Source: an optimization exercise on an open RTL-to-GDS flow (aim: small area). Production flows keep margins and buffers that such runs may drop.
In this exercise RTL edits were held to simulation tests only and were not proved equivalent to the original.
Not every run is shown, and edits may drop behaviour that the tests do not exercise.

==> flow/design.v <==
`timescale 1ns / 1ps
module sd_controller(
    output reg cs,  
    output mosi,  
    input miso,  
    output sclk,  
    input rd,    
    output reg [7:0] dout,  
    output reg byte_available,  
    input wr,    
    input [7:0] din,  
    output reg ready_for_next_byte,  
    input reset,  
    output ready,  
    input [31:0] address,    
    input clk,   
    output [4:0] status,  
    output reg [7:0] recv_data
);
    parameter RST = 0;
    parameter INIT = 1;
    parameter CMD0 = 2;
    parameter CMD8 = 20;
    parameter CMD55 = 3;
    parameter CMD41 = 4;
    parameter POLL_CMD = 5;
    parameter IDLE = 6;
    parameter READ_BLOCK = 7;
    parameter READ_BLOCK_WAIT = 8;
    parameter READ_BLOCK_DATA = 9;
    parameter READ_BLOCK_CRC = 10;
    parameter SEND_CMD = 11;
    parameter RECEIVE_BYTE_WAIT = 12;
    parameter RECEIVE_BYTE = 13;
    parameter WRITE_BLOCK_CMD = 14;
    parameter WRITE_BLOCK_INIT = 15;
    parameter WRITE_BLOCK_DATA = 16;
    parameter WRITE_BLOCK_BYTE = 17;
    parameter WRITE_BLOCK_WAIT = 18;
    parameter WRITE_DATA_SIZE = 515;
    parameter BOOT_TICKS = 27'd1_000;
    (*mark_debug = "true"*) reg [4:0] state;
    assign status = state;
    reg [4:0] return_state;
    reg sclk_sig;
    reg [55:0] cmd_out;
    reg cmd_mode;
    reg [7:0] data_sig;
    reg [2:0] response_type;
    reg [9:0] byte_counter;
    reg [9:0] bit_counter;
    reg [26:0] boot_counter;
    reg [7:0] reset_counter;
    reg [7:0] slow_div; 
    reg [3:0] fast_div;       
    reg high_speed_mode;
    always @(posedge clk) begin
        if (reset) begin
            slow_div <= 0;
            fast_div <= 0;
            high_speed_mode <= 0;
        end else begin
            slow_div <= slow_div + 1;
            fast_div <= fast_div + 1;
            if (state >= 6) high_speed_mode <= 1; 
        end
    end
    wire tick_slow = (slow_div == 0);
    wire tick_fast = (fast_div == 0);
    wire clock_enable = high_speed_mode ? tick_fast : tick_slow; 
    always @(posedge clk) begin
        if(reset == 1) begin
            state <= RST;
            sclk_sig <= 0;
            boot_counter <= BOOT_TICKS;
            cmd_mode <= 1;
            cs <= 1;
            cmd_out <= {56{1'b1}};
            data_sig <= 8'hFF;
            byte_available <= 0;
            ready_for_next_byte <= 0;
            dout <= 8'h00;
            recv_data <= 8'h00;
            byte_counter <= 0;
            bit_counter <= 0;
            return_state <= RST;
            response_type <= 3'b1;
            if (clock_enable) begin
                reset_counter <= reset_counter + 1;
                if (reset_counter[2]) sclk_sig <= ~sclk_sig;
            end
        end
        else begin
            if (clock_enable) begin
            case(state)
                RST: begin
                    if(boot_counter == 0) begin
                        sclk_sig <= 0;
                        cmd_out <= {56{1'b1}};
                        byte_counter <= 0;
                        byte_available <= 0;
                        ready_for_next_byte <= 0;
                        cmd_mode <= 1;
                        bit_counter <= 160;
                        cs <= 1;
                        state <= INIT;
                    end
                    else begin
                        boot_counter <= boot_counter - 1;
                        sclk_sig <= 1;  
                    end
                end
                INIT: begin
                    if(bit_counter == 0) begin
                        cs <= 0;
                        state <= CMD0;
                    end
                    else begin
                        bit_counter <= bit_counter - 1;
                        sclk_sig <= ~sclk_sig;
                    end
                end
                CMD0: begin
                    cmd_out <= 56'hFF_40_00_00_00_00_95;
                    bit_counter <= 55;
                    response_type <= 3'b1;
                    return_state <= CMD8;
                    state <= SEND_CMD;
                end
                CMD8: begin
                    cmd_out <= 56'hFF_48_00_00_01_AA_87;
                    bit_counter <= 55;
                    response_type <= 3'b111;
                    return_state <= CMD55;
                    state <= SEND_CMD;
                end
                CMD55: begin
                    cmd_out <= 56'hFF_77_00_00_00_00_01;
                    bit_counter <= 55;
                    response_type <= 3'b1;
                    return_state <= CMD41;
                    state <= SEND_CMD;
                end
                CMD41: begin
                    cmd_out <= 56'hFF_69_40_00_00_00_01;
                    bit_counter <= 55;
                    response_type <= 3'b1;
                    return_state <= POLL_CMD;
                    state <= SEND_CMD;
                end
                POLL_CMD: begin
                    if(recv_data[0] == 0) begin
                        state <= IDLE;  
                    end
                    else begin
                        state <= CMD55;  
                    end
                end
                IDLE: begin
                    byte_available <= 0;
                    if(rd == 1) begin
                        state <= READ_BLOCK;
                    end
                    else if(wr == 1) begin
                        state <= WRITE_BLOCK_CMD;
                    end
                    else begin
                        state <= IDLE;
                    end
                end
                READ_BLOCK: begin
                    cmd_out <= {16'hFF_51, address, 8'hFF};
                    bit_counter <= 55;
                    response_type <= 3'b1;
                    boot_counter <= 65_000;  
                    return_state <= READ_BLOCK_WAIT;
                    state <= SEND_CMD;
                end
                READ_BLOCK_WAIT: begin
                    if(sclk_sig == 1 && miso == 0) begin
                        byte_counter <= 511;
                        bit_counter <= 7;
                        return_state <= READ_BLOCK_DATA;
                        state <= RECEIVE_BYTE;
                    end else if (boot_counter == 0) begin
                        state <= IDLE;  
                    end else begin
                        boot_counter <= boot_counter - 1;
                    end
                    sclk_sig <= ~sclk_sig;
                end
                READ_BLOCK_DATA: begin
                    dout <= recv_data;
                    byte_available <= 1;
                    if (rd) begin  
                        if (byte_counter == 0) begin
                            bit_counter <= 7;
                            return_state <= READ_BLOCK_CRC;
                            state <= RECEIVE_BYTE;
                        end
                        else begin
                            byte_counter <= byte_counter - 1;
                            return_state <= READ_BLOCK_DATA;
                            bit_counter <= 7;
                            state <= RECEIVE_BYTE;
                        end
                    end
                end
                READ_BLOCK_CRC: begin
                    bit_counter <= 7;
                    return_state <= IDLE;
                    state <= RECEIVE_BYTE;
                end
                SEND_CMD: begin
                    if (sclk_sig == 1) begin
                        if (bit_counter == 0) begin
                            state <= RECEIVE_BYTE_WAIT;
                        end
                        else begin
                            bit_counter <= bit_counter - 1;
                            cmd_out <= {cmd_out[54:0], 1'b1};
                        end
                    end
                    sclk_sig <= ~sclk_sig;
                end
                RECEIVE_BYTE_WAIT: begin
                    if (sclk_sig == 1) begin
                        if (miso == 0) begin
                            recv_data <= 0;
                            case (response_type)
                                1: bit_counter <= 6;
                                7: bit_counter <= 38;
                                default: bit_counter <= 6;
                            endcase
                            state <= RECEIVE_BYTE;
                        end
                    end
                    sclk_sig <= ~sclk_sig;
                end
                RECEIVE_BYTE: begin
                    byte_available <= 0;
                    if (sclk_sig == 1) begin
                        recv_data <= {recv_data[6:0], miso};
                        if (bit_counter == 0) begin
                            state <= return_state;
                        end
                        else begin
                            bit_counter <= bit_counter - 1;
                        end
                    end
                    sclk_sig <= ~sclk_sig;
                end
                WRITE_BLOCK_CMD: begin
                    cmd_out <= {16'hFF_58, address, 8'hFF};
                    bit_counter <= 55;
                    return_state <= WRITE_BLOCK_INIT;
                    response_type <= 1;
                    state <= SEND_CMD;
                    ready_for_next_byte <= 1;
                end
                WRITE_BLOCK_INIT: begin
                    cmd_mode <= 0;
                    byte_counter <= WRITE_DATA_SIZE; 
                    state <= WRITE_BLOCK_DATA;
                    ready_for_next_byte <= 0;
                end
                WRITE_BLOCK_DATA: begin
                    if (byte_counter == 0) begin
                        state <= RECEIVE_BYTE_WAIT;
                        return_state <= WRITE_BLOCK_WAIT;
                    end
                    else begin
                        if ((byte_counter == 2) || (byte_counter == 1)) begin
                            data_sig <= 8'hFF;
                        end
                        else if (byte_counter == WRITE_DATA_SIZE) begin
                            data_sig <= 8'hFE;
                        end
                        else begin
                            data_sig <= din;
                            ready_for_next_byte <= 1;
                        end
                        bit_counter <= 7;
                        state <= WRITE_BLOCK_BYTE;
                        byte_counter <= byte_counter - 1;
                    end
                end
                WRITE_BLOCK_BYTE: begin
                    if (sclk_sig == 1) begin
                        if (bit_counter == 0) begin
                            state <= WRITE_BLOCK_DATA;
                            ready_for_next_byte <= 0;
                        end
                        else begin
                            data_sig <= {data_sig[6:0], 1'b1};
                            bit_counter <= bit_counter - 1;
                        end;
                    end;
                    sclk_sig <= ~sclk_sig;
                end
                WRITE_BLOCK_WAIT: begin
                    if (sclk_sig == 1) begin
                        if (miso == 1) begin
                            state <= IDLE;
                            cmd_mode <= 1;
                        end
                    end
                    sclk_sig <= ~sclk_sig;
                end
                default: begin
                    state <= RST;
                    sclk_sig <= 0;
                    boot_counter <= 27'd005_000;
                    cmd_mode <= 1;
                    cs <= 1;
                    cmd_out <= {56{1'b1}};
                    data_sig <= 8'hFF;
                end
            endcase
            end
        end
    end
    assign sclk = sclk_sig;
    assign mosi = cmd_mode ? cmd_out[55] : data_sig[7];
    assign ready = (state == IDLE);
endmodule
==> flow/run.sh <==
#!/bin/bash
# synth_recipe.tcl (not shown) runs the flow's synth.tcl, then flattens the netlist and writes it again
# the make line also repeats each setting of config.mk as NAME=value (left out here)
make -C /OpenROAD-flow-scripts/flow DESIGN_CONFIG=/design/flow/config.mk WORK_HOME=/design/flow/orfs CLKGATE_MAP_FILE= SYNTH_SCRIPT=/design/flow/synth_recipe.tcl finish
==> flow/config.mk <==
export PLATFORM = sky130hd
export DESIGN_NAME = sd_controller
export DESIGN_NICKNAME = sd_controller
export VERILOG_FILES = /design/flow/design.v
export SDC_FILE = /design/flow/constraint.sdc
export NUM_CORES = 4
export LEC_CHECK = 0
export CAP_MARGIN = 20
export CORE_MARGIN = 2
export CORE_UTILIZATION = 40
export SLEW_MARGIN = 20
==> flow/constraint.sdc <==
create_clock -name core_clock -period 6.0 [get_ports {clk}]
set_input_delay 1.2000 -clock core_clock [delete_from_list [all_inputs] [get_ports {clk}]]
set_output_delay 1.2000 -clock core_clock [all_outputs]
set_load 0.01 [all_outputs]
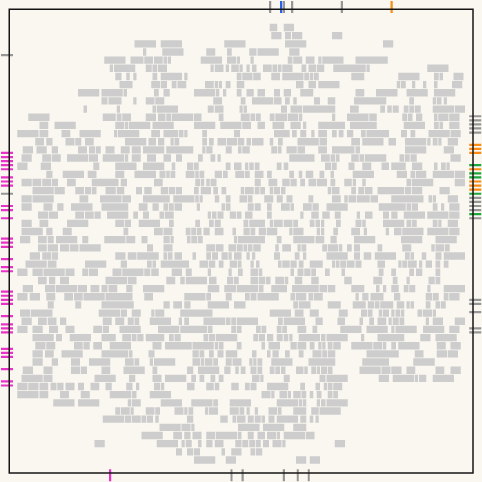
**Above:** run 1 (pin placement).
Scale: 3 px per um. Pins as bars across the die edge, other pins in gray.
Key: orange = recv_data [pins 8, direction output, edge 7 right, 1 top]; green = status [pins 5, direction output, edge right]; magenta = address [pins 32, direction input, edge 31 left, 1 bottom]; blue = ready [pins 1, direction output, edge top]

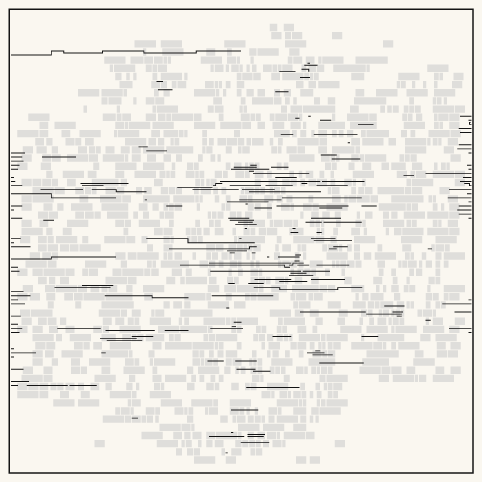
**Above:** run 1 (met3 routing).
Scale: 3 px per um. Cells faint in the background.
The layer holds 5.8% of the routed length. The wires run mostly horizontal.
vias: 8,862
final wirelength: 26,400 um
M3 GR Usage: 4.43%

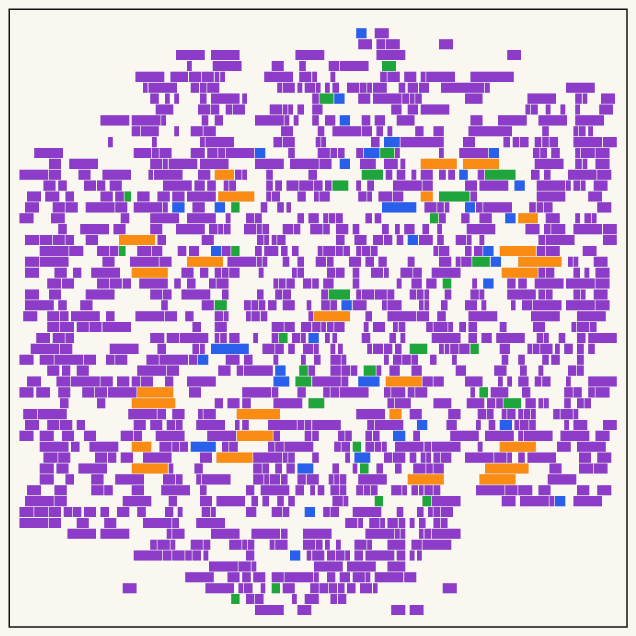
**Above:** run 1 (drive-strength map).
Scale: 4 px per um.
Key: purple = x1 and smaller [cells 1,049]; orange = x6 and larger [cells 26]; blue = x3 and x4 [cells 36]; green = x2 [cells 31]

==> results.json, run 1 <==
{
  "worstPathRequired_ns": 4.80,
  "startpoint": "state[2]",
  "cap_violations": 0,
  "synthAdderAreaFrac_pct": 1.78,
  "die_h_um": 154,
  "cts_tree": "built",
  "gp_congestion": 0.958,
  "core_um2": 22000,
  "fin_setup_tns_ns": 0,
  "antenna_cells": 0,
  "grt_pass1_wl_um": 42900,
  "routedWlPerCell_um": 18.6,
  "cts_resized": 0,
  "avgSynthCellArea_um2": 8.11,
  "timing_worst_setup_path_type": "reg -> out",
  "fin_nets": 1186,
  "drtIter0Drc": 830,
  "finalHoldViolations": 0,
  "synth_top_family_by_area": "compound AO/OA/AOI/OAI gates",
  "final_cell_mix": "dfxtp_1 (152), nor2_1 (91), a21oi_1 (86)",
  "cts_inserted_buffers": 17,
  "synth_ff_type": "dfxtp_1",
  "synthArstFlopShare_pct": 0,
  "whs_ns": 0.452,
  "synth_seq_cells": 158,
  "io_buffers": 71,
  "multiInputGateArea_um2": 5340,
  "tightest_slew_ns": 1.09,
  "dp_hpwl_um": 17000,
  "relSlewSlack_pct": 26.7,
  "drtPass1Iterations": 5,
  "overflow": 0,
  "holdBufCountCts": 0,
  "synth_edf_count": 4,
  "initial_core_util_pct": 41.0,
  "critPathArrivalTime_ns": 2.57,
  "syn_nets": 1168,
  "rr_endpoint": "byte_counter[0]",
  "timing.final.max_slew_violations": 0,
  "io_pins": 72,
  "setup_slack_ns": 2.23,
  "drive_gt1_share_pct": 8.14,
  "synth_compound_area_share_pct": 28.6,
  "yosys.cell_types.count": 85,
  "register_area_um2": 3210,
  "grt_usage_pct": 22.1,
  "insertion_delay_ns": 0.44,
  "outcome": "complete, no violations",
  "rows": 54,
  "fmax_mhz": 265,
  "htree_levels": 4,
  "ys_top_cells_by_area": "dfxtp_1 (34%), a21oi_1 (4.8%), a211o_1 (4.3%), nor4_1 (4.2%), o21ai_0 (4.2%)",
  "clkTransAtPathRegs_ns": 0.07,
  "post-route-min-period_ns": 3.77,
  "cts_root_buffer": "clkbuf_16",
  "end_kind": "output pin",
  "final_common_cell": "dfxtp_1",
  "hp-class": "reg -> reg",
  "synth_xor_xnor_area_share_pct": 2.53,
  "vias_per_cell": 6.23,
  "synthSimpleGateAreaFrac_pct": 24.8,
  "syn_inst": 1111,
  "drc": 0,
  "setup_violations": 0,
  "regToRegStartpoint": "boot_counter[18]",
  "yosysSeqAreaShare_pct": 35.6,
  "die_x_um": 154,
  "synth_area_um2": 9010,
  "reg2regPathDepth": 6,
  "yosys_warnings": 1,
  "clock_path_buffers": 2,
  "grt_pass1_vias": 8083,
  "endpoint": "ready",
  "yosysTopAreaCell": "dfxtp_1",
  "min_period_over_period_pct": 62.8,
  "antenna_found_initial": 0,
  "clock_sinks": 158,
  "critPathMaxFanout": 44,
  "die_area_um2": 23700,
  "clock_skew_ns": 0.00853,
  "grt_setup_unrepaired": "false",
  "ant_nets": 0,
  "rrSetupSlack_ns": 2.51
}
-- run 1: sequential cells by signal (all words and copies together) (netlist names) --
name and count:
data_sig 8, return_state 5, cmd_mode 1, dout 8, high_speed_mode 1, ready_for_next_byte 1, boot_counter 27, sclk_sig 1
slow_div 8, state 5, cs 1, reset_counter 3, recv_data 8, fast_div 4, byte_available 1, response_type 1
cmd_out 55, bit_counter 10, byte_counter 10
-- run 1: cells in the mapped netlist (all sizes together) (6+ instances only) --
master and n:
and4 11, o21ai 76, nor4 62, a211oi 14
inv 22, nor3b 7, buf 21, nor3 37
nor2 96, or3 7, xor2 7, nand3 29
nand2 70, a2bb2oi 7, a221oi 37, clkbuf 73
a2111oi 6, nand2b 17, nand4 6, a22oi 7
a21oi 86, or4 10, o22ai 9, mux2i 7
xnor2 19, and3 8, ha 12, nor4b 7
a211o 44, dfxtp 154, a31oi 25, nor2b 17
or2 14
-- run 1: metrics by stage --
stage	util, %	instance area, um^2	cells
detailed placement	44.9	9850	1390
CTS	47.8	10500	1422
global placement	44.9	9850	1390
finish	47.8	10500	1422
floorplan	-	9010	1111
global route	47.8	10500	1422
-- run 1: layout make-up --
cell class | count | area share [%]
flip-flops and latches | 158 | 30.5
well taps | 280 | 3.33
multi-input cells | 834 | 50.8
clock inverters | 12 | 1.72
clock buffers | 20 | 4.44
inverters | 25 | 0.893
repair buffers | 93 | 8.31
-- run 1: worst min path at each step --
stage / startpoint / to / cells past startpoint
floorplan: slow_div[0] / slow_div[0] / 1
global placement: dout[2] / dout[2] / 2
detailed placement: dout[6] / dout[6] / 2
CTS: dout[6] / dout[6] / 2
global route: dout[5] / dout[5] / 2
finish: dout[2] / dout[2] / 2
-- run 1: routing by layer --
metal  global-route usage, %  share of wire, %
met1                    31.7                48
met2                    33.3                44
met3                    4.43               5.8
met4                    6.68               2.1
met5                       0                 0
-- run 1: worst max-delay path, stage by stage, from the launching register on --
cell and delay (ns):
dfxtp_1 0.30, buf_4 0.39, nand2b_1 0.33, nor4_1 0.48, clkdlybuf4s50_1 0.64
**Run 1: where the registers sit**

Scale: 4 px per um. Other sequential cells in the stronger gray, the rest of the logic in the fainter gray.
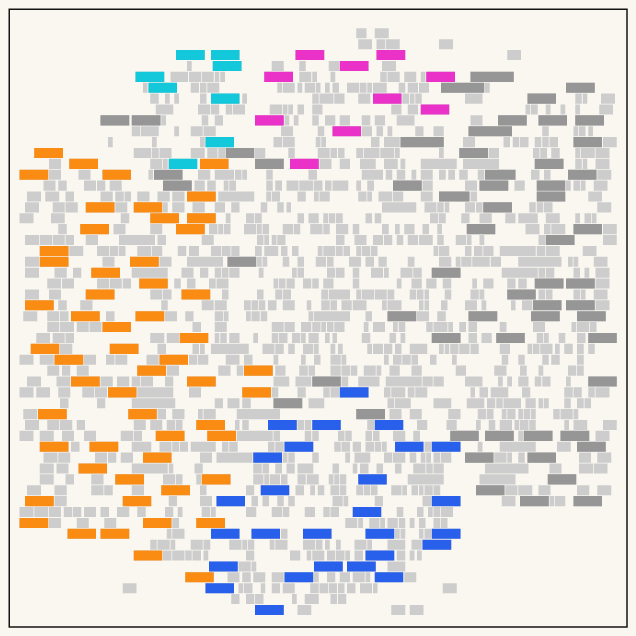

==> run 2: a larger rewrite; changed files in full <==
removed: flow/run.sh
==> flow/design.v <==
module sd_controller(
    output cs,
    output mosi,
    input miso,
    output sclk,
    input rd,
    output reg [7:0] dout,
    output reg byte_available,
    input wr,
    input [7:0] din,
    output reg ready_for_next_byte,
    input reset,
    output ready,
    input [31:0] address,
    input clk,
    output [4:0] status,
    output reg [7:0] recv_data
);
    localparam RST = 5'd0;
    localparam INIT = 5'd1;
    localparam CMD0 = 5'd2;
    localparam CMD8 = 5'd20;
    localparam CMD55 = 5'd3;
    localparam CMD41 = 5'd4;
    localparam POLL_CMD = 5'd5;
    localparam IDLE = 5'd6;
    localparam READ_BLOCK = 5'd7;
    localparam READ_BLOCK_WAIT = 5'd8;
    localparam READ_BLOCK_DATA = 5'd9;
    localparam READ_BLOCK_CRC = 5'd10;
    localparam SEND_CMD = 5'd11;
    localparam RECEIVE_BYTE_WAIT = 5'd12;
    localparam RECEIVE_BYTE = 5'd13;
    localparam WRITE_BLOCK_CMD = 5'd14;
    localparam WRITE_BLOCK_INIT = 5'd15;
    localparam WRITE_BLOCK_DATA = 5'd16;
    localparam WRITE_BLOCK_BYTE = 5'd17;
    localparam WRITE_BLOCK_WAIT = 5'd18;
    reg [4:0] state;
    reg [4:0] return_state;
    reg sclk_sig;
    reg [9:0] byte_counter;
    reg [7:0] bit_counter;
    reg [31:0] arg;
    reg [7:0] slow_div;
    assign status = state;
    assign sclk = sclk_sig;
    assign ready = (state == IDLE);
    assign cs = (state == RST) || (state == INIT);
    wire slow_mode = (state == RST) || (state == INIT) || (state == CMD0);
    wire tick_fast = (slow_div[3:0] == 4'd0);
    wire clock_enable = tick_fast && (!slow_mode || slow_div[7:4] == 4'd0);
    wire [7:0] bit_dec = bit_counter - 8'd1;
    wire [9:0] byte_dec = byte_counter - 10'd1;
    wire bit_zero = (bit_counter == 8'd0);
    wire byte_zero = (byte_counter == 10'd0);
    wire cnt_zero = bit_zero && byte_zero;
    always @(posedge clk) begin
        if (reset) slow_div <= 8'd0;
        else slow_div <= slow_div + 8'd1;
    end
    reg cmd_bit;
    always @(*) begin
        cmd_bit = 1'b1;
        if (bit_counter[5:0] >= 6'd48) cmd_bit = 1'b1;
        else if (bit_counter[5:0] >= 6'd40) begin
            case (return_state)
                CMD8: cmd_bit = 8'h40 >> (bit_counter[5:0] - 6'd40);
                CMD55: cmd_bit = 8'h48 >> (bit_counter[5:0] - 6'd40);
                CMD41: cmd_bit = 8'h77 >> (bit_counter[5:0] - 6'd40);
                POLL_CMD: cmd_bit = 8'h69 >> (bit_counter[5:0] - 6'd40);
                READ_BLOCK_WAIT: cmd_bit = 8'h51 >> (bit_counter[5:0] - 6'd40);
                default: cmd_bit = 8'h58 >> (bit_counter[5:0] - 6'd40);
            endcase
        end else if (bit_counter[5:0] >= 6'd8) begin
            case (return_state)
                CMD8: cmd_bit = 1'b0;
                CMD55: cmd_bit = 32'h0000_01AA >> (bit_counter[5:0] - 6'd8);
                CMD41: cmd_bit = 1'b0;
                POLL_CMD: cmd_bit = 32'h4000_0000 >> (bit_counter[5:0] - 6'd8);
                default: cmd_bit = arg[bit_counter[4:0]];
            endcase
        end else begin
            case (return_state)
                CMD8: cmd_bit = 8'h95 >> bit_counter[2:0];
                CMD55: cmd_bit = 8'h87 >> bit_counter[2:0];
                CMD41: cmd_bit = 8'h01 >> bit_counter[2:0];
                POLL_CMD: cmd_bit = 8'h01 >> bit_counter[2:0];
                default: cmd_bit = 1'b1;
            endcase
        end
    end
    wire first_wr = (byte_counter == 10'd515);
    assign mosi = (state == SEND_CMD) ? cmd_bit :
                  (state == WRITE_BLOCK_BYTE || (state == WRITE_BLOCK_DATA && !first_wr)) ? arg[bit_counter[2:0]] :
                  1'b1;
    always @(posedge clk) begin
        if (reset) begin
            state <= RST;
            byte_counter <= 10'd3;
            bit_counter <= 8'd232;
            byte_available <= 1'b0;
            ready_for_next_byte <= 1'b0;
            dout <= 8'h00;
            recv_data <= 8'h00;
            return_state <= RST;
        end else if (clock_enable) begin
            case (state)
                RST: begin
                    if (cnt_zero) begin
                        sclk_sig <= 1'b0;
                        bit_counter <= 8'd160;
                        state <= INIT;
                    end else begin
                        bit_counter <= bit_dec;
                        if (bit_zero) byte_counter <= byte_dec;
                        sclk_sig <= 1'b1;
                    end
                end
                INIT: begin
                    if (bit_zero) begin
                        state <= CMD0;
                    end else begin
                        bit_counter <= bit_dec;
                        sclk_sig <= ~sclk_sig;
                    end
                end
                CMD0: begin
                    bit_counter <= 8'd55;
                    return_state <= CMD8;
                    state <= SEND_CMD;
                end
                CMD8: begin
                    bit_counter <= 8'd55;
                    return_state <= CMD55;
                    state <= SEND_CMD;
                end
                CMD55: begin
                    bit_counter <= 8'd55;
                    return_state <= CMD41;
                    state <= SEND_CMD;
                end
                CMD41: begin
                    bit_counter <= 8'd55;
                    return_state <= POLL_CMD;
                    state <= SEND_CMD;
                end
                POLL_CMD: begin
                    if (recv_data[0] == 1'b0) state <= IDLE;
                    else state <= CMD55;
                end
                IDLE: begin
                    byte_available <= 1'b0;
                    if (rd) state <= READ_BLOCK;
                    else if (wr) state <= WRITE_BLOCK_CMD;
                end
                READ_BLOCK: begin
                    arg <= {address[23:0], address[31:24]};
                    bit_counter <= 8'd55;
                    return_state <= READ_BLOCK_WAIT;
                    state <= SEND_CMD;
                end
                READ_BLOCK_WAIT: begin
                    if (sclk_sig && !miso) begin
                        byte_counter <= 10'd511;
                        bit_counter <= 8'd7;
                        return_state <= READ_BLOCK_DATA;
                        state <= RECEIVE_BYTE;
                    end else if (cnt_zero) begin
                        state <= IDLE;
                    end else begin
                        bit_counter <= bit_dec;
                        if (bit_zero) byte_counter <= byte_dec;
                    end
                    sclk_sig <= ~sclk_sig;
                end
                READ_BLOCK_DATA: begin
                    dout <= recv_data;
                    byte_available <= 1'b1;
                    if (rd) begin
                        bit_counter <= 8'd7;
                        state <= RECEIVE_BYTE;
                        if (byte_zero) return_state <= READ_BLOCK_CRC;
                        else begin
                            byte_counter <= byte_dec;
                            return_state <= READ_BLOCK_DATA;
                        end
                    end
                end
                READ_BLOCK_CRC: begin
                    bit_counter <= 8'd7;
                    return_state <= IDLE;
                    state <= RECEIVE_BYTE;
                end
                SEND_CMD: begin
                    if (sclk_sig) begin
                        if (bit_zero) state <= RECEIVE_BYTE_WAIT;
                        else bit_counter <= bit_dec;
                    end
                    sclk_sig <= ~sclk_sig;
                end
                RECEIVE_BYTE_WAIT: begin
                    if (sclk_sig && !miso) begin
                        recv_data <= 8'h00;
                        bit_counter <= (return_state == CMD55) ? 8'd38 : 8'd6;
                        state <= RECEIVE_BYTE;
                    end
                    sclk_sig <= ~sclk_sig;
                end
                RECEIVE_BYTE: begin
                    byte_available <= 1'b0;
                    if (sclk_sig) begin
                        recv_data <= {recv_data[6:0], miso};
                        if (bit_zero) begin
                            state <= return_state;
                            if (return_state == READ_BLOCK_WAIT) begin
                                byte_counter <= 10'd253;
                                bit_counter <= 8'd232;
                            end
                        end else bit_counter <= bit_dec;
                    end
                    sclk_sig <= ~sclk_sig;
                end
                WRITE_BLOCK_CMD: begin
                    arg <= {address[23:0], address[31:24]};
                    bit_counter <= 8'd55;
                    return_state <= WRITE_BLOCK_INIT;
                    state <= SEND_CMD;
                    ready_for_next_byte <= 1'b1;
                end
                WRITE_BLOCK_INIT: begin
                    byte_counter <= 10'd515;
                    state <= WRITE_BLOCK_DATA;
                    ready_for_next_byte <= 1'b0;
                end
                WRITE_BLOCK_DATA: begin
                    if (byte_zero) begin
                        state <= RECEIVE_BYTE_WAIT;
                        return_state <= WRITE_BLOCK_WAIT;
                    end else begin
                        if (byte_counter == 10'd2 || byte_counter == 10'd1)
                            arg[7:0] <= 8'hFF;
                        else if (first_wr)
                            arg[7:0] <= 8'hFE;
                        else begin
                            arg[7:0] <= din;
                            ready_for_next_byte <= 1'b1;
                        end
                        bit_counter <= 8'd7;
                        state <= WRITE_BLOCK_BYTE;
                        byte_counter <= byte_dec;
                    end
                end
                WRITE_BLOCK_BYTE: begin
                    if (sclk_sig) begin
                        if (bit_zero) begin
                            state <= WRITE_BLOCK_DATA;
                            ready_for_next_byte <= 1'b0;
                        end else bit_counter <= bit_dec;
                    end
                    sclk_sig <= ~sclk_sig;
                end
                WRITE_BLOCK_WAIT: begin
                    if (sclk_sig && miso) state <= IDLE;
                    sclk_sig <= ~sclk_sig;
                end
                default: begin
                    state <= 5'bx;
                end
            endcase
        end
    end
endmodule
==> flow/flow/run.sh <==
#!/bin/bash
# Standard ORFS layout with smaller port buffers and a lighter clock tree.
set -uo pipefail
export BUFFER_PORTS_ARGS="-buffer_cell sky130_fd_sc_hd__buf_1"
export CTS_ARGS="-sink_clustering_enable -repair_clock_nets -dont_use_dummy_load -buf_list sky130_fd_sc_hd__clkbuf_8 -sink_clustering_size 30 -sink_clustering_max_diameter 80"
bash standard.sh > standard.log 2>&1
==> flow/standard.sh <==
#!/bin/bash
# synth_recipe.tcl (not shown) runs the flow's synth.tcl, then flattens the netlist and writes it again
# the make line also repeats each setting of config.mk as NAME=value (left out here)
make -C /OpenROAD-flow-scripts/flow DESIGN_CONFIG=/design/flow/config.mk WORK_HOME=/design/flow/orfs CLKGATE_MAP_FILE= SYNTH_SCRIPT=/design/flow/synth_recipe.tcl "${@:-finish}"
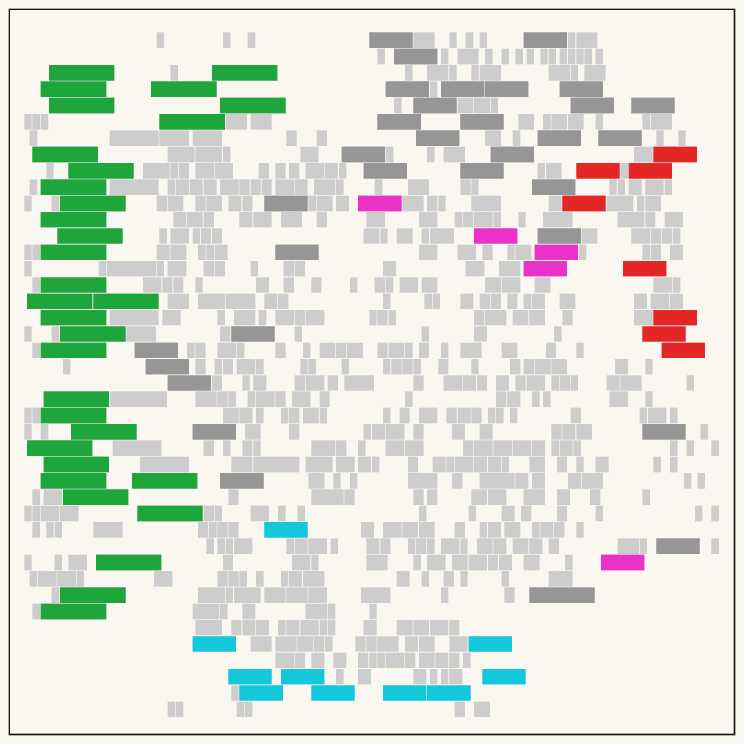
**Above:** run 2 (where the registers sit).
Scale: 6 px per um. Other sequential cells in the stronger gray, the rest of the logic in the fainter gray.
Key: red = slow_div [placed flops 8]; magenta = state [placed flops 5]; green = arg [placed flops 32]; cyan = byte_counter [placed flops 10]

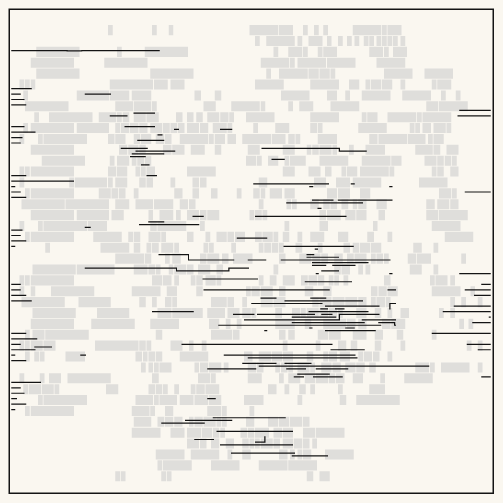
**Above:** run 2 (met3 routing).
Scale: 4 px per um. Cells faint in the background.
The longest straight run is 42.3 um. The layer carries 1,220 um of wire. 123 nets have wire on it. The wires run mostly horizontal. The layer holds 7.8% of the routed length.

==> results.json, run 2 <==
{
  "clkTransAtPathRegs_ns": 0.07,
  "gp_congestion": 0.970,
  "io_buffers": 71,
  "synth_edf_count": 33,
  "fin_setup_tns_ns": 0,
  "yosys.cell_types.count": 75,
  "grt_pass1_wl_um": 25200,
  "min_period_over_period_pct": 67.7,
  "final_cell_mix": "nor2_1 (82), buf_1 (70), dfxtp_1 (54)",
  "end_kind": "output pin",
  "avgSynthCellArea_um2": 8.62,
  "yosysTopAreaCell": "dfxtp_1",
  "largest_register_ff_count": 32,
  "ys_top_cells_by_area": "dfxtp_1 (20%), edfxtp_1 (18%), nor2_1 (5.7%), o21ai_0 (4.1%), a21oi_1 (3.6%)",
  "cts_tree": "built",
  "hp-class": "reg -> reg",
  "whs_ns": 0.468,
  "synth_common_cells": "nor2_1 (83), dfxtp_1 (54), nand2_1 (47)",
  "die_area_um2": 14600,
  "critPathArrivalTime_ns": 2.86,
  "final_common_cell": "nor2_1",
  "synthArstFlopShare_pct": 0,
  "dp_hpwl_um": 11400,
  "worstPathRequired_ns": 4.80,
  "insertion_delay_ns": 0.38,
  "antenna_found_initial": 0,
  "fin_nets": 730,
  "core_um2": 13200,
  "reg_top3": "arg x32, byte_counter x10",
  "antenna_cells": 0,
  "clock_path_buffers": 2,
  "cts_resized": 0,
  "cts_root_buffer": "clkbuf_8",
  "cp_cell_sequence": "buf_4 -> nor3_1 -> nand2_1 -> o21ai_0 -> a2bb2oi_1 -> buf_1",
  "io_pins": 72,
  "relSlewSlack_pct": 38.5,
  "outcome": "complete, no violations",
  "fmax_mhz": 246,
  "slowest_delay_ns": 0.77,
  "timing_worst_setup_path_type": "reg -> out",
  "synth_area_um2": 5440,
  "syn_inst": 631,
  "timing.final.max_slew_violations": 0,
  "synth_seq_cells": 87,
  "largest-register": "arg",
  "syn_nets": 686,
  "vias_per_cell": 6.06,
  "initial_core_util_pct": 41.1,
  "drtIter0Drc": 497,
  "clock_sinks": 87,
  "holdBufCountCts": 0,
  "finalHoldViolations": 0,
  "yosys_warnings": 1,
  "post-route-min-period_ns": 4.06,
  "clock_skew_ns": 0.0231,
  "die_x_um": 121,
  "cap_violations": 0,
  "drc": 0,
  "grt_setup_unrepaired": "false",
  "tightest_slew_ns": 0.915,
  "overflow": 0,
  "routedWlPerCell_um": 18.4,
  "setup_violations": 0,
  "yosysSeqAreaShare_pct": 38.1,
  "drive_gt1_share_pct": 5.20,
  "cp_slowest_cell": "nor3_1",
  "die_h_um": 121,
  "grt_usage_pct": 22.1,
  "htree_levels": 3
}
run 2: stage by stage:
step	instance area, um^2	std cells	utilization (%)	worst slack [ns]
floorplan	5440	631	-	2.57
global placement	5800	840	43.8	2.31
detailed placement	5810	840	43.8	2.34
CTS	5930	849	44.8	1.94
global route	5940	849	44.8	1.65
finish	5940	849	44.8	1.94
run 2: final timing paths:
check	startpoint	to	slack (ns)	depth (start not counted)
min	byte_available	byte_available	0.47	2
max	state[1]	mosi	1.94	6
max reg2reg	bit_counter[0]	byte_counter[2]	2.30	9
min reg2reg	byte_available	byte_available	0.47	2
run 2: final cells by class:
type                    instances  area, um^2
fillers                      1346        7310
clock buffers                   9         124
multi-input cells             478        3120
repair buffers                 78         320
flip-flops and latches         87        2070
well taps                     176         220
inverters                      21        78.8
run 2: worst reg2reg max path, delay by kind of cell (launching register included):
kind | cells | cell delay [ns]
flops | 1 | 0.52
compound gates | 2 | 0.62
simple gates | 5 | 1.90
fa+ha+maj | 1 | 0.25
buf+inv | 1 | 0.27
run 2: cells by family (layout without fill, tap and decap cells):
| group | Yosys count | in the layout | synth area share, % |
|---|---|---|---|
| multiplexers | 27 | 27 | 6.67 |
| buffers and inverters | 66 | 108 | 4.81 |
| AO/OA/AOI/OAI | 188 | 188 | 23.2 |
| XOR/XNOR | 17 | 17 | 2.74 |
| adder cells (fa/ha/maj) | 10 | 10 | 2.30 |
| AND/OR/NAND/NOR | 236 | 236 | 22.2 |
| flip-flops | 87 | 87 | 38.1 |
run 2: per-layer routing:
layer | GRT usage (%) | up-vias | routed length [um]
li1 | - | 2465 | -
met1 | 30.2 | 2422 | 6910
met2 | 34.5 | 229 | 7120
met3 | 4.48 | 31 | 1220
met4 | 8.58 | 0 | 400
met5 | 0 | - | 0
**Run 2: full-chip view from the flow's report step**

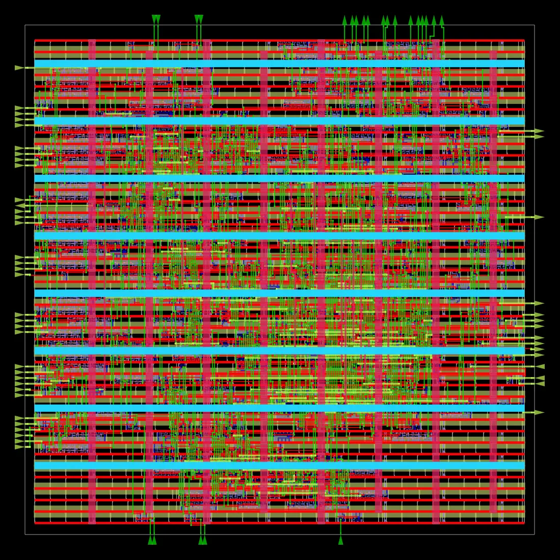

==> inputs of run 3 (changes only) <==
==> flow/run.sh (new file) <==
#!/bin/bash
# synth_recipe.tcl (not shown) runs the flow's synth.tcl, then flattens the netlist and writes it again
# the make line also repeats each setting of config.mk as NAME=value (left out here)
make -C /OpenROAD-flow-scripts/flow DESIGN_CONFIG=/design/flow/config.mk WORK_HOME=/design/flow/orfs CLKGATE_MAP_FILE= SYNTH_SCRIPT=/design/flow/synth_recipe.tcl finish
removed: flow/flow/run.sh
removed: flow/standard.sh
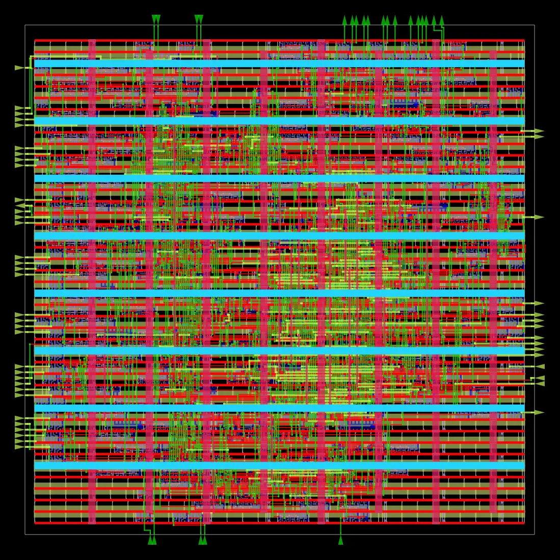
**Above:** run 3 (full-chip view from the flow's report step).
Ports: 72
final wirelength: 16,100 um
die area: 14,600 um^2
Die Ht: 121 um

==> results.json, run 3 <==
{
  "drive_gt1_share_pct": 5.73,
  "grt_pass1_wl_um": 25700,
  "dp_hpwl_um": 11500,
  "relSlewSlack_pct": 44.1,
  "grt_usage_pct": 22.5,
  "rrSetupSlack_ns": 2.16,
  "cp_cell_sequence": "inv_1 -> ha_1 -> nand4b_1 -> nor4_1 -> a31oi_1 -> o22ai_1 -> a211oi_1 -> a221oi_1 -> a2bb2oi_1 -> clkdlybuf4s50_1",
  "hold_depth": 1,
  "reg2regPathDepth": 9,
  "min_period_over_period_pct": 77.1,
  "final_cell_mix": "nor2_1 (82), clkdlybuf4s50_1 (71), dfxtp_1 (54)",
  "yosysTopAreaCell": "dfxtp_1",
  "yosysSeqAreaShare_pct": 38.1,
  "cts_resized": 0,
  "end_kind": "output pin",
  "vias_per_cell": 6.05,
  "synth_xor_xnor_area_share_pct": 2.74,
  "die_x_um": 121,
  "cts_setup_buffers": 0,
  "overflow": 0,
  "synth_ff_type": "dfxtp_1",
  "final_common_cell": "nor2_1",
  "crit_buf_inv": 2,
  "tightest_slew_ns": 0.834,
  "htree_levels": 3,
  "synth_compound_area_share_pct": 23.2,
  "synth_common_cells": "nor2_1 (83), dfxtp_1 (54), nand2_1 (47)",
  "drc": 0,
  "io_buffers": 71,
  "insertion_delay_ns": 0.36,
  "timing.final.max_slew_violations": 0,
  "slowest_delay_ns": 0.61,
  "initial_core_util_pct": 41.1,
  "critPathMaxFanout": 14,
  "largest-register": "arg",
  "ant_nets": 0,
  "cap_violations": 0,
  "antenna_cells": 0,
  "synthSimpleGateAreaFrac_pct": 22.2,
  "antenna_found_initial": 0,
  "timing_worst_setup_path_type": "reg -> out",
  "fmax_mhz": 216,
  "gp_congestion": 0.976,
  "clock_path_buffers": 2,
  "fin_setup_tns_ns": 0,
  "core_um2": 13200,
  "outcome": "complete, no violations",
  "critPathArrivalTime_ns": 3.42,
  "syn_nets": 686,
  "hold_start": "slow_div[0]",
  "synthArstFlopShare_pct": 0,
  "grt_setup_unrepaired": "false",
  "hp-class": "reg -> reg",
  "regToRegStartpoint": "bit_counter[0]",
  "yosys_warnings": 1,
  "reg_top3": "arg x32, byte_counter x10",
  "critPathLaunchType": "flip-flop",
  "stdcell_count": 857,
  "grt_pass1_vias": 4796,
  "synth_seq_cells": 87,
  "yosys.cell_types.count": 75,
  "yosysMostFrequentCell": "nor2_1",
  "min_to": "slow_div[0]",
  "fin_nets": 731,
  "rows": 42,
  "cts_tree": "built",
  "worstPathRequired_ns": 4.80,
  "drtPass1Iterations": 5,
  "postPlaceCellArea_um2": 6250,
  "startpoint": "bit_counter[3]",
  "place_ws_ns": 1.97,
  "cts_inserted_buffers": 9,
  "ys_top_cells_by_area": "dfxtp_1 (20%), edfxtp_1 (18%), nor2_1 (5.7%), o21ai_0 (4.1%), a21oi_1 (3.6%)",
  "synth_top_area_share_pct": 19.9,
  "largest_register_ff_count": 32,
  "holdBufCountCts": 0,
  "synth_area_um2": 5440,
  "cp_slowest_cell": "dfxtp_1",
  "clkTransAtPathRegs_ns": 0.06,
  "post-route-min-period_ns": 4.62,
  "rr_endpoint": "byte_counter[2]",
  "crit_family": "compound AO/OA/AOI/OAI gates",
  "clock_sinks": 87,
  "avgSynthCellArea_um2": 8.62,
  "drtIter0Drc": 514,
  "routedWlPerCell_um": 18.8,
  "synth_top_family_by_area": "compound AO/OA/AOI/OAI gates",
  "finalHoldViolations": 0,
  "dpl.cell_count": 841,
  "cts_root_buffer": "clkbuf_16",
  "synthAdderAreaFrac_pct": 2.30,
  "synth_edf_count": 33,
  "vias": 5188,
  "clock_skew_ns": 0.00622,
  "synthMuxAreaShare_pct": 6.67,
  "setup_violations": 0,
  "syn_inst": 631
}
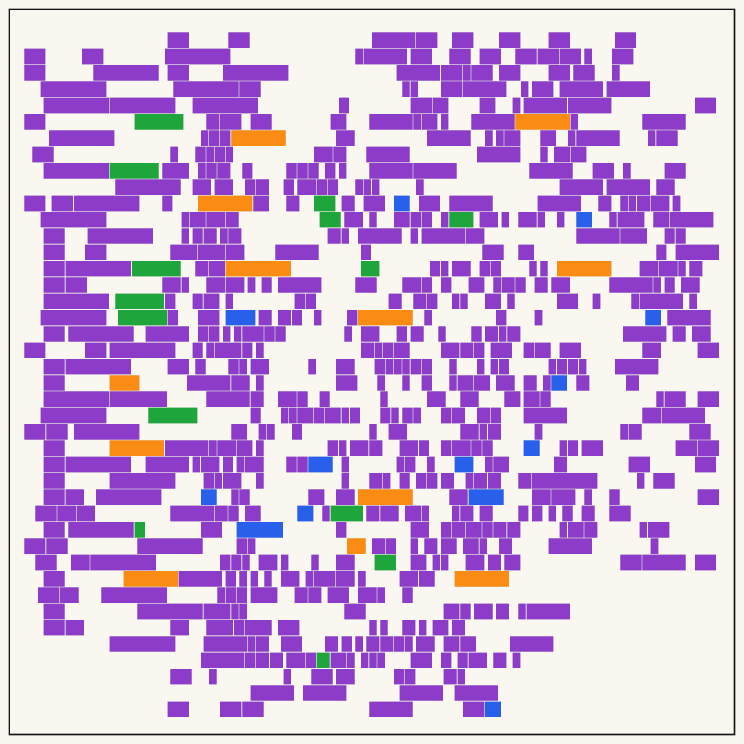
**Above:** run 3 (drive-strength map).
Scale: 6 px per um.
Key: green = x2 [cells 14]; purple = x1 and smaller [cells 642]; blue = x3 and x4 [cells 13]; orange = x6 and larger [cells 12]
Layout area overhead: 20.5%
final instance area: 6560 um^2
setup ws final: 1.38 ns
Non-clk bufs: 79

==> run 3: metal layers <==
layer / GRT usage (%) / routed length (um)
met1: 29.9 / 6900
met3: 5.47 / 1370
met4: 9.59 / 590
met5: 0 / 0
met2: 35.0 / 7230
==> run 3: cell type report <==
cell class / count / area (um^2)
Fill cell: 1310 / 6690
Sequential cell: 87 / 2070
Tap cell: 176 / 220
Clock buffer: 12 / 246
Clock inverter: 4 / 52.6
Inverter: 21 / 78.8
Multi-Input combinational cell: 478 / 3120
Timing Repair Buffer: 79 / 771
==> run 3: how the worst max path moves through the flow <==
stage | end | slack (ns) | cells after the start
finish | mosi | 1.38 | 10
global route | mosi | 1.24 | 10
CTS | mosi | 1.45 | 10
detailed placement | mosi | 1.97 | 8
global placement | mosi | 2.04 | 8
floorplan | mosi | 2.57 | 9
==> run 3: worst reg2reg max path: cells and delay by family (launching register included) <==
kind                     cells  cell delay (ns)
AO/OA/AOI/OAI                2             0.62
AND/OR/NAND/NOR              5             2.00
adder cells (fa/ha/maj)      1             0.27
buffers and inverters        1             0.31
flip-flops                   1             0.52
==> run 3: cell families after synthesis <==
kind of cell,after synthesis
AND/OR/NAND/NOR,236
AO/OA/AOI/OAI,188
flip-flops,87
buffers and inverters,66
multiplexers,27
XOR/XNOR,17
adder cells (fa/ha/maj),10
==> run 3: stage by stage <==
step                hold slack, ns  util (%)
floorplan                    0.426         -
global placement             0.440      47.2
detailed placement           0.457      47.2
CTS                          0.472      49.5
global route                 0.501      49.5
finish                       0.462      49.5
**Run 3: pin placement**

Scale: 4 px per um. Pins as bars across the die edge, other pins in gray.
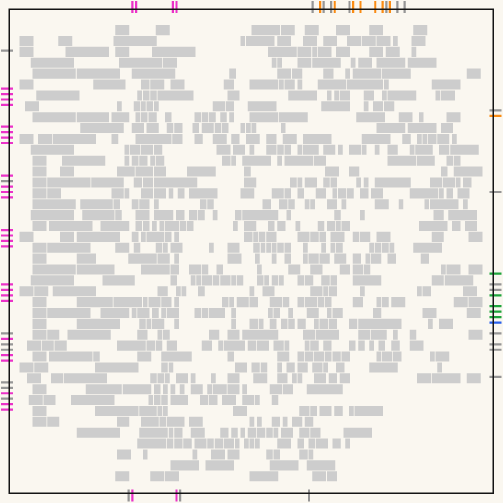

==> inputs of run 4 (changes only) <==
==> flow/flow/run.sh (new file) <==
#!/bin/bash
# Layout flow: standard synthesis, then an area-oriented re-mapping of the
# combinational logic only (registers untouched), then the standard ORFS
# layout with minimum-size port buffers and a small clock tree.
set -uo pipefail
W=$(pwd)
R=$W/orfs/results/sky130hd/sd_controller/base
LIB=$FLOW_HOME/platforms/sky130hd/lib/sky130_fd_sc_hd__tt_025C_1v80.lib
export BUFFER_PORTS_ARGS="-buffer_cell sky130_fd_sc_hd__buf_1"
export CTS_ARGS="${CTS_ARGS_OVERRIDE:--sink_clustering_enable -repair_clock_nets -dont_use_dummy_load -buf_list sky130_fd_sc_hd__clkbuf_8 -sink_clustering_size 50 -sink_clustering_max_diameter 300}"

bash standard.sh synth > synth.log 2>&1 || exit 1

python3 flow/filt_lib.py $LIB flow/keep_cells.txt $W/comb.lib > filt.log 2>&1
cp $R/1_2_yosys.v $W/1_2_yosys.std.v
FFS=$(grep -oE "sky130_fd_sc_hd__(dfxtp|edfxtp|dfrtp|dfstp|sdfxtp|dfxbp|conb)_[0-9]+" $W/1_2_yosys.std.v | sort -u | tr '\n' ' ')
cat > $W/resynth.ys <<EOY
read_liberty -ignore_miss_func $LIB
read_verilog $W/1_2_yosys.std.v
hierarchy -top $FLOW_TOP
setattr -mod -set keep_hierarchy 1 $FFS
flatten
blackbox $FFS
hierarchy -top $FLOW_TOP
opt_clean -purge
abc -liberty $W/comb.lib -script $W/flow/deep.abc
opt_clean -purge
hilomap -singleton -hicell sky130_fd_sc_hd__conb_1 HI -locell sky130_fd_sc_hd__conb_1 LO
insbuf -buf sky130_fd_sc_hd__buf_4 A X
splitnets
opt_clean -purge
check -assert
stat -liberty $LIB
write_verilog -noattr -noexpr -nohex -nodec $W/1_2_yosys.resyn.v
EOY
# equivalence of the re-mapped logic with the standard netlist, registers cut
cat > $W/equiv.ys <<EOY
read_liberty -ignore_miss_func $LIB
read_verilog $W/1_2_yosys.std.v
rename $FLOW_TOP gold
read_verilog $W/1_2_yosys.resyn.v
rename $FLOW_TOP gate
setattr -mod -set keep_hierarchy 1 $FFS
flatten gold gate
blackbox $FFS
rename -hide w:_*
rename -hide w:*.*
opt_clean -purge
equiv_make gold gate equiv
hierarchy -top equiv
equiv_simple
equiv_status -assert
EOY
if yosys -s $W/resynth.ys > $W/resynth.log 2>&1 && yosys -s $W/equiv.ys > $W/equiv.log 2>&1; then
  cp $W/1_2_yosys.resyn.v $R/1_2_yosys.v
  rm -f $R/1_synth.odb $R/1_synth.sdc
  echo "using re-mapped netlist" > $W/resynth.status
else
  echo "re-mapping failed; using standard netlist" > $W/resynth.status
fi

bash standard.sh > standard.log 2>&1
==> flow/flow/deep.abc (new file) <==
strash
&get -n
&deepsyn -T 20
&put
dch -f
map -a
topo
==> flow/flow/filt_lib.py (new file) <==
import sys,re
lib, keep, out = sys.argv[1], set(open(sys.argv[2]).read().split()), sys.argv[3]
txt=open(lib).read()
res=[]; i=0
pat=re.compile(r'\n\s*cell\s*\(\s*"?([A-Za-z0-9_]+)"?\s*\)\s*\{')
pos=0
while True:
    m=pat.search(txt,pos)
    if not m: res.append(txt[pos:]); break
    res.append(txt[pos:m.start()])
    # find matching brace
    depth=0; j=m.end()-1
    while True:
        c=txt[j]
        if c=='{': depth+=1
        elif c=='}':
            depth-=1
            if depth==0: break
        j+=1
    if m.group(1) in keep: res.append(txt[m.start():j+1])
    pos=j+1
open(out,'w').write(''.join(res))
==> flow/flow/keep_cells.txt (new file) <==
sky130_fd_sc_hd__a2111o_1
sky130_fd_sc_hd__a2111oi_0
sky130_fd_sc_hd__a2111oi_1
sky130_fd_sc_hd__a211o_1
sky130_fd_sc_hd__a211oi_1
sky130_fd_sc_hd__a21bo_1
sky130_fd_sc_hd__a21boi_0
sky130_fd_sc_hd__a21boi_1
sky130_fd_sc_hd__a21o_1
sky130_fd_sc_hd__a21oi_1
sky130_fd_sc_hd__a221o_1
sky130_fd_sc_hd__a221oi_1
sky130_fd_sc_hd__a222oi_1
sky130_fd_sc_hd__a22o_1
sky130_fd_sc_hd__a22oi_1
sky130_fd_sc_hd__a2bb2o_1
sky130_fd_sc_hd__a2bb2oi_1
sky130_fd_sc_hd__a311o_1
sky130_fd_sc_hd__a311oi_1
sky130_fd_sc_hd__a31o_1
sky130_fd_sc_hd__a31oi_1
sky130_fd_sc_hd__a32o_1
sky130_fd_sc_hd__a32oi_1
sky130_fd_sc_hd__a41o_1
sky130_fd_sc_hd__a41oi_1
sky130_fd_sc_hd__and2_0
sky130_fd_sc_hd__and2_1
sky130_fd_sc_hd__and2b_1
sky130_fd_sc_hd__and3_1
sky130_fd_sc_hd__and3b_1
sky130_fd_sc_hd__and4_1
sky130_fd_sc_hd__and4b_1
sky130_fd_sc_hd__and4bb_1
sky130_fd_sc_hd__fa_1
sky130_fd_sc_hd__fah_1
sky130_fd_sc_hd__fahcin_1
sky130_fd_sc_hd__fahcon_1
sky130_fd_sc_hd__ha_1
sky130_fd_sc_hd__inv_1
sky130_fd_sc_hd__maj3_1
sky130_fd_sc_hd__mux2_1
sky130_fd_sc_hd__mux2i_1
sky130_fd_sc_hd__mux4_1
sky130_fd_sc_hd__nand2_1
sky130_fd_sc_hd__nand2b_1
sky130_fd_sc_hd__nand3_1
sky130_fd_sc_hd__nand3b_1
sky130_fd_sc_hd__nand4_1
sky130_fd_sc_hd__nand4b_1
sky130_fd_sc_hd__nand4bb_1
sky130_fd_sc_hd__nor2_1
sky130_fd_sc_hd__nor2b_1
sky130_fd_sc_hd__nor3_1
sky130_fd_sc_hd__nor3b_1
sky130_fd_sc_hd__nor4_1
sky130_fd_sc_hd__nor4b_1
sky130_fd_sc_hd__nor4bb_1
sky130_fd_sc_hd__o2111a_1
sky130_fd_sc_hd__o2111ai_1
sky130_fd_sc_hd__o211a_1
sky130_fd_sc_hd__o211ai_1
sky130_fd_sc_hd__o21a_1
sky130_fd_sc_hd__o21ai_0
sky130_fd_sc_hd__o21ai_1
sky130_fd_sc_hd__o21ba_1
sky130_fd_sc_hd__o21bai_1
sky130_fd_sc_hd__o221a_1
sky130_fd_sc_hd__o221ai_1
sky130_fd_sc_hd__o22a_1
sky130_fd_sc_hd__o22ai_1
sky130_fd_sc_hd__o2bb2a_1
sky130_fd_sc_hd__o2bb2ai_1
sky130_fd_sc_hd__o311a_1
sky130_fd_sc_hd__o311ai_0
sky130_fd_sc_hd__o311ai_1
sky130_fd_sc_hd__o31a_1
sky130_fd_sc_hd__o31ai_1
sky130_fd_sc_hd__o32a_1
sky130_fd_sc_hd__o32ai_1
sky130_fd_sc_hd__o41a_1
sky130_fd_sc_hd__o41ai_1
sky130_fd_sc_hd__or2_0
sky130_fd_sc_hd__or2_1
sky130_fd_sc_hd__or2b_1
sky130_fd_sc_hd__or3_1
sky130_fd_sc_hd__or3b_1
sky130_fd_sc_hd__or4_1
sky130_fd_sc_hd__or4b_1
sky130_fd_sc_hd__or4bb_1
sky130_fd_sc_hd__xnor2_1
sky130_fd_sc_hd__xnor3_1
sky130_fd_sc_hd__xor2_1
sky130_fd_sc_hd__xor3_1
==> flow/standard.sh (new file) <==
#!/bin/bash
# synth_recipe.tcl (not shown) runs the flow's synth.tcl, then flattens the netlist and writes it again
# the make line also repeats each setting of config.mk as NAME=value (left out here)
make -C /OpenROAD-flow-scripts/flow DESIGN_CONFIG=/design/flow/config.mk WORK_HOME=/design/flow/orfs CLKGATE_MAP_FILE= SYNTH_SCRIPT=/design/flow/synth_recipe.tcl "${@:-finish}"
removed: flow/run.sh
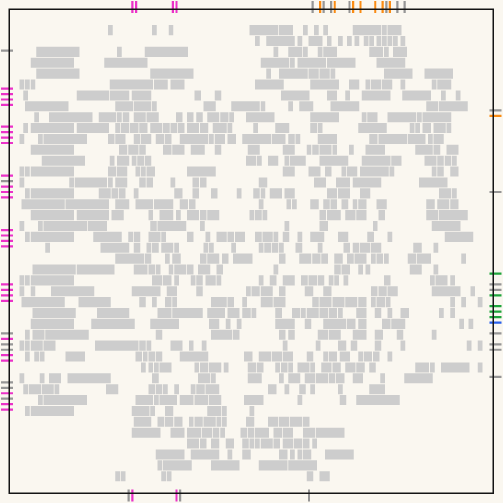
**Above:** run 4 (pin placement).
Scale: 4 px per um. Pins as bars across the die edge, other pins in gray.
Key: magenta = address [pins 32, direction input, edge 26 left, 4 top, 2 bottom]; orange = recv_data [pins 8, direction output, edge 7 top, 1 right]; green = status [pins 5, direction output, edge right]; blue = ready [pins 1, direction output, edge right]

==> results.json, run 4 <==
{
  "outcome": "complete, no violations",
  "multiInputGateArea_um2": 3120,
  "vias_per_cell": 6.06,
  "yosys.cell_types.count": 75,
  "initial_core_util_pct": 41.1,
  "hp-class": "reg -> reg",
  "timing_worst_setup_path_type": "reg -> out",
  "fin_setup_tns_ns": 0,
  "drc": 0,
  "fmax_mhz": 246,
  "setup_violations": 0,
  "crit_buf_inv": 2,
  "synth_ff_type": "dfxtp_1",
  "drtIter0Drc": 497,
  "cts_tree": "built",
  "finalHoldViolations": 0,
  "critPathArrivalTime_ns": 2.86,
  "die_h_um": 121,
  "reg_top3": "arg x32, byte_counter x10",
  "drive_gt1_share_pct": 5.20,
  "critPathMaxFanout": 21,
  "synth_seq_cells": 87,
  "grt_setup_unrepaired": "false",
  "register_area_um2": 2070,
  "antenna_found_initial": 0,
  "synth_edf_count": 33,
  "yosysTopAreaCell": "dfxtp_1",
  "cts_resized": 0,
  "grt_pass1_vias": 4669,
  "insertion_delay_ns": 0.38,
  "clock_sinks": 87,
  "clkTransAtPathRegs_ns": 0.07,
  "cts_inserted_buffers": 9,
  "grt_pass1_wl_um": 25200,
  "synth_area_um2": 5440,
  "holdBufCountCts": 0,
  "avgSynthCellArea_um2": 8.62,
  "drt-total-wl_um": 15600,
  "dpl.cell_count": 840,
  "syn_inst": 631,
  "routedWlPerCell_um": 18.4,
  "ys_top_cells_by_area": "dfxtp_1 (20%), edfxtp_1 (18%), nor2_1 (5.7%), o21ai_0 (4.1%), a21oi_1 (3.6%)",
  "min_period_over_period_pct": 67.7,
  "relSlewSlack_pct": 38.5,
  "cts_root_buffer": "clkbuf_8",
  "overflow": 0,
  "fillers": 1346,
  "die_area_um2": 14600,
  "clock_skew_ns": 0.0231,
  "yosysSeqAreaShare_pct": 38.1,
  "vias": 5147,
  "critPathLaunchType": "flip-flop",
  "synth_common_cells": "nor2_1 (83), dfxtp_1 (54), nand2_1 (47)",
  "core_um2": 13200,
  "syn_nets": 686,
  "largest_register_ff_count": 32,
  "cp_cell_sequence": "buf_4 -> nor3_1 -> nand2_1 -> o21ai_0 -> a2bb2oi_1 -> buf_1",
  "end_kind": "output pin",
  "largest-register": "arg",
  "drtPass1Iterations": 5,
  "cp_slowest_cell": "nor3_1",
  "synth_top_area_share_pct": 19.9,
  "yosys_warnings": 1,
  "yosysMostFrequentCell": "nor2_1",
  "die_x_um": 121,
  "htree_levels": 3,
  "fin_nets": 730,
  "stdcell_count": 849,
  "crit_family": "simple AND/OR/NAND/NOR gates",
  "fin_util_pct": 44.8,
  "antenna_cells": 0,
  "post-route-min-period_ns": 4.06,
  "io_pins": 72,
  "grt_max_degree": 51,
  "gp_congestion": 0.970,
  "synthArstFlopShare_pct": 0,
  "cts_setup_buffers": 0,
  "tightest_slew_ns": 0.915,
  "dp_hpwl_um": 11400,
  "rows": 42,
  "final_common_cell": "nor2_1"
}
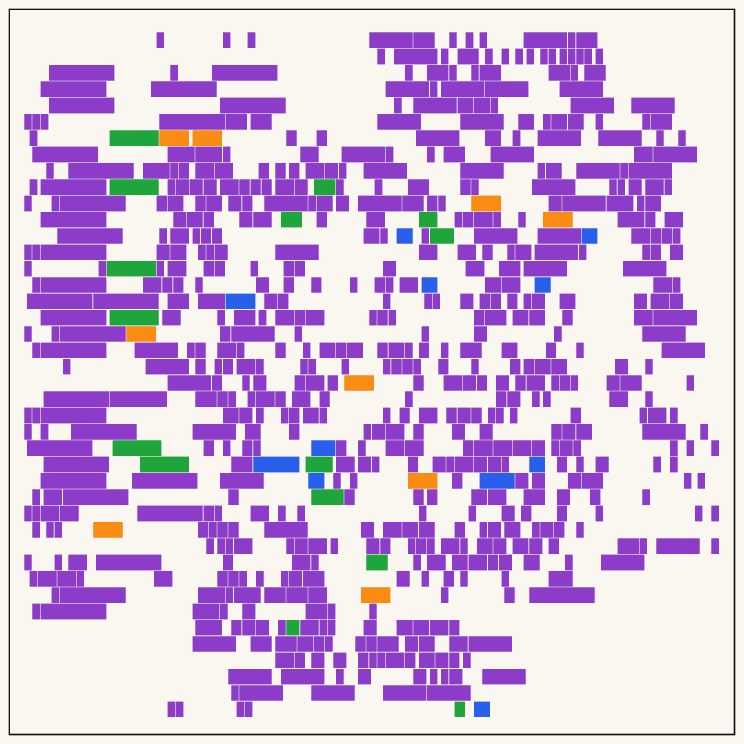
**Above:** run 4 (drive-strength map).
Scale: 6 px per um.
Key: green = x2 [cells 15]; blue = x3 and x4 [cells 11]; orange = x6 and larger [cells 9]; purple = x1 and smaller [cells 638]
Layout area overhead: 9.08%
final instance area: 5940 um^2
Non-clk bufs: 78
setup ws final: 1.94 ns

## run 4: cell types whose count changed in the layout (fill, tap and decap cells not counted), moves of 2 or more
cell             previous run  this run
clkbuf_1                    2         0
clkbuf_16                   9         0
clkdlybuf4s50_1            71         0
buf_1                       0        70
clkbuf_8                    1         9
## run 4: cell families after synthesis
logic type      Yosys count  synth area share, %
flops                    87                 38.1
fa+ha+maj                10                 2.30
buf+inv                  66                 4.81
mux                      27                 6.67
compound gates          188                 23.2
simple gates            236                 22.2
xor+xnor                 17                 2.74
## run 4: stage by stage
stage | hold slack [ns] | setup WS (ns) | cell area [um^2]
after global placement | 0.440 | 2.31 | 5800
final | 0.468 | 1.94 | 5940
after CTS | 0.473 | 1.94 | 5930
after detailed placement | 0.456 | 2.34 | 5810
after global routing | 0.496 | 1.65 | 5940
after floorplan | 0.426 | 2.57 | 5440
## run 4: final timing paths
check	from	end	slack [ns]	depth (start not counted)
setup / recovery	state[1]	mosi	1.94	6
hold reg to reg	byte_available	byte_available	0.47	2
hold / removal	byte_available	byte_available	0.47	2
setup reg to reg	bit_counter[0]	byte_counter[2]	2.30	9
## run 4: per-layer routing
layer	wire, um	up-vias	GRT usage, %
met5	0	-	0
met4	400	0	8.58
met3	1220	31	4.48
met2	7120	229	34.5
met1	6910	2422	30.2
li1	-	2465	-
## run 4: final cells by class
cell class / instances / area share, %
Multi-Input combinational cell: 478 / 52.6
Clock buffer: 9 / 2.09
Sequential cell: 87 / 34.9
Tap cell: 176 / 3.71
Timing Repair Buffer: 78 / 5.40
Inverter: 21 / 1.33
## run 4: worst reg2reg max path: stages (launching register included)
cell	delay, ns
dfxtp_1	0.52
inv_1	0.27
ha_1	0.25
or4b_4	0.53
nor4_4	0.38
a31oi_1	0.20
nor3_2	0.69
nand2_1	0.24
a222oi_1	0.42
nor2_1	0.06
==> inputs of run 5 (changes only) <==
--- a/flow/flow/run.sh
+++ b/flow/flow/run.sh
@@ -20,7 +20,9 @@
 hierarchy -top $FLOW_TOP
 setattr -mod -set keep_hierarchy 1 $FFS
 flatten
-blackbox $FFS
+hierarchy -top $FLOW_TOP
+delete $FFS
+read_liberty -lib $LIB
 hierarchy -top $FLOW_TOP
 opt_clean -purge
 abc -liberty $W/comb.lib -script $W/flow/deep.abc
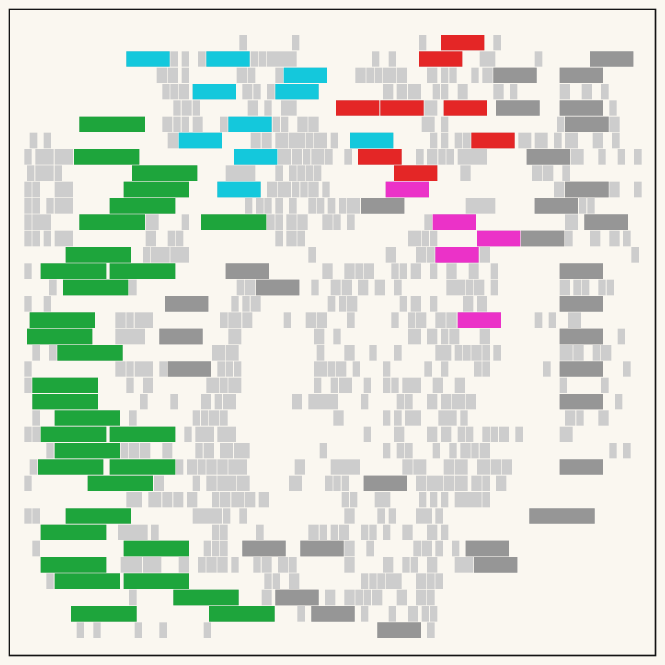
**Above:** run 5 (where the registers sit).
Scale: 6 px per um. Other sequential cells in the stronger gray, the rest of the logic in the fainter gray.
Key: green = arg [placed flops 32, where a vertical strip on the left]; cyan = byte_counter [placed flops 10]; magenta = state [placed flops 5]; red = slow_div [placed flops 8]
Reg area: 2070 um^2

==> results.json, run 5 <==
{
  "initial_core_util_pct": 41.3,
  "die_h_um": 107,
  "clkTransAtPathRegs_ns": 0.09,
  "tightest_slew_ns": 1.08,
  "drtIter0Drc": 326,
  "yosys_warnings": 1,
  "crit_family": "simple AND/OR/NAND/NOR gates",
  "drc": 0,
  "wl_met1_um": 5280,
  "timing.final.max_slew_violations": 0,
  "overflow": 0,
  "drive_gt1_share_pct": 1.99,
  "io_buffers": 71,
  "cp_slowest_cell": "nor3_1",
  "rr_endpoint": "byte_counter[7]",
  "cts_inserted_buffers": 9,
  "outcome": "complete, no violations",
  "setup_slack_ns": 1.58,
  "fin_nets": 649,
  "synth_area_um2": 4280,
  "ant_nets": 0,
  "insertion_delay_ns": 0.37,
  "syn2layout_area_growth_pct": 9.91,
  "antenna_cells": 0,
  "post-route-min-period_ns": 4.42,
  "rows": 37,
  "dr.max_layer_used": "met4",
  "clock_skew_ns": 0.0195,
  "final_cell_mix": "nor2_1 (86), inv_1 (80), buf_1 (71)",
  "met2_length_um": 5370,
  "antenna_found_initial": 0,
  "grt_pass1_vias": 3845,
  "cts_root_buffer": "clkbuf_8",
  "syn_nets": 586,
  "crit_buf_inv": 5,
  "avgSynthCellArea_um2": 7.91,
  "fin_setup_tns_ns": 0,
  "core_um2": 10400,
  "critPathMaxFanout": 11,
  "critPathLaunchType": "flip-flop",
  "endpoint": "byte_counter[7]",
  "cts_tree": "built",
  "startpoint": "state[2]",
  "vias_per_cell": 5.52,
  "reg2regPathDepth": 20,
  "final_common_cell": "nor2_1",
  "min_period_over_period_pct": 73.6,
  "rrSetupSlack_ns": 1.58,
  "grt_max_degree": 29,
  "routedWlPerCell_um": 16.2,
  "wl_met3_um": 1070,
  "largest-register": "arg",
  "hp-class": "reg -> reg",
  "fin_area_um2": 4700,
  "dp_hpwl_um": 8900,
  "postPlaceCellArea_um2": 4580,
  "timing_worst_setup_path_type": "reg -> reg",
  "htree_levels": 3,
  "slowest_delay_ns": 0.79,
  "largest_register_ff_count": 32,
  "clock_sinks": 87,
  "worstPathRequired_ns": 6.28,
  "die_x_um": 107,
  "io_pins": 72,
  "drtPass1Iterations": 6,
  "fmax_mhz": 226,
  "grt_pass1_wl_um": 19300,
  "relSlewSlack_pct": 27.6,
  "cp_common_cell": "inv_1",
  "syn_inst": 541,
  "setup_violations": 0,
  "end_kind": "flip-flop",
  "critPathArrivalTime_ns": 4.69,
  "cp_cell_sequence": "inv_1 -> nand2_1 -> nor3_1 -> inv_1 -> a21oi_1 -> a21oi_1 -> a21oi_1 -> nand2_1 -> a21oi_1 -> inv_1 -> nor2_1 -> inv_1 -> nor2_1 -> inv_1 -> nor3_1 -> or2_1 -> nand2_1 -> nor2_1 -> o21ai_0 -> o21ai_0",
  "gp_congestion": 0.990,
  "finalHoldViolations": 0,
  "die_area_um2": 11500,
  "reg_top3": "arg x32, byte_counter x10"
}
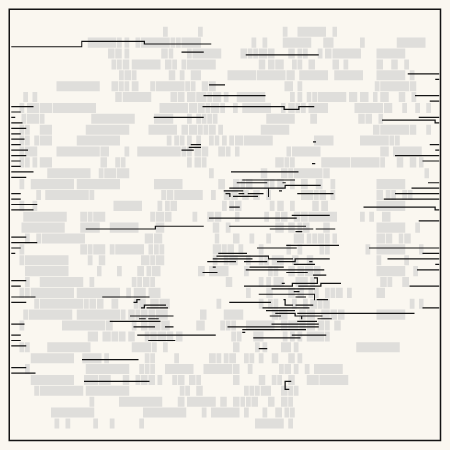
**Above:** run 5 (met3 routing).
Scale: 4 px per um. Cells faint in the background.
116 nets have wire on it. The layer carries 1,070 um of wire. The wires run mostly horizontal.
final wirelength: 12,000 um
vias: 4,074
M3 GR Usage: 5.81%

-- run 5: metal layers --
metal / vias to the layer above / global-route usage [%]
li1: 1982 / -
met1: 1844 / 27.8
met3: 24 / 5.81
met4: 0 / 9.52
met5: - / 0
met2: 224 / 34.8
-- run 5: metrics by stage --
step	cells	hold slack (ns)	util, %
after global placement	729	0.422	44.2
after CTS	738	0.455	45.4
after detailed placement	729	0.436	44.2
after floorplan	541	0.407	-
final	738	0.459	45.4
after global routing	738	0.475	45.4
-- run 5: worst min path at each step --
stage	start	to	slack [ns]	cells past startpoint
3_3_place_gp	slow_div[0]	slow_div[0]	0.42	1
3_5_place_dp	slow_div[0]	slow_div[0]	0.44	1
2_1_floorplan	slow_div[0]	slow_div[0]	0.41	1
5_1_grt	slow_div[7]	slow_div[7]	0.48	1
4_1_cts	slow_div[0]	slow_div[0]	0.45	1
6_report	slow_div[7]	slow_div[7]	0.46	1
-- run 5: area by class of cell --
type | count | area (um^2)
tap | 136 | 170
clock buffer | 9 | 124
inverter | 80 | 300
sequential | 87 | 2070
multi-input combinational | 353 | 1760
fill | 1067 | 5670
timing repair buffer | 73 | 282
**Run 5: pin placement**

Scale: 4 px per um. Pins as bars across the die edge, other pins in gray.
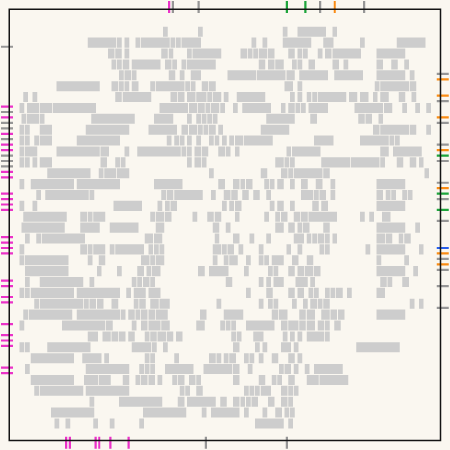

==> inputs of run 6 (changes only) <==
--- a/flow/design.v
+++ b/flow/design.v
@@ -40,7 +40,7 @@
     reg [4:0] return_state;
     reg sclk_sig;
     reg [9:0] byte_counter;
-    reg [7:0] bit_counter;
+    reg [6:0] bit_counter;
     reg [31:0] arg;
     reg [7:0] slow_div;
     assign status = state;
@@ -50,9 +50,9 @@
     wire slow_mode = (state == RST) || (state == INIT) || (state == CMD0);
     wire tick_fast = (slow_div[3:0] == 4'd0);
     wire clock_enable = tick_fast && (!slow_mode || slow_div[7:4] == 4'd0);
-    wire [7:0] bit_dec = bit_counter - 8'd1;
+    wire [6:0] bit_dec = bit_counter - 7'd1;
     wire [9:0] byte_dec = byte_counter - 10'd1;
-    wire bit_zero = (bit_counter == 8'd0);
+    wire bit_zero = (bit_counter == 7'd0);
     wire byte_zero = (byte_counter == 10'd0);
     wire cnt_zero = bit_zero && byte_zero;
     always @(posedge clk) begin
@@ -97,19 +97,18 @@
     always @(posedge clk) begin
         if (reset) begin
             state <= RST;
-            byte_counter <= 10'd3;
-            bit_counter <= 8'd232;
+            byte_counter <= 10'd7;
+            bit_counter <= 7'd104;
             byte_available <= 1'b0;
             ready_for_next_byte <= 1'b0;
             dout <= 8'h00;
             recv_data <= 8'h00;
-            return_state <= RST;
         end else if (clock_enable) begin
             case (state)
                 RST: begin
                     if (cnt_zero) begin
                         sclk_sig <= 1'b0;
-                        bit_counter <= 8'd160;
+                        bit_counter <= 7'd80;
                         state <= INIT;
                     end else begin
                         bit_counter <= bit_dec;
@@ -121,27 +120,27 @@
                     if (bit_zero) begin
                         state <= CMD0;
                     end else begin
-                        bit_counter <= bit_dec;
+                        if (sclk_sig) bit_counter <= bit_dec;
                         sclk_sig <= ~sclk_sig;
                     end
                 end
                 CMD0: begin
-                    bit_counter <= 8'd55;
+                    bit_counter <= 7'd55;
                     return_state <= CMD8;
                     state <= SEND_CMD;
                 end
                 CMD8: begin
-                    bit_counter <= 8'd55;
+                    bit_counter <= 7'd55;
                     return_state <= CMD55;
                     state <= SEND_CMD;
                 end
                 CMD55: begin
-                    bit_counter <= 8'd55;
+                    bit_counter <= 7'd55;
                     return_state <= CMD41;
                     state <= SEND_CMD;
                 end
                 CMD41: begin
-                    bit_counter <= 8'd55;
+                    bit_counter <= 7'd55;
                     return_state <= POLL_CMD;
                     state <= SEND_CMD;
                 end
@@ -156,14 +155,14 @@
                 end
                 READ_BLOCK: begin
                     arg <= {address[23:0], address[31:24]};
-                    bit_counter <= 8'd55;
+                    bit_counter <= 7'd55;
                     return_state <= READ_BLOCK_WAIT;
                     state <= SEND_CMD;
                 end
                 READ_BLOCK_WAIT: begin
                     if (sclk_sig && !miso) begin
                         byte_counter <= 10'd511;
-                        bit_counter <= 8'd7;
+                        bit_counter <= 7'd7;
                         return_state <= READ_BLOCK_DATA;
                         state <= RECEIVE_BYTE;
                     end else if (cnt_zero) begin
@@ -178,7 +177,7 @@
                     dout <= recv_data;
                     byte_available <= 1'b1;
                     if (rd) begin
-                        bit_counter <= 8'd7;
+                        bit_counter <= 7'd7;
                         state <= RECEIVE_BYTE;
                         if (byte_zero) return_state <= READ_BLOCK_CRC;
                         else begin
@@ -188,7 +187,7 @@
                     end
                 end
                 READ_BLOCK_CRC: begin
-                    bit_counter <= 8'd7;
+                    bit_counter <= 7'd7;
                     return_state <= IDLE;
                     state <= RECEIVE_BYTE;
                 end
@@ -202,7 +201,7 @@
                 RECEIVE_BYTE_WAIT: begin
                     if (sclk_sig && !miso) begin
                         recv_data <= 8'h00;
-                        bit_counter <= (return_state == CMD55) ? 8'd38 : 8'd6;
+                        bit_counter <= (return_state == CMD55) ? 7'd38 : 7'd6;
                         state <= RECEIVE_BYTE;
                     end
                     sclk_sig <= ~sclk_sig;
@@ -214,8 +213,8 @@
                         if (bit_zero) begin
                             state <= return_state;
                             if (return_state == READ_BLOCK_WAIT) begin
-                                byte_counter <= 10'd253;
-                                bit_counter <= 8'd232;
+                                byte_counter <= 10'd507;
+                                bit_counter <= 7'd104;
                             end
                         end else bit_counter <= bit_dec;
                     end
@@ -223,7 +222,7 @@
                 end
                 WRITE_BLOCK_CMD: begin
                     arg <= {address[23:0], address[31:24]};
-                    bit_counter <= 8'd55;
+                    bit_counter <= 7'd55;
                     return_state <= WRITE_BLOCK_INIT;
                     state <= SEND_CMD;
                     ready_for_next_byte <= 1'b1;
@@ -246,7 +245,7 @@
                             arg[7:0] <= din;
                             ready_for_next_byte <= 1'b1;
                         end
-                        bit_counter <= 8'd7;
+                        bit_counter <= 7'd7;
                         state <= WRITE_BLOCK_BYTE;
                         byte_counter <= byte_dec;
                     end
--- a/flow/flow/run.sh
+++ b/flow/flow/run.sh
@@ -7,7 +7,7 @@
 R=$W/orfs/results/sky130hd/sd_controller/base
 LIB=$FLOW_HOME/platforms/sky130hd/lib/sky130_fd_sc_hd__tt_025C_1v80.lib
 export BUFFER_PORTS_ARGS="-buffer_cell sky130_fd_sc_hd__buf_1"
-export CTS_ARGS="${CTS_ARGS_OVERRIDE:--sink_clustering_enable -repair_clock_nets -dont_use_dummy_load -buf_list sky130_fd_sc_hd__clkbuf_8 -sink_clustering_size 50 -sink_clustering_max_diameter 300}"
+export CTS_ARGS="-repair_clock_nets -dont_use_dummy_load -buf_list sky130_fd_sc_hd__clkbuf_16 -root_buf sky130_fd_sc_hd__clkbuf_16 -sink_clustering_enable -sink_clustering_size 100 -sink_clustering_max_diameter 1000 -sink_clustering_levels 1"
 
 bash standard.sh synth > synth.log 2>&1 || exit 1
 
==> flow/flow/deep.abc (replaced) <==
strash
&get -n
&deepsyn -T 20
&put
dch -f
amap
topo
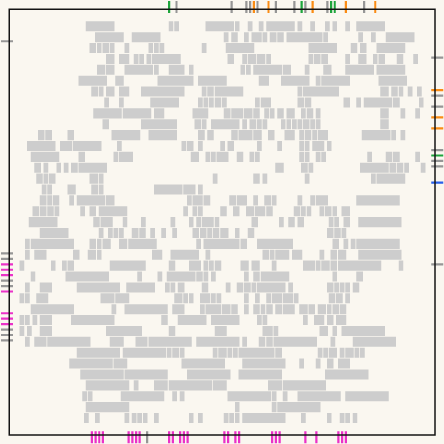
**Above:** run 6 (pin placement).
Scale: 4 px per um. Pins as bars across the die edge, other pins in gray.
Key: green = status [pins 5, direction output, edge 4 top, 1 right]; orange = recv_data [pins 8, direction output, edge 5 top, 3 right]; blue = ready [pins 1, direction output, edge right]; magenta = address [pins 32, direction input, edge 25 bottom, 7 left]
All pins by edge: 26 bottom, 19 top, 15 left, 12 right.
die width: 106 um
Die Ht: 106 um
PortBufs: 71

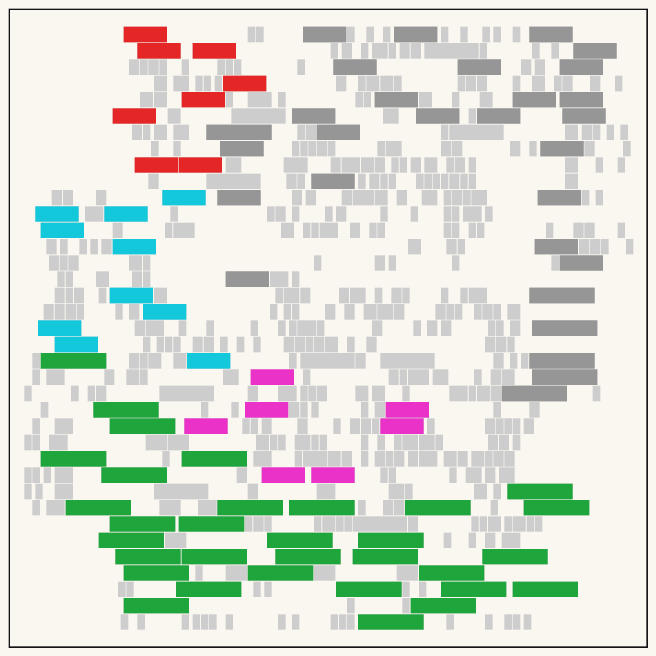
**Above:** run 6 (where the registers sit).
Scale: 6 px per um. Other sequential cells in the stronger gray, the rest of the logic in the fainter gray.
Key: green = arg [placed flops 32, where a horizontal strip, bottom]; cyan = byte_counter [placed flops 10, where middle left]; red = slow_div [placed flops 8, where upper left]; magenta = bit_counter [placed flops 7]
Another 29 sequential cells are not colored.

==> results.json, run 6 <==
{
  "final_cell_mix": "nor2_1 (83), buf_1 (71), inv_1 (63)",
  "clock_path_buffers": 2,
  "timing.final.max_slew_violations": 0,
  "vias_per_cell": 5.51,
  "finalHoldViolations": 0,
  "grt_max_degree": 26,
  "gp_congestion": 0.959,
  "die_area_um2": 11300,
  "post-route-min-period_ns": 4.24,
  "outcome": "complete, no violations",
  "cts_root_buffer": "clkbuf_16",
  "critPathArrivalTime_ns": 3.04,
  "initial_core_util_pct": 40.7,
  "grt_util_met2_pct": 31.3,
  "clkTransAtPathRegs_ns": 0.06,
  "cts_tree": "built",
  "cts_inserted_buffers": 9,
  "min_period_over_period_pct": 70.6,
  "hp-class": "reg -> reg",
  "cts_setup_buffers": 0,
  "clock_skew_ns": 0.0113,
  "drtPass1Iterations": 5,
  "largest_register_ff_count": 32,
  "fin_util_pct": 45.9,
  "grt_busiest_layer": "met2",
  "drc": 0,
  "grt_setup_unrepaired": "false",
  "grtUsageMet1_pct": 28.5,
  "avgSynthCellArea_um2": 8.59,
  "clock_sinks": 86,
  "grt_pass1_wl_um": 17900,
  "end_kind": "output pin",
  "rows": 37,
  "syn_nets": 530,
  "io_pins": 72,
  "final_common_cell": "nor2_1",
  "dp_hpwl_um": 8270,
  "reg_top3": "arg x32, byte_counter x10",
  "antenna_found_initial": 0,
  "relSlewSlack_pct": 34.0,
  "timing_worst_setup_path_type": "reg -> out",
  "ant_nets": 0,
  "yosys_warnings": 1,
  "vias": 3758,
  "core_um2": 10200,
  "cap_violations": 0,
  "syn2layout_area_growth_pct": 12.6,
  "holdBufCountCts": 0,
  "grt_use_met3_pct": 4.48,
  "drt-total-wl_um": 11100,
  "critPathLaunchType": "flip-flop",
  "drtIter0Drc": 333,
  "syn_inst": 485,
  "cts_resized": 0,
  "tightest_slew_ns": 0.981,
  "htree_levels": 3,
  "grt_pass1_vias": 3473,
  "fmax_mhz": 236,
  "fin_setup_tns_ns": 0,
  "drive_gt1_share_pct": 2.20,
  "critPathMaxFanout": 9,
  "worstPathRequired_ns": 4.80,
  "insertion_delay_ns": 0.33,
  "fin_nets": 593,
  "grt_usage_pct": 20.6,
  "overflow": 0,
  "antenna_cells": 0,
  "synth_area_um2": 4170,
  "largest-register": "arg",
  "setup_violations": 0,
  "routedWlPerCell_um": 16.3,
  "fillers": 1022
}
==> run 6: layout make-up <==
class	instances	area [um^2]	area share, %
Clock buffer	9	225	4.80
Inverter	63	236	5.04
Tap cell	136	170	3.63
Timing Repair Buffer	73	282	6.00
Sequential cell	86	2100	44.8
Multi-Input combinational cell	315	1680	35.7
==> run 6: critical path, stage by stage (launching register included) <==
cell,delay (ns)
dfxtp_1,0.44
inv_1,0.14
nor2_1,0.67
inv_1,0.19
o22a_1,0.24
a31oi_1,0.20
a22oi_1,0.11
o21ai_0,0.22
a21oi_1,0.11
o31a_1,0.26
buf_1,0.13
==> run 6: layer usage <==
| metal | vias to the layer above | share of wire [%] |
|---|---|---|
| met3 | 23 | 6.8 |
| li1 | 1847 | - |
| met1 | 1745 | 46 |
| met4 | 0 | 2.3 |
| met5 | - | 0 |
| met2 | 143 | 45 |
==> run 6: final timing paths <==
kind,startpoint,endpoint,slack [ns],cells after the start
setup / recovery,bit_counter[0],mosi,1.76,10
hold reg to reg,slow_div[0],slow_div[0],0.43,1
hold / removal,slow_div[0],slow_div[0],0.43,1
setup reg to reg,bit_counter[0],byte_counter[8],2.05,21
==> run 6: metrics by stage <==
stage               cell area [um^2]  setup slack, ns  std cells  hold WS [ns]
floorplan                       4170             2.15        485         0.398
global placement                4470             2.10        673         0.409
detailed placement              4470             2.06        673         0.415
CTS                             4690             1.77        682         0.429
global route                    4690             1.46        682         0.471
finish                          4690             1.76        682         0.431
**Run 6: full-chip view from the flow's report step**

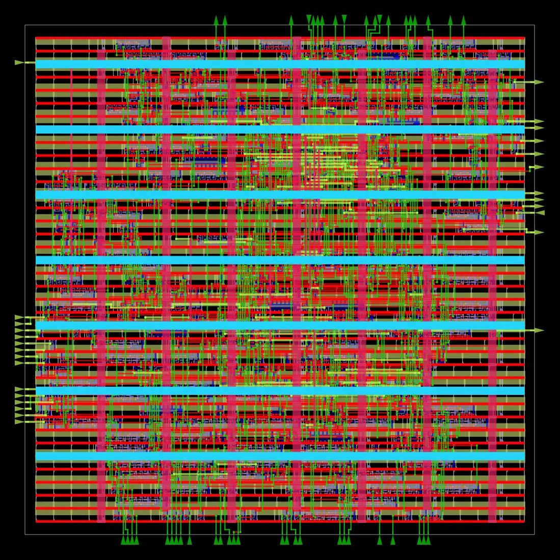

==> inputs of run 7 (changes only) <==
==> flow/flow/run.sh (replaced) <==
#!/bin/bash
# Layout flow: the standard synthesis, then an area-oriented re-mapping of the
# combinational logic only (registers and their names untouched, each result
# proven equivalent to the standard netlist), then the standard ORFS layout
# with minimum-size port buffers and no CTS dummy loads.
set -uo pipefail
W=$(pwd)
R=$W/orfs/results/sky130hd/sd_controller/base
LIB=$FLOW_HOME/platforms/sky130hd/lib/sky130_fd_sc_hd__tt_025C_1v80.lib
export BUFFER_PORTS_ARGS="-buffer_cell sky130_fd_sc_hd__buf_1"
export CTS_ARGS="-sink_clustering_enable -repair_clock_nets -dont_use_dummy_load -buf_list sky130_fd_sc_hd__clkbuf_8 -sink_clustering_size 50 -sink_clustering_max_diameter 300"

bash standard.sh synth > synth.log 2>&1 || exit 1

python3 flow/filt_lib.py $LIB flow/keep_cells.txt $W/comb.lib > filt.log 2>&1
cp $R/1_2_yosys.v $W/1_2_yosys.std.v
FFS=$(grep -oE "sky130_fd_sc_hd__(dfxtp|edfxtp|dfrtp|dfstp|sdfxtp|dfxbp|conb)_[0-9]+" $W/1_2_yosys.std.v | sort -u | tr '\n' ' ')

remap() {
  local k=$1
  cat > $W/resynth_$k.ys <<EOY
read_liberty -ignore_miss_func $LIB
read_verilog $W/1_2_yosys.std.v
hierarchy -top $FLOW_TOP
setattr -mod -set keep_hierarchy 1 $FFS
flatten
hierarchy -top $FLOW_TOP
delete $FFS
read_liberty -lib $LIB
hierarchy -top $FLOW_TOP
opt_clean -purge
abc -liberty $W/comb.lib -script $W/flow/$k.abc
opt_clean -purge
hilomap -singleton -hicell sky130_fd_sc_hd__conb_1 HI -locell sky130_fd_sc_hd__conb_1 LO
insbuf -buf sky130_fd_sc_hd__buf_4 A X
splitnets
opt_clean -purge
check -assert
tee -o $W/area_$k.txt stat -liberty $LIB
write_verilog -noattr -noexpr -nohex -nodec $W/1_2_yosys.$k.v
EOY
  # equivalence with the standard netlist, registers cut and paired by name
  cat > $W/equiv_$k.ys <<EOY
read_liberty -ignore_miss_func $LIB
read_verilog $W/1_2_yosys.std.v
rename $FLOW_TOP gold
read_verilog $W/1_2_yosys.$k.v
rename $FLOW_TOP gate
setattr -mod -set keep_hierarchy 1 $FFS
flatten gold gate
blackbox $FFS
rename -hide w:_*
rename -hide w:*.*
opt_clean -purge
equiv_make gold gate equiv
hierarchy -top equiv
equiv_simple
equiv_status -assert
EOY
  if yosys -s $W/resynth_$k.ys > $W/resynth_$k.log 2>&1 && yosys -s $W/equiv_$k.ys > $W/equiv_$k.log 2>&1; then
    awk '/Chip area/{print $NF}' $W/area_$k.txt > $W/ok_$k.txt
  fi
}
for k in s1 s2 s3 s4; do remap $k & done
wait
best=""; bestA=""
for k in s1 s2 s3 s4; do
  [ -s $W/ok_$k.txt ] || continue
  a=$(cat $W/ok_$k.txt)
  if [ -z "$best" ] || awk -v a=$a -v b=$bestA 'BEGIN{exit !(a<b)}'; then best=$k; bestA=$a; fi
done
if [ -n "$best" ]; then
  cp $W/1_2_yosys.$best.v $R/1_2_yosys.v
  rm -f $R/1_synth.odb $R/1_synth.sdc
  echo "using re-mapped netlist $best (area $bestA)" > $W/resynth.status
else
  echo "re-mapping failed; using standard netlist" > $W/resynth.status
fi

bash standard.sh > standard.log 2>&1
==> flow/flow/s1.abc (new file) <==
strash
&get -n
&deepsyn -T 20
&put
dch -f
amap
topo
==> flow/flow/s2.abc (new file) <==
strash
&get -n
&deepsyn -T 20
&put
dch -f
amap -m
topo
==> flow/flow/s3.abc (new file) <==
strash
&get -n
&deepsyn -T 20
&put
dch -f
map -a
topo
==> flow/flow/s4.abc (new file) <==
strash
&get -n
&deepsyn -T 20
&put
dch -f
amap
mfs2
strash
dch -f
amap
topo
removed: flow/flow/deep.abc
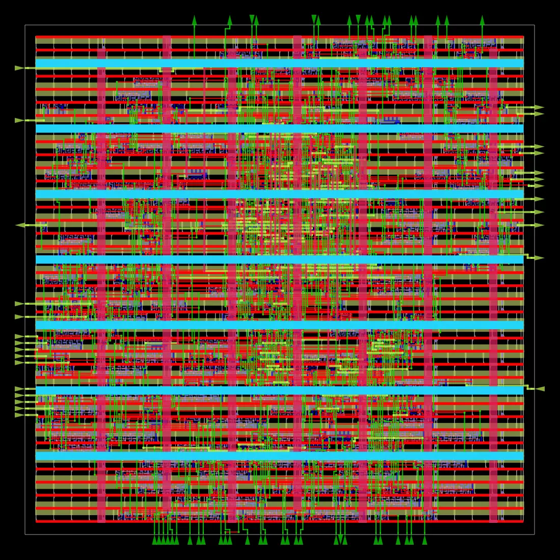
**Above:** run 7 (full-chip view from the flow's report step).
die width: 106 um
final wirelength: 11,000 um
num rows: 37
Die Ht: 106 um

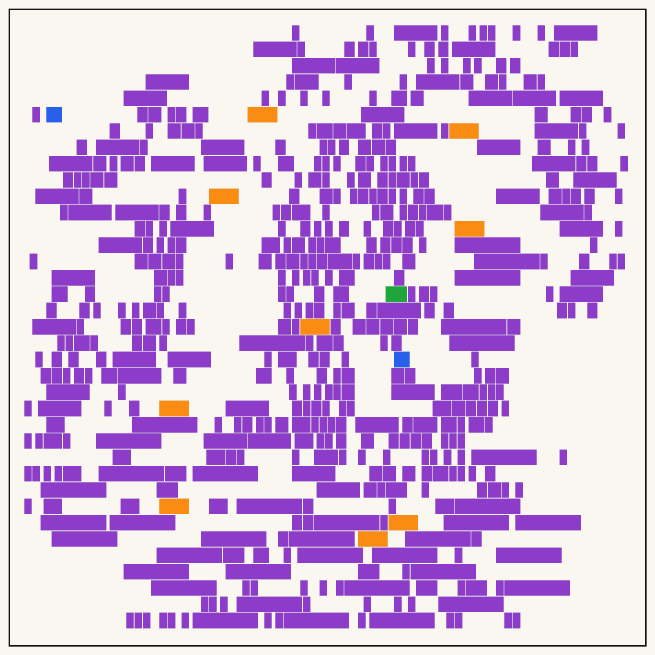
**Above:** run 7 (drive-strength map).
Scale: 6 px per um.
Key: green = x2 [cells 1]; blue = x3 and x4 [cells 2]; orange = x6 and larger [cells 9]; purple = x1 and smaller [cells 526]
Non-clk bufs: 73
final instance area: 4570 um^2
setup ws final: 1.45 ns
Layout area overhead: 10.2%

==> results.json, run 7 <==
{
  "outcome": "complete, no violations",
  "io_buffers": 71,
  "insertion_delay_ns": 0.36,
  "vias_per_cell": 5.63,
  "syn_inst": 477,
  "finalHoldViolations": 0,
  "clock_skew_ns": 0.0233,
  "critPathMaxFanout": 8,
  "yosys_warnings": 1,
  "avgSynthCellArea_um2": 8.70,
  "min_period_over_period_pct": 75.8,
  "setup_violations": 0,
  "fin_nets": 585,
  "overflow": 0,
  "antenna_cells": 0,
  "cts_inserted_buffers": 9,
  "grt_max_degree": 26,
  "cts_resized": 0,
  "post-route-min-period_ns": 4.55,
  "dp_hpwl_um": 8250,
  "vias": 3795,
  "cts_root_buffer": "clkbuf_8",
  "met2_length_um": 4860,
  "slowest_delay_ns": 0.50,
  "ant_nets": 0,
  "place_ws_ns": 1.54,
  "cp_common_cell": "nor2_1",
  "drive_gt1_share_pct": 2.23,
  "dr.max_layer_used": "met4",
  "whs_ns": 0.457,
  "largest_register_ff_count": 32,
  "critPathArrivalTime_ns": 4.78,
  "grt_usage_pct": 20.7,
  "final_cell_mix": "nor2_1 (78), buf_1 (71), inv_1 (58)"
}
-- run 7: final cells by class --
| class | instances | area, um^2 |
|---|---|---|
| Fill cell | 1034 | 5610 |
| Sequential cell | 86 | 2100 |
| Tap cell | 136 | 170 |
| Multi-Input combinational cell | 312 | 1680 |
| Clock buffer | 9 | 124 |
| Timing Repair Buffer | 73 | 282 |
| Inverter | 58 | 218 |
-- run 7: path summary, 6_finish.rpt --
| check | from | end | slack (ns) | cells after the start |
|---|---|---|---|---|
| worst max-delay path | bit_counter[0] | byte_counter[8] | 1.45 | 18 |
| worst min-delay path | slow_div[0] | slow_div[0] | 0.46 | 1 |
| worst max register to register | bit_counter[0] | byte_counter[8] | 1.45 | 18 |
| worst min register to register | slow_div[0] | slow_div[0] | 0.46 | 1 |
-- run 7: through the flow --
step | std cells | area, um^2
5_1_grt | 674 | 4570
4_1_cts | 674 | 4570
3_5_place_dp | 665 | 4450
3_3_place_gp | 665 | 4450
6_report | 674 | 4570
2_1_floorplan | 477 | 4150
-- run 7: per-layer routing --
metal / up-vias / global-route usage [%]
li1: 1827 / -
met1: 1742 / 27.6
met2: 181 / 31.6
met3: 45 / 4.95
met4: 0 / 10.1
met5: - / 0
-- run 7: worst register-to-register path: cells and delay by family (launching register included) --
family,cells,cell delay (ns)
AO/OA/AOI/OAI,4,0.66
flip-flops,1,0.38
AND/OR/NAND/NOR,12,3.08
buffers and inverters,2,0.31
**Run 7: where the registers sit**

Scale: 6 px per um. Other sequential cells in the stronger gray, the rest of the logic in the fainter gray.
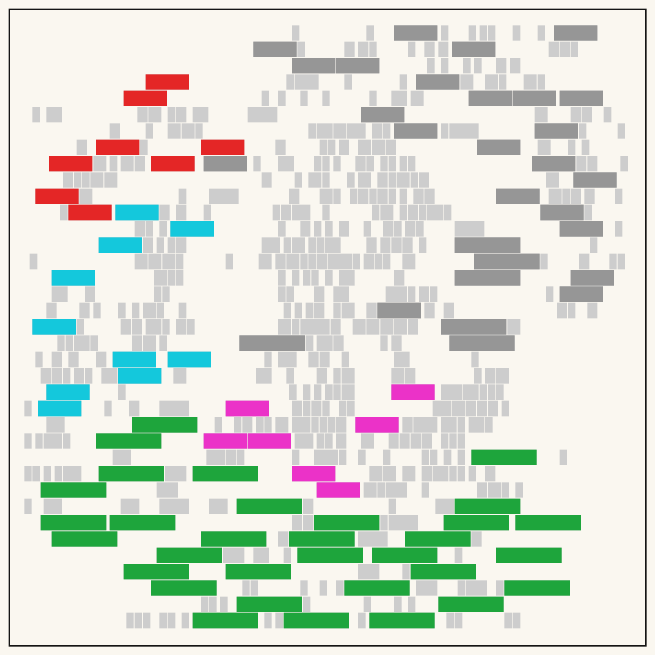

==> inputs of run 8 (changes only) <==
==> flow/design.v (replaced) <==
module sd_controller(
    output cs,
    output mosi,
    input miso,
    output sclk,
    input rd,
    output reg [7:0] dout,
    output reg byte_available,
    input wr,
    input [7:0] din,
    output reg ready_for_next_byte,
    input reset,
    output ready,
    input [31:0] address,
    input clk,
    output [4:0] status,
    output reg [7:0] recv_data
);
    localparam RST = 5'd0;
    localparam INIT = 5'd1;
    localparam CMD0 = 5'd2;
    localparam CMD8 = 5'd20;
    localparam CMD55 = 5'd3;
    localparam CMD41 = 5'd4;
    localparam POLL_CMD = 5'd5;
    localparam IDLE = 5'd6;
    localparam READ_BLOCK = 5'd7;
    localparam READ_BLOCK_WAIT = 5'd8;
    localparam READ_BLOCK_DATA = 5'd9;
    localparam READ_BLOCK_CRC = 5'd10;
    localparam SEND_CMD = 5'd11;
    localparam RECEIVE_BYTE_WAIT = 5'd12;
    localparam RECEIVE_BYTE = 5'd13;
    localparam WRITE_BLOCK_CMD = 5'd14;
    localparam WRITE_BLOCK_INIT = 5'd15;
    localparam WRITE_BLOCK_DATA = 5'd16;
    localparam WRITE_BLOCK_BYTE = 5'd17;
    localparam WRITE_BLOCK_WAIT = 5'd18;
    reg [4:0] state;
    reg [4:0] return_state;
    reg sclk_sig;
    reg [11:0] byte_counter;
    reg [2:0] bit_counter;
    wire [14:0] cnt = {byte_counter, bit_counter};
    reg [31:0] arg;
    reg [3:0] fast_div;
    assign status = state;
    assign sclk = sclk_sig;
    assign ready = (state == IDLE);
    assign cs = (state == RST) || (state == INIT);
    wire slow_mode = (state == RST) || (state == INIT) || (state == CMD0);
    wire tick_fast = (fast_div == 4'd0);
    wire clock_enable = tick_fast && (!slow_mode || state == RST || cnt[3:0] == 4'd0);
    wire cnt_step = tick_fast && (slow_mode || sclk_sig);
    wire [14:0] cnt_dec = cnt - 15'd1;
    wire bit_zero = (bit_counter == 3'd0);
    wire byte_zero = (byte_counter == 12'd0);
    wire cnt_zero = bit_zero && byte_zero;
    always @(posedge clk) begin
        if (reset) fast_div <= 4'd0;
        else fast_div <= fast_div + 4'd1;
    end
    reg cmd_bit;
    always @(*) begin
        cmd_bit = 1'b1;
        if (cnt[5:0] >= 6'd48) cmd_bit = 1'b1;
        else if (cnt[5:0] >= 6'd40) begin
            case (return_state)
                CMD8: cmd_bit = 8'h40 >> (cnt[5:0] - 6'd40);
                CMD55: cmd_bit = 8'h48 >> (cnt[5:0] - 6'd40);
                CMD41: cmd_bit = 8'h77 >> (cnt[5:0] - 6'd40);
                POLL_CMD: cmd_bit = 8'h69 >> (cnt[5:0] - 6'd40);
                READ_BLOCK_WAIT: cmd_bit = 8'h51 >> (cnt[5:0] - 6'd40);
                default: cmd_bit = 8'h58 >> (cnt[5:0] - 6'd40);
            endcase
        end else if (cnt[5:0] >= 6'd8) begin
            case (return_state)
                CMD8: cmd_bit = 1'b0;
                CMD55: cmd_bit = 32'h0000_01AA >> (cnt[5:0] - 6'd8);
                CMD41: cmd_bit = 1'b0;
                POLL_CMD: cmd_bit = 32'h4000_0000 >> (cnt[5:0] - 6'd8);
                default: cmd_bit = arg[cnt[4:0]];
            endcase
        end else begin
            case (return_state)
                CMD8: cmd_bit = 8'h95 >> bit_counter[2:0];
                CMD55: cmd_bit = 8'h87 >> bit_counter[2:0];
                CMD41: cmd_bit = 8'h01 >> bit_counter[2:0];
                POLL_CMD: cmd_bit = 8'h01 >> bit_counter[2:0];
                default: cmd_bit = 1'b1;
            endcase
        end
    end
    wire first_wr = (byte_counter == 12'd515);
    assign mosi = (state == SEND_CMD) ? cmd_bit :
                  (state == WRITE_BLOCK_BYTE) ? arg[bit_counter[2:0]] :
                  (state == WRITE_BLOCK_DATA) ? (first_wr | arg[0]) :
                  1'b1;
    always @(posedge clk) begin
        if (reset) begin
            state <= RST;
            sclk_sig <= 1'b1;
            {byte_counter, bit_counter} <= 15'd16000;
            byte_available <= 1'b0;
            ready_for_next_byte <= 1'b0;
            dout <= 8'h00;
            recv_data <= 8'h00;
        end else begin
            if (cnt_step) {byte_counter, bit_counter} <= cnt_dec;
            if (clock_enable) begin
            case (state)
                RST: begin
                    if (cnt_zero) begin
                        sclk_sig <= 1'b0;
                        {byte_counter, bit_counter} <= 15'd2575;
                        state <= INIT;
                    end else begin
                        sclk_sig <= 1'b1;
                    end
                end
                INIT: begin
                    if (cnt_zero) begin
                        state <= CMD0;
                    end else begin
                        sclk_sig <= ~sclk_sig;
                    end
                end
                CMD0: begin
                    {byte_counter, bit_counter} <= 15'd55;
                    return_state <= CMD8;
                    state <= SEND_CMD;
                end
                CMD8: begin
                    {byte_counter, bit_counter} <= 15'd55;
                    return_state <= CMD55;
                    state <= SEND_CMD;
                end
                CMD55: begin
                    {byte_counter, bit_counter} <= 15'd55;
                    return_state <= CMD41;
                    state <= SEND_CMD;
                end
                CMD41: begin
                    {byte_counter, bit_counter} <= 15'd55;
                    return_state <= POLL_CMD;
                    state <= SEND_CMD;
                end
                POLL_CMD: begin
                    if (recv_data[0] == 1'b0) state <= IDLE;
                    else state <= CMD55;
                end
                IDLE: begin
                    byte_available <= 1'b0;
                    if (rd) state <= READ_BLOCK;
                    else if (wr) state <= WRITE_BLOCK_CMD;
                end
                READ_BLOCK: begin
                    arg <= {address[23:0], address[31:24]};
                    {byte_counter, bit_counter} <= 15'd55;
                    return_state <= READ_BLOCK_WAIT;
                    state <= SEND_CMD;
                end
                READ_BLOCK_WAIT: begin
                    if (sclk_sig && !miso) begin
                        {byte_counter, bit_counter} <= {12'd512, 3'd7};
                        return_state <= READ_BLOCK_DATA;
                        state <= RECEIVE_BYTE;
                    end else if (cnt_zero) begin
                        state <= IDLE;
                    end
                    sclk_sig <= ~sclk_sig;
                end
                READ_BLOCK_DATA: begin
                    dout <= recv_data;
                    byte_available <= 1'b1;
                    if (rd) begin
                        state <= RECEIVE_BYTE;
                        if (byte_zero) return_state <= READ_BLOCK_CRC;
                        else return_state <= READ_BLOCK_DATA;
                    end
                end
                READ_BLOCK_CRC: begin
                    return_state <= IDLE;
                    state <= RECEIVE_BYTE;
                end
                SEND_CMD: begin
                    if (sclk_sig && cnt_zero) state <= RECEIVE_BYTE_WAIT;
                    sclk_sig <= ~sclk_sig;
                end
                RECEIVE_BYTE_WAIT: begin
                    if (sclk_sig && !miso) begin
                        recv_data <= 8'h00;
                        {byte_counter, bit_counter} <= (return_state == CMD55) ? 15'd38 : 15'd6;
                        state <= RECEIVE_BYTE;
                    end
                    sclk_sig <= ~sclk_sig;
                end
                RECEIVE_BYTE: begin
                    byte_available <= 1'b0;
                    if (sclk_sig) begin
                        recv_data <= {recv_data[6:0], miso};
                        if (bit_zero && (byte_zero || return_state != CMD55)) begin
                            state <= return_state;
                            if (return_state == READ_BLOCK_WAIT) begin
                                {byte_counter, bit_counter} <= 15'd32500;
                            end
                        end
                    end
                    sclk_sig <= ~sclk_sig;
                end
                WRITE_BLOCK_CMD: begin
                    arg <= {address[23:0], address[31:24]};
                    {byte_counter, bit_counter} <= 15'd55;
                    return_state <= WRITE_BLOCK_INIT;
                    state <= SEND_CMD;
                    ready_for_next_byte <= 1'b1;
                end
                WRITE_BLOCK_INIT: begin
                    byte_counter <= 12'd515;
                    state <= WRITE_BLOCK_DATA;
                    ready_for_next_byte <= 1'b0;
                end
                WRITE_BLOCK_DATA: begin
                    if (byte_zero) begin
                        state <= RECEIVE_BYTE_WAIT;
                        return_state <= WRITE_BLOCK_WAIT;
                    end else begin
                        if (byte_counter == 12'd2 || byte_counter == 12'd1)
                            arg[7:0] <= 8'hFF;
                        else if (first_wr)
                            arg[7:0] <= 8'hFE;
                        else begin
                            arg[7:0] <= din;
                            ready_for_next_byte <= 1'b1;
                        end
                        state <= WRITE_BLOCK_BYTE;
                    end
                end
                WRITE_BLOCK_BYTE: begin
                    if (sclk_sig && bit_zero) begin
                        state <= WRITE_BLOCK_DATA;
                        ready_for_next_byte <= 1'b0;
                    end
                    sclk_sig <= ~sclk_sig;
                end
                WRITE_BLOCK_WAIT: begin
                    if (sclk_sig && miso) state <= IDLE;
                    sclk_sig <= ~sclk_sig;
                end
                default: begin
                    state <= 5'bx;
                end
            endcase
            end
        end
    end
endmodule
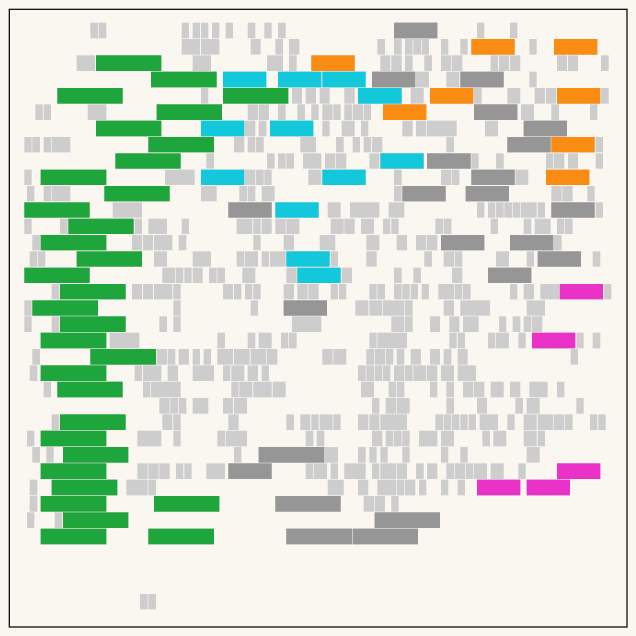
**Above:** run 8 (where the registers sit).
Scale: 6 px per um. Other sequential cells in the stronger gray, the rest of the logic in the fainter gray.
Key: magenta = state [placed flops 5, where lower right]; green = arg [placed flops 32, where a vertical strip on the left]; cyan = byte_counter [placed flops 12, where top center]; orange = dout [placed flops 8, where upper right]
Another 23 sequential cells are not colored.

==> results.json, run 8 <==
{
  "grt_setup_unrepaired": "false",
  "rrSetupSlack_ns": 2.21,
  "rows": 36,
  "timing.final.max_slew_violations": 0,
  "critPathMaxFanout": 14,
  "largest_register_ff_count": 32,
  "io_buffers": 71,
  "cts_setup_buffers": 0,
  "cts_root_buffer": "clkbuf_8",
  "final_cell_mix": "nor2_1 (77), buf_1 (71), inv_1 (55)",
  "postPlaceCellArea_um2": 4190,
  "hold_start": "fast_div[0]",
  "clkTransAtPathRegs_ns": 0.09,
  "insertion_delay_ns": 0.36,
  "setup_violations": 0,
  "reg_top3": "arg x32, byte_counter x12",
  "avgSynthCellArea_um2": 8.58,
  "min_to": "fast_div[0]",
  "holdBufCountCts": 0,
  "min_period_over_period_pct": 74.5,
  "cts_inserted_buffers": 9,
  "drt-total-wl_um": 10600,
  "outcome": "complete, no violations",
  "post-route-min-period_ns": 4.47,
  "overflow": 0,
  "antenna_cells": 0,
  "critPathArrivalTime_ns": 3.27,
  "gp_congestion": 1.02,
  "drtIter0Drc": 230,
  "cts_resized": 0,
  "ant_nets": 0,
  "end_kind": "output pin",
  "grt_pass1_vias": 3304,
  "die_x_um": 103,
  "largest-register": "arg",
  "critPathLaunchType": "flip-flop",
  "startpoint": "bit_counter[0]",
  "syn_nets": 499,
  "syn2layout_area_growth_pct": 10.9,
  "rr_endpoint": "arg[6]",
  "routedWlPerCell_um": 16.4,
  "reg2regPathDepth": 11,
  "vias": 3525,
  "worstPathRequired_ns": 4.80,
  "drtPass1Iterations": 5,
  "cts_tree": "built",
  "dp_hpwl_um": 7850,
  "yosys_warnings": 1,
  "die_area_um2": 10500,
  "fin_nets": 562,
  "relSlewSlack_pct": 39.1,
  "synth_area_um2": 3900,
  "die_h_um": 103,
  "fin_setup_tns_ns": 0,
  "hp-class": "reg -> reg",
  "grt_pass1_wl_um": 16800,
  "grt_max_degree": 26
}
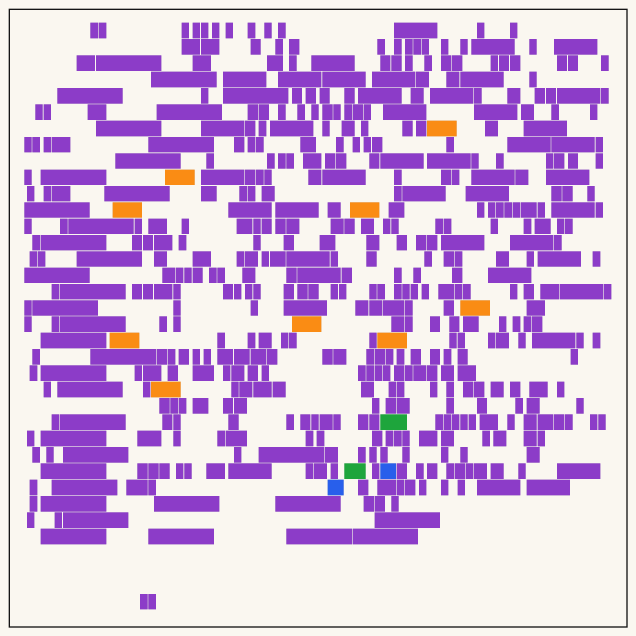
**Above:** run 8 (drive-strength map).
Scale: 6 px per um.
Key: green = x2 [cells 2]; blue = x3 and x4 [cells 2]; orange = x6 and larger [cells 9]; purple = x1 and smaller [cells 502]

run 8: critical path, cell delays in order (launching register included):
cell	delay (ns)
dfxtp_1	0.47
nor2_1	0.40
inv_1	0.15
nor2_1	0.27
inv_1	0.18
nor2_1	0.12
nor3_1	0.06
a222oi_1	0.35
nor4_1	0.10
nor4_1	0.24
a21oi_1	0.08
nor3_1	0.16
nor2_1	0.11
o21a_1	0.11
buf_1	0.12
run 8: through the flow:
| step | hold slack [ns] | instances | utilization, % | setup WS (ns) |
|---|---|---|---|---|
| after floorplan | 0.398 | 454 | - | 1.89 |
| after global placement | 0.412 | 639 | 43.7 | 2.05 |
| after detailed placement | 0.415 | 639 | 43.7 | 2.02 |
| after CTS | 0.437 | 648 | 45.0 | 1.62 |
| after global routing | 0.481 | 648 | 45.0 | 1.25 |
| final | 0.435 | 648 | 45.0 | 1.53 |
run 8: metal layers:
layer	wire length (um)	track usage [%]	part of all wire (%)	vias up
met5	0	0	0	-
li1	-	-	-	1737
met2	4880	32.6	46	162
met3	748	4.81	7.0	20
met4	257	9.13	2.4	0
met1	4750	28.1	45	1606
run 8: cell type report:
| cell class | instances | area (um^2) | area share [%] |
|---|---|---|---|
| clock buffer | 9 | 124 | 2.87 |
| sequential | 80 | 1970 | 45.6 |
| multi-input combinational | 298 | 1570 | 36.4 |
| inverter | 55 | 206 | 4.78 |
| timing repair buffer | 73 | 282 | 6.51 |
| tap | 133 | 166 | 3.85 |
run 8: how the worst max path moves through the flow:
stage	end	cells after the start
after floorplan	arg[0]	10
after global placement	mosi	15
after detailed placement	mosi	13
after CTS	mosi	13
after global routing	mosi	15
final	mosi	14
**Run 8: full-chip view from the flow's report step**

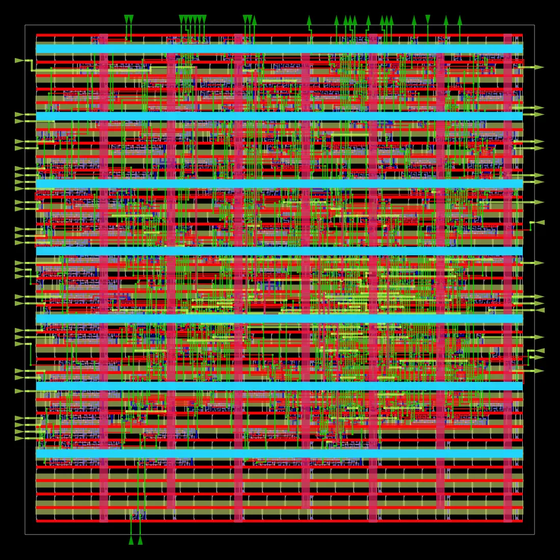

==> inputs of run 9 (changes only) <==
--- a/flow/design.v
+++ b/flow/design.v
@@ -42,7 +42,10 @@
     reg [11:0] byte_counter;
     reg [2:0] bit_counter;
     wire [14:0] cnt = {byte_counter, bit_counter};
-    reg [31:0] arg;
+    assign argv = {cnt[14:6], arg};
+    wire frame_end = (cnt[5:0] == 6'd0);
+    reg [22:0] arg;
+    wire [31:0] argv;
     reg [3:0] fast_div;
     assign status = state;
     assign sclk = sclk_sig;
@@ -79,7 +82,7 @@
                 CMD55: cmd_bit = 32'h0000_01AA >> (cnt[5:0] - 6'd8);
                 CMD41: cmd_bit = 1'b0;
                 POLL_CMD: cmd_bit = 32'h4000_0000 >> (cnt[5:0] - 6'd8);
-                default: cmd_bit = arg[cnt[4:0]];
+                default: cmd_bit = argv[cnt[4:0]];
             endcase
         end else begin
             case (return_state)
@@ -126,22 +129,26 @@
                     end
                 end
                 CMD0: begin
-                    {byte_counter, bit_counter} <= 15'd55;
+                    arg <= {address[14:0], address[31:24]};
+                    {byte_counter, bit_counter} <= {address[23:15], 6'd55};
                     return_state <= CMD8;
                     state <= SEND_CMD;
                 end
                 CMD8: begin
-                    {byte_counter, bit_counter} <= 15'd55;
+                    arg <= {address[14:0], address[31:24]};
+                    {byte_counter, bit_counter} <= {address[23:15], 6'd55};
                     return_state <= CMD55;
                     state <= SEND_CMD;
                 end
                 CMD55: begin
-                    {byte_counter, bit_counter} <= 15'd55;
+                    arg <= {address[14:0], address[31:24]};
+                    {byte_counter, bit_counter} <= {address[23:15], 6'd55};
                     return_state <= CMD41;
                     state <= SEND_CMD;
                 end
                 CMD41: begin
-                    {byte_counter, bit_counter} <= 15'd55;
+                    arg <= {address[14:0], address[31:24]};
+                    {byte_counter, bit_counter} <= {address[23:15], 6'd55};
                     return_state <= POLL_CMD;
                     state <= SEND_CMD;
                 end
@@ -155,8 +162,8 @@
                     else if (wr) state <= WRITE_BLOCK_CMD;
                 end
                 READ_BLOCK: begin
-                    arg <= {address[23:0], address[31:24]};
-                    {byte_counter, bit_counter} <= 15'd55;
+                    arg <= {address[14:0], address[31:24]};
+                    {byte_counter, bit_counter} <= {address[23:15], 6'd55};
                     return_state <= READ_BLOCK_WAIT;
                     state <= SEND_CMD;
                 end
@@ -184,7 +191,7 @@
                     state <= RECEIVE_BYTE;
                 end
                 SEND_CMD: begin
-                    if (sclk_sig && cnt_zero) state <= RECEIVE_BYTE_WAIT;
+                    if (sclk_sig && frame_end) state <= RECEIVE_BYTE_WAIT;
                     sclk_sig <= ~sclk_sig;
                 end
                 RECEIVE_BYTE_WAIT: begin
@@ -209,8 +216,8 @@
                     sclk_sig <= ~sclk_sig;
                 end
                 WRITE_BLOCK_CMD: begin
-                    arg <= {address[23:0], address[31:24]};
-                    {byte_counter, bit_counter} <= 15'd55;
+                    arg <= {address[14:0], address[31:24]};
+                    {byte_counter, bit_counter} <= {address[23:15], 6'd55};
                     return_state <= WRITE_BLOCK_INIT;
                     state <= SEND_CMD;
                     ready_for_next_byte <= 1'b1;
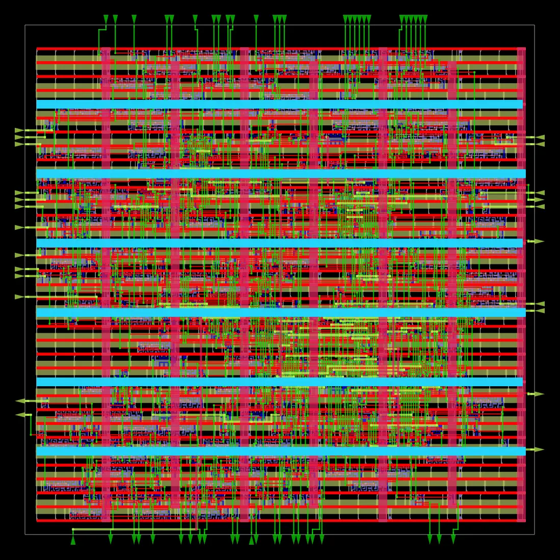
**Above:** run 9 (full-chip view from the flow's report step).
die width: 99.9 um
final std cells w/o fill: 618
final instance area: 4060 um^2
Die Ht: 99.9 um
final core utilization: 46.1%

==> results.json, run 9 <==
{
  "grt_max_degree": 22,
  "die_area_um2": 9970,
  "htree_levels": 3,
  "setup_violations": 0,
  "fin_nets": 557,
  "grt_setup_unrepaired": "false",
  "crit_buf_inv": 3,
  "synth_area_um2": 3680,
  "place_ws_ns": 2.24,
  "drc": 0,
  "worstPathRequired_ns": 4.80,
  "dr.max_layer_used": "met4",
  "final_cell_mix": "nor2_1 (80), buf_1 (71), inv_1 (57)",
  "antenna_cells": 0,
  "largest_register_ff_count": 23,
  "vias_per_cell": 5.62,
  "cts_setup_buffers": 0,
  "whs_ns": 0.432,
  "syn_inst": 449,
  "critPathMaxFanout": 10,
  "cp_slowest_cell": "dfxtp_1",
  "yosys_warnings": 1,
  "routedWlPerCell_um": 16.8,
  "end_kind": "output pin",
  "grt_usage_pct": 21.2,
  "core_um2": 8810,
  "fillers": 906,
  "final_common_cell": "nor2_1",
  "outcome": "complete, no violations",
  "slowest_delay_ns": 0.51,
  "avgSynthCellArea_um2": 8.19,
  "io_pins": 72,
  "cp_cell_sequence": "inv_1 -> nor2_1 -> inv_1 -> o22ai_1 -> a2111oi_0 -> or3_1 -> o2111a_1 -> o21ai_0 -> o311a_1 -> nor2_1 -> buf_1",
  "timing_worst_setup_path_type": "reg -> out",
  "fin_setup_tns_ns": 0,
  "fmax_mhz": 245,
  "setup_slack_ns": 1.91,
  "overflow": 0,
  "clock_skew_ns": 0.0257,
  "tightest_slew_ns": 1.12,
  "post-route-min-period_ns": 4.09,
  "clkTransAtPathRegs_ns": 0.06,
  "initial_core_util_pct": 41.7,
  "holdBufCountCts": 0,
  "dp_hpwl_um": 7980,
  "largest-register": "arg",
  "drtIter0Drc": 269,
  "wl_met3_um": 584,
  "critPathArrivalTime_ns": 2.89,
  "met2_length_um": 4600,
  "cts_tree": "built",
  "cts_resized": 0,
  "finalHoldViolations": 0,
  "relSlewSlack_pct": 24.5,
  "syn2layout_area_growth_pct": 10.4,
  "cap_violations": 0,
  "gp_congestion": 0.944,
  "grt_pass1_vias": 3294,
  "critPathLaunchType": "flip-flop",
  "timing.final.max_slew_violations": 0,
  "hp-class": "reg -> reg",
  "drive_gt1_share_pct": 2.16,
  "antenna_found_initial": 0,
  "min_period_over_period_pct": 68.1,
  "clock_path_buffers": 2,
  "io_buffers": 71,
  "grt_pass1_wl_um": 16700,
  "drtPass1Iterations": 5,
  "rows": 34,
  "ant_nets": 0,
  "crit_family": "simple AND/OR/NAND/NOR gates",
  "vias": 3473,
  "cts_inserted_buffers": 9,
  "wl_met1_um": 5030,
  "syn_nets": 494,
  "insertion_delay_ns": 0.35,
  "cts_root_buffer": "clkbuf_8",
  "reg_top3": "arg x23, byte_counter x12",
  "clock_sinks": 71
}
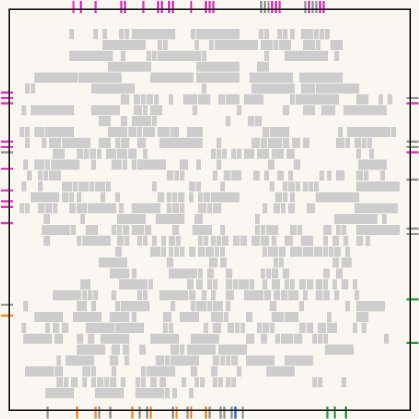
**Above:** run 9 (pin placement).
Scale: 4 px per um. Pins as bars across the die edge, other pins in gray.
Key: orange = recv_data [pins 8, direction output, edge 7 bottom, 1 left]; magenta = address [pins 32, direction input, edge 20 top, 10 left, 2 right]; blue = ready [pins 1, direction output, edge bottom]; green = status [pins 5, direction output, edge 3 bottom, 2 right]
All pins by edge: 26 top, 23 bottom, 13 left, 10 right.

==> run 9: cell count changes in the layout (fill, tap and decap cells not counted), sizes merged, moves of 4 or more <==
cell	previous run	this run
edfxtp	37	28
nand2	34	30
nor3	23	27
nor4	10	5
o21ai	36	30
==> run 9: worst reg2reg max path, cell delays in order (launching register included) <==
cell and delay [ns]:
dfxtp_1 0.38, nor3_1 0.33, o21bai_1 0.22, nor2_1 0.16, nand2_1 0.10, nor2_1 0.23, inv_1 0.09, nor2_1 0.16
nand2_1 0.12, nor2_1 0.20, nand2_1 0.13, nor2_1 0.17, nand2_1 0.11, nor2_1 0.17, nand2_1 0.11, nor2_1 0.18
nand2_1 0.12, nor2_1 0.17, nor2_1 0.06, a2111oi_0 0.40, a211o_1 0.14
==> run 9: through the flow <==
| stage | area [um^2] | cells | util, % |
|---|---|---|---|
| after floorplan | 3680 | 449 | - |
| after global placement | 3940 | 609 | 44.7 |
| after detailed placement | 3940 | 609 | 44.7 |
| after CTS | 4060 | 618 | 46.1 |
| after global routing | 4060 | 618 | 46.1 |
| final | 4060 | 618 | 46.1 |
==> run 9: cell type report <==
type                            count  area, um^2  area share (%)
Timing Repair Buffer               73         282            6.94
Tap cell                          108         135            3.33
Sequential cell                    71        1700            41.9
Inverter                           57         214            5.27
Multi-Input combinational cell    300        1600            39.5
Clock buffer                        9         124            3.05
==> run 9: metal layers <==
metal / vias up / track usage, %
met1: 1608 / 30.6
met3: 13 / 4.74
met4: 0 / 7.59
li1: 1730 / -
met2: 122 / 31.4
met5: - / 0
==> run 9: final timing paths <==
check / startpoint / to / slack, ns / depth (start not counted)
setup / recovery: bit_counter[0] / mosi / 1.91 / 11
hold / removal: fast_div[0] / fast_div[0] / 0.43 / 1
setup reg to reg: state[3] / byte_counter[11] / 2.21 / 20
hold reg to reg: fast_div[0] / fast_div[0] / 0.43 / 1
**Run 9: drive-strength map**

Scale: 6 px per um.
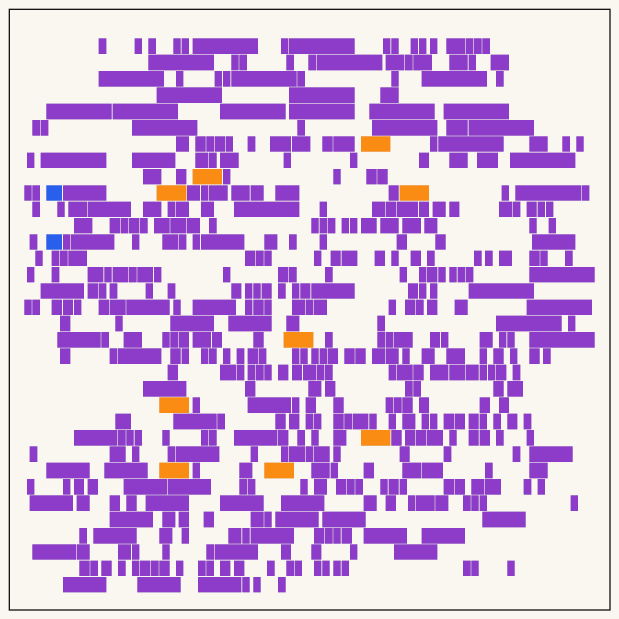

==> inputs of run 10 (changes only) <==
--- a/flow/design.v
+++ b/flow/design.v
@@ -37,7 +37,10 @@
     localparam WRITE_BLOCK_BYTE = 5'd17;
     localparam WRITE_BLOCK_WAIT = 5'd18;
     reg [4:0] state;
-    reg [4:0] return_state;
+    reg [3:0] ret_code;
+    wire [4:0] return_state = {ret_code[3:2] == 2'b00 && ret_code[0] == 1'b0,
+                               ret_code[3], ret_code[2] | (ret_code == 4'd0),
+                               ret_code[1:0]};
     reg sclk_sig;
     reg [11:0] byte_counter;
     reg [2:0] bit_counter;
@@ -131,25 +134,25 @@
                 CMD0: begin
                     arg <= {address[14:0], address[31:24]};
                     {byte_counter, bit_counter} <= {address[23:15], 6'd55};
-                    return_state <= CMD8;
+                    ret_code <= 4'd0;
                     state <= SEND_CMD;
                 end
                 CMD8: begin
                     arg <= {address[14:0], address[31:24]};
                     {byte_counter, bit_counter} <= {address[23:15], 6'd55};
-                    return_state <= CMD55;
+                    ret_code <= CMD55[3:0];
                     state <= SEND_CMD;
                 end
                 CMD55: begin
                     arg <= {address[14:0], address[31:24]};
                     {byte_counter, bit_counter} <= {address[23:15], 6'd55};
-                    return_state <= CMD41;
+                    ret_code <= CMD41[3:0];
                     state <= SEND_CMD;
                 end
                 CMD41: begin
                     arg <= {address[14:0], address[31:24]};
                     {byte_counter, bit_counter} <= {address[23:15], 6'd55};
-                    return_state <= POLL_CMD;
+                    ret_code <= POLL_CMD[3:0];
                     state <= SEND_CMD;
                 end
                 POLL_CMD: begin
@@ -164,13 +167,13 @@
                 READ_BLOCK: begin
                     arg <= {address[14:0], address[31:24]};
                     {byte_counter, bit_counter} <= {address[23:15], 6'd55};
-                    return_state <= READ_BLOCK_WAIT;
+                    ret_code <= READ_BLOCK_WAIT[3:0];
                     state <= SEND_CMD;
                 end
                 READ_BLOCK_WAIT: begin
                     if (sclk_sig && !miso) begin
                         {byte_counter, bit_counter} <= {12'd512, 3'd7};
-                        return_state <= READ_BLOCK_DATA;
+                        ret_code <= READ_BLOCK_DATA[3:0];
                         state <= RECEIVE_BYTE;
                     end else if (cnt_zero) begin
                         state <= IDLE;
@@ -182,12 +185,12 @@
                     byte_available <= 1'b1;
                     if (rd) begin
                         state <= RECEIVE_BYTE;
-                        if (byte_zero) return_state <= READ_BLOCK_CRC;
-                        else return_state <= READ_BLOCK_DATA;
+                        if (byte_zero) ret_code <= READ_BLOCK_CRC[3:0];
+                        else ret_code <= READ_BLOCK_DATA[3:0];
                     end
                 end
                 READ_BLOCK_CRC: begin
-                    return_state <= IDLE;
+                    ret_code <= IDLE[3:0];
                     state <= RECEIVE_BYTE;
                 end
                 SEND_CMD: begin
@@ -218,7 +221,7 @@
                 WRITE_BLOCK_CMD: begin
                     arg <= {address[14:0], address[31:24]};
                     {byte_counter, bit_counter} <= {address[23:15], 6'd55};
-                    return_state <= WRITE_BLOCK_INIT;
+                    ret_code <= WRITE_BLOCK_INIT[3:0];
                     state <= SEND_CMD;
                     ready_for_next_byte <= 1'b1;
                 end
@@ -230,7 +233,7 @@
                 WRITE_BLOCK_DATA: begin
                     if (byte_zero) begin
                         state <= RECEIVE_BYTE_WAIT;
-                        return_state <= WRITE_BLOCK_WAIT;
+                        ret_code <= WRITE_BLOCK_WAIT[3:0];
                     end else begin
                         if (byte_counter == 12'd2 || byte_counter == 12'd1)
                             arg[7:0] <= 8'hFF;
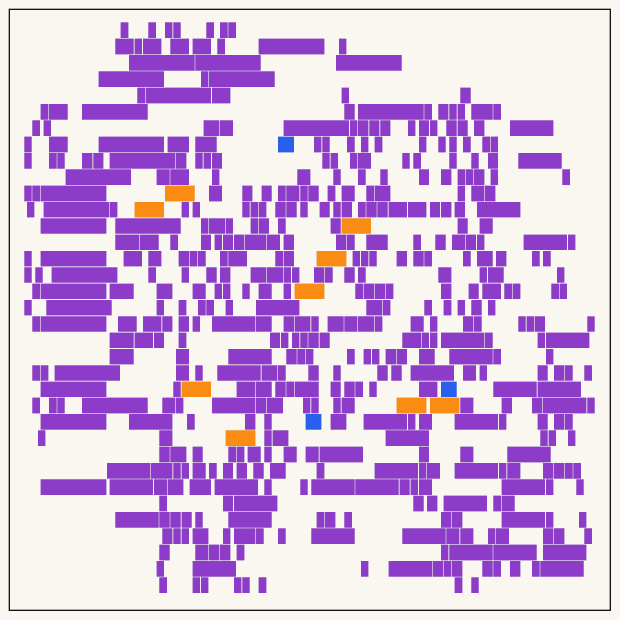
**Above:** run 10 (drive-strength map).
Scale: 6 px per um.
Key: blue = x3 and x4 [cells 3]; purple = x1 and smaller [cells 499]; orange = x6 and larger [cells 9]
setup ws final: 1.85 ns
final instance area: 4080 um^2
Layout area overhead: 10.7%

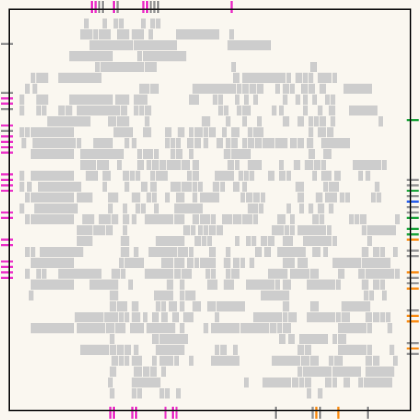
**Above:** run 10 (pin placement).
Scale: 4 px per um. Pins as bars across the die edge, other pins in gray.
Key: blue = ready [pins 1, direction output, edge right]; green = status [pins 5, direction output, edge right]; orange = recv_data [pins 8, direction output, edge 6 right, 2 bottom]; magenta = address [pins 32, direction input, edge 19 left, 7 bottom, 6 top]

==> results.json, run 10 <==
{
  "critPathMaxFanout": 12,
  "antenna_cells": 0,
  "tightest_slew_ns": 0.852,
  "overflow": 0,
  "grt_max_degree": 22,
  "clkTransAtPathRegs_ns": 0.10,
  "end_kind": "output pin",
  "outcome": "complete, no violations",
  "syn_nets": 494,
  "dp_hpwl_um": 7950,
  "cts_inserted_buffers": 9,
  "final_cell_mix": "nor2_1 (74), buf_1 (71), inv_1 (54)",
  "io_buffers": 71,
  "slowest_delay_ns": 0.58,
  "io_pins": 72,
  "cap_violations": 0,
  "ant_nets": 0,
  "die_x_um": 99.9,
  "syn_inst": 449,
  "fin_setup_tns_ns": 0,
  "core_um2": 9060,
  "timing.final.max_slew_violations": 0,
  "grt_usage_pct": 22.2,
  "cp_slowest_cell": "dfxtp_1",
  "drtPass1Iterations": 5,
  "clock_sinks": 70,
  "setup_violations": 0,
  "cts_resized": 0,
  "holdBufCountCts": 0,
  "dpl.cell_count": 613,
  "grt_pass1_wl_um": 17300,
  "cts_tree": "built",
  "grt_setup_unrepaired": "false",
  "worstPathRequired_ns": 4.80,
  "vias": 3591,
  "post-route-min-period_ns": 4.15,
  "synth_area_um2": 3680,
  "fin_nets": 558,
  "initial_core_util_pct": 40.6,
  "min_period_over_period_pct": 69.2,
  "insertion_delay_ns": 0.35,
  "yosys_warnings": 1,
  "timing_worst_setup_path_type": "reg -> out",
  "critPathArrivalTime_ns": 2.95,
  "cp_cell_sequence": "inv_1 -> nor2_1 -> inv_1 -> o221a_1 -> o221ai_1 -> o2111ai_1 -> nand2_1 -> a21oi_1 -> nor3_1 -> a21oi_1 -> nor4_1 -> o21bai_1 -> nor2b_1 -> buf_1",
  "relSlewSlack_pct": 42.6,
  "rows": 35,
  "drt-total-wl_um": 10800,
  "drive_gt1_share_pct": 2.35,
  "postPlaceCellArea_um2": 3950,
  "htree_levels": 3,
  "routedWlPerCell_um": 17.4,
  "drc": 0,
  "hp-class": "reg -> reg"
}
[run 10: cell types whose count changed in the layout (fill, tap and decap cells not counted), sizes merged, moves of 3 or more]
cell     previous run  this run
o21ai              30        45
o221a               0         5
nor2               80        74
a31oi               9         6
nand2              30        26
o22ai              14        11
inv                57        54
nor3               27        23
nand4               1         4
a2111oi             6         1
o221ai              4         7
a221oi              3         0
[run 10: layout make-up]
type / count / area (um^2)
fillers: 948 / 4990
well taps: 111 / 139
clock buffers: 9 / 124
flip-flops and latches: 70 / 1670
inverters: 54 / 203
multi-input cells: 304 / 1650
repair buffers: 74 / 289
[run 10: per-layer routing]
layer | GRT usage, % | share of wire, %
met2 | 35.4 | 45
met1 | 28.9 | 45
met4 | 8.54 | 3.1
met5 | 0 | 0
met3 | 5.78 | 6.9
[run 10: final timing paths]
path	end	start	slack, ns	cells past startpoint
min reg2reg	fast_div[0]	fast_div[0]	0.47	1
max reg2reg	byte_counter[11]	state[3]	1.96	23
max	mosi	bit_counter[1]	1.85	14
min	fast_div[0]	fast_div[0]	0.47	1
[run 10: per-stage QoR]
stage                     hold WS [ns]  util, %
after CTS                        0.470     45.0
after floorplan                  0.414        -
after global routing             0.501     45.0
after global placement           0.430     43.6
final                            0.472     45.0
after detailed placement         0.447     43.6

port drivers added, routing unchanged:
The results above use ideal ports. As a check the final layouts listed here were re-extracted and re-timed, cells and wires unchanged. Step 1: set_driving_cell puts a clkbuf_16 on clk and a buf_2 on each other input, an assumption about the parent block. Step 2 moves the port delays by t, midway between the first and last clock arrival at a register: inputs arrive t later, outputs are due t later. That takes back most of the time a late clock gives input paths. a / b / c = ideal ports / drivers / drivers and shift; a / b = the first two.
run	t, ns	setup WS [ns]	clock arrival spread, ns
run 1	0.480	2.230 / 2.182 / 2.080	0.009 / 0.009
run 2	0.403	1.937 / 1.900 / 2.301	0.023 / 0.023
run 3	0.392	1.376 / 1.337 / 1.729	0.007 / 0.008
run 4	0.403	1.937 / 1.900 / 2.301	0.023 / 0.023
run 5	0.393	1.584 / 1.584 / 1.584	0.020 / 0.020
run 6	0.368	1.763 / 1.724 / 1.941	0.013 / 0.012
run 7	0.379	1.455 / 1.455 / 1.455	0.023 / 0.023
run 8	0.376	1.533 / 1.499 / 1.875	0.027 / 0.027
run 9	0.367	1.911 / 1.881 / 2.212	0.026 / 0.026
run 10	0.365	1.851 / 1.819 / 1.956	0.040 / 0.040
After both steps every run listed still meets setup and hold. The setup slack of run 1, which loses most, moves by -0.048 ns with the drivers and by -0.150 ns with both steps.
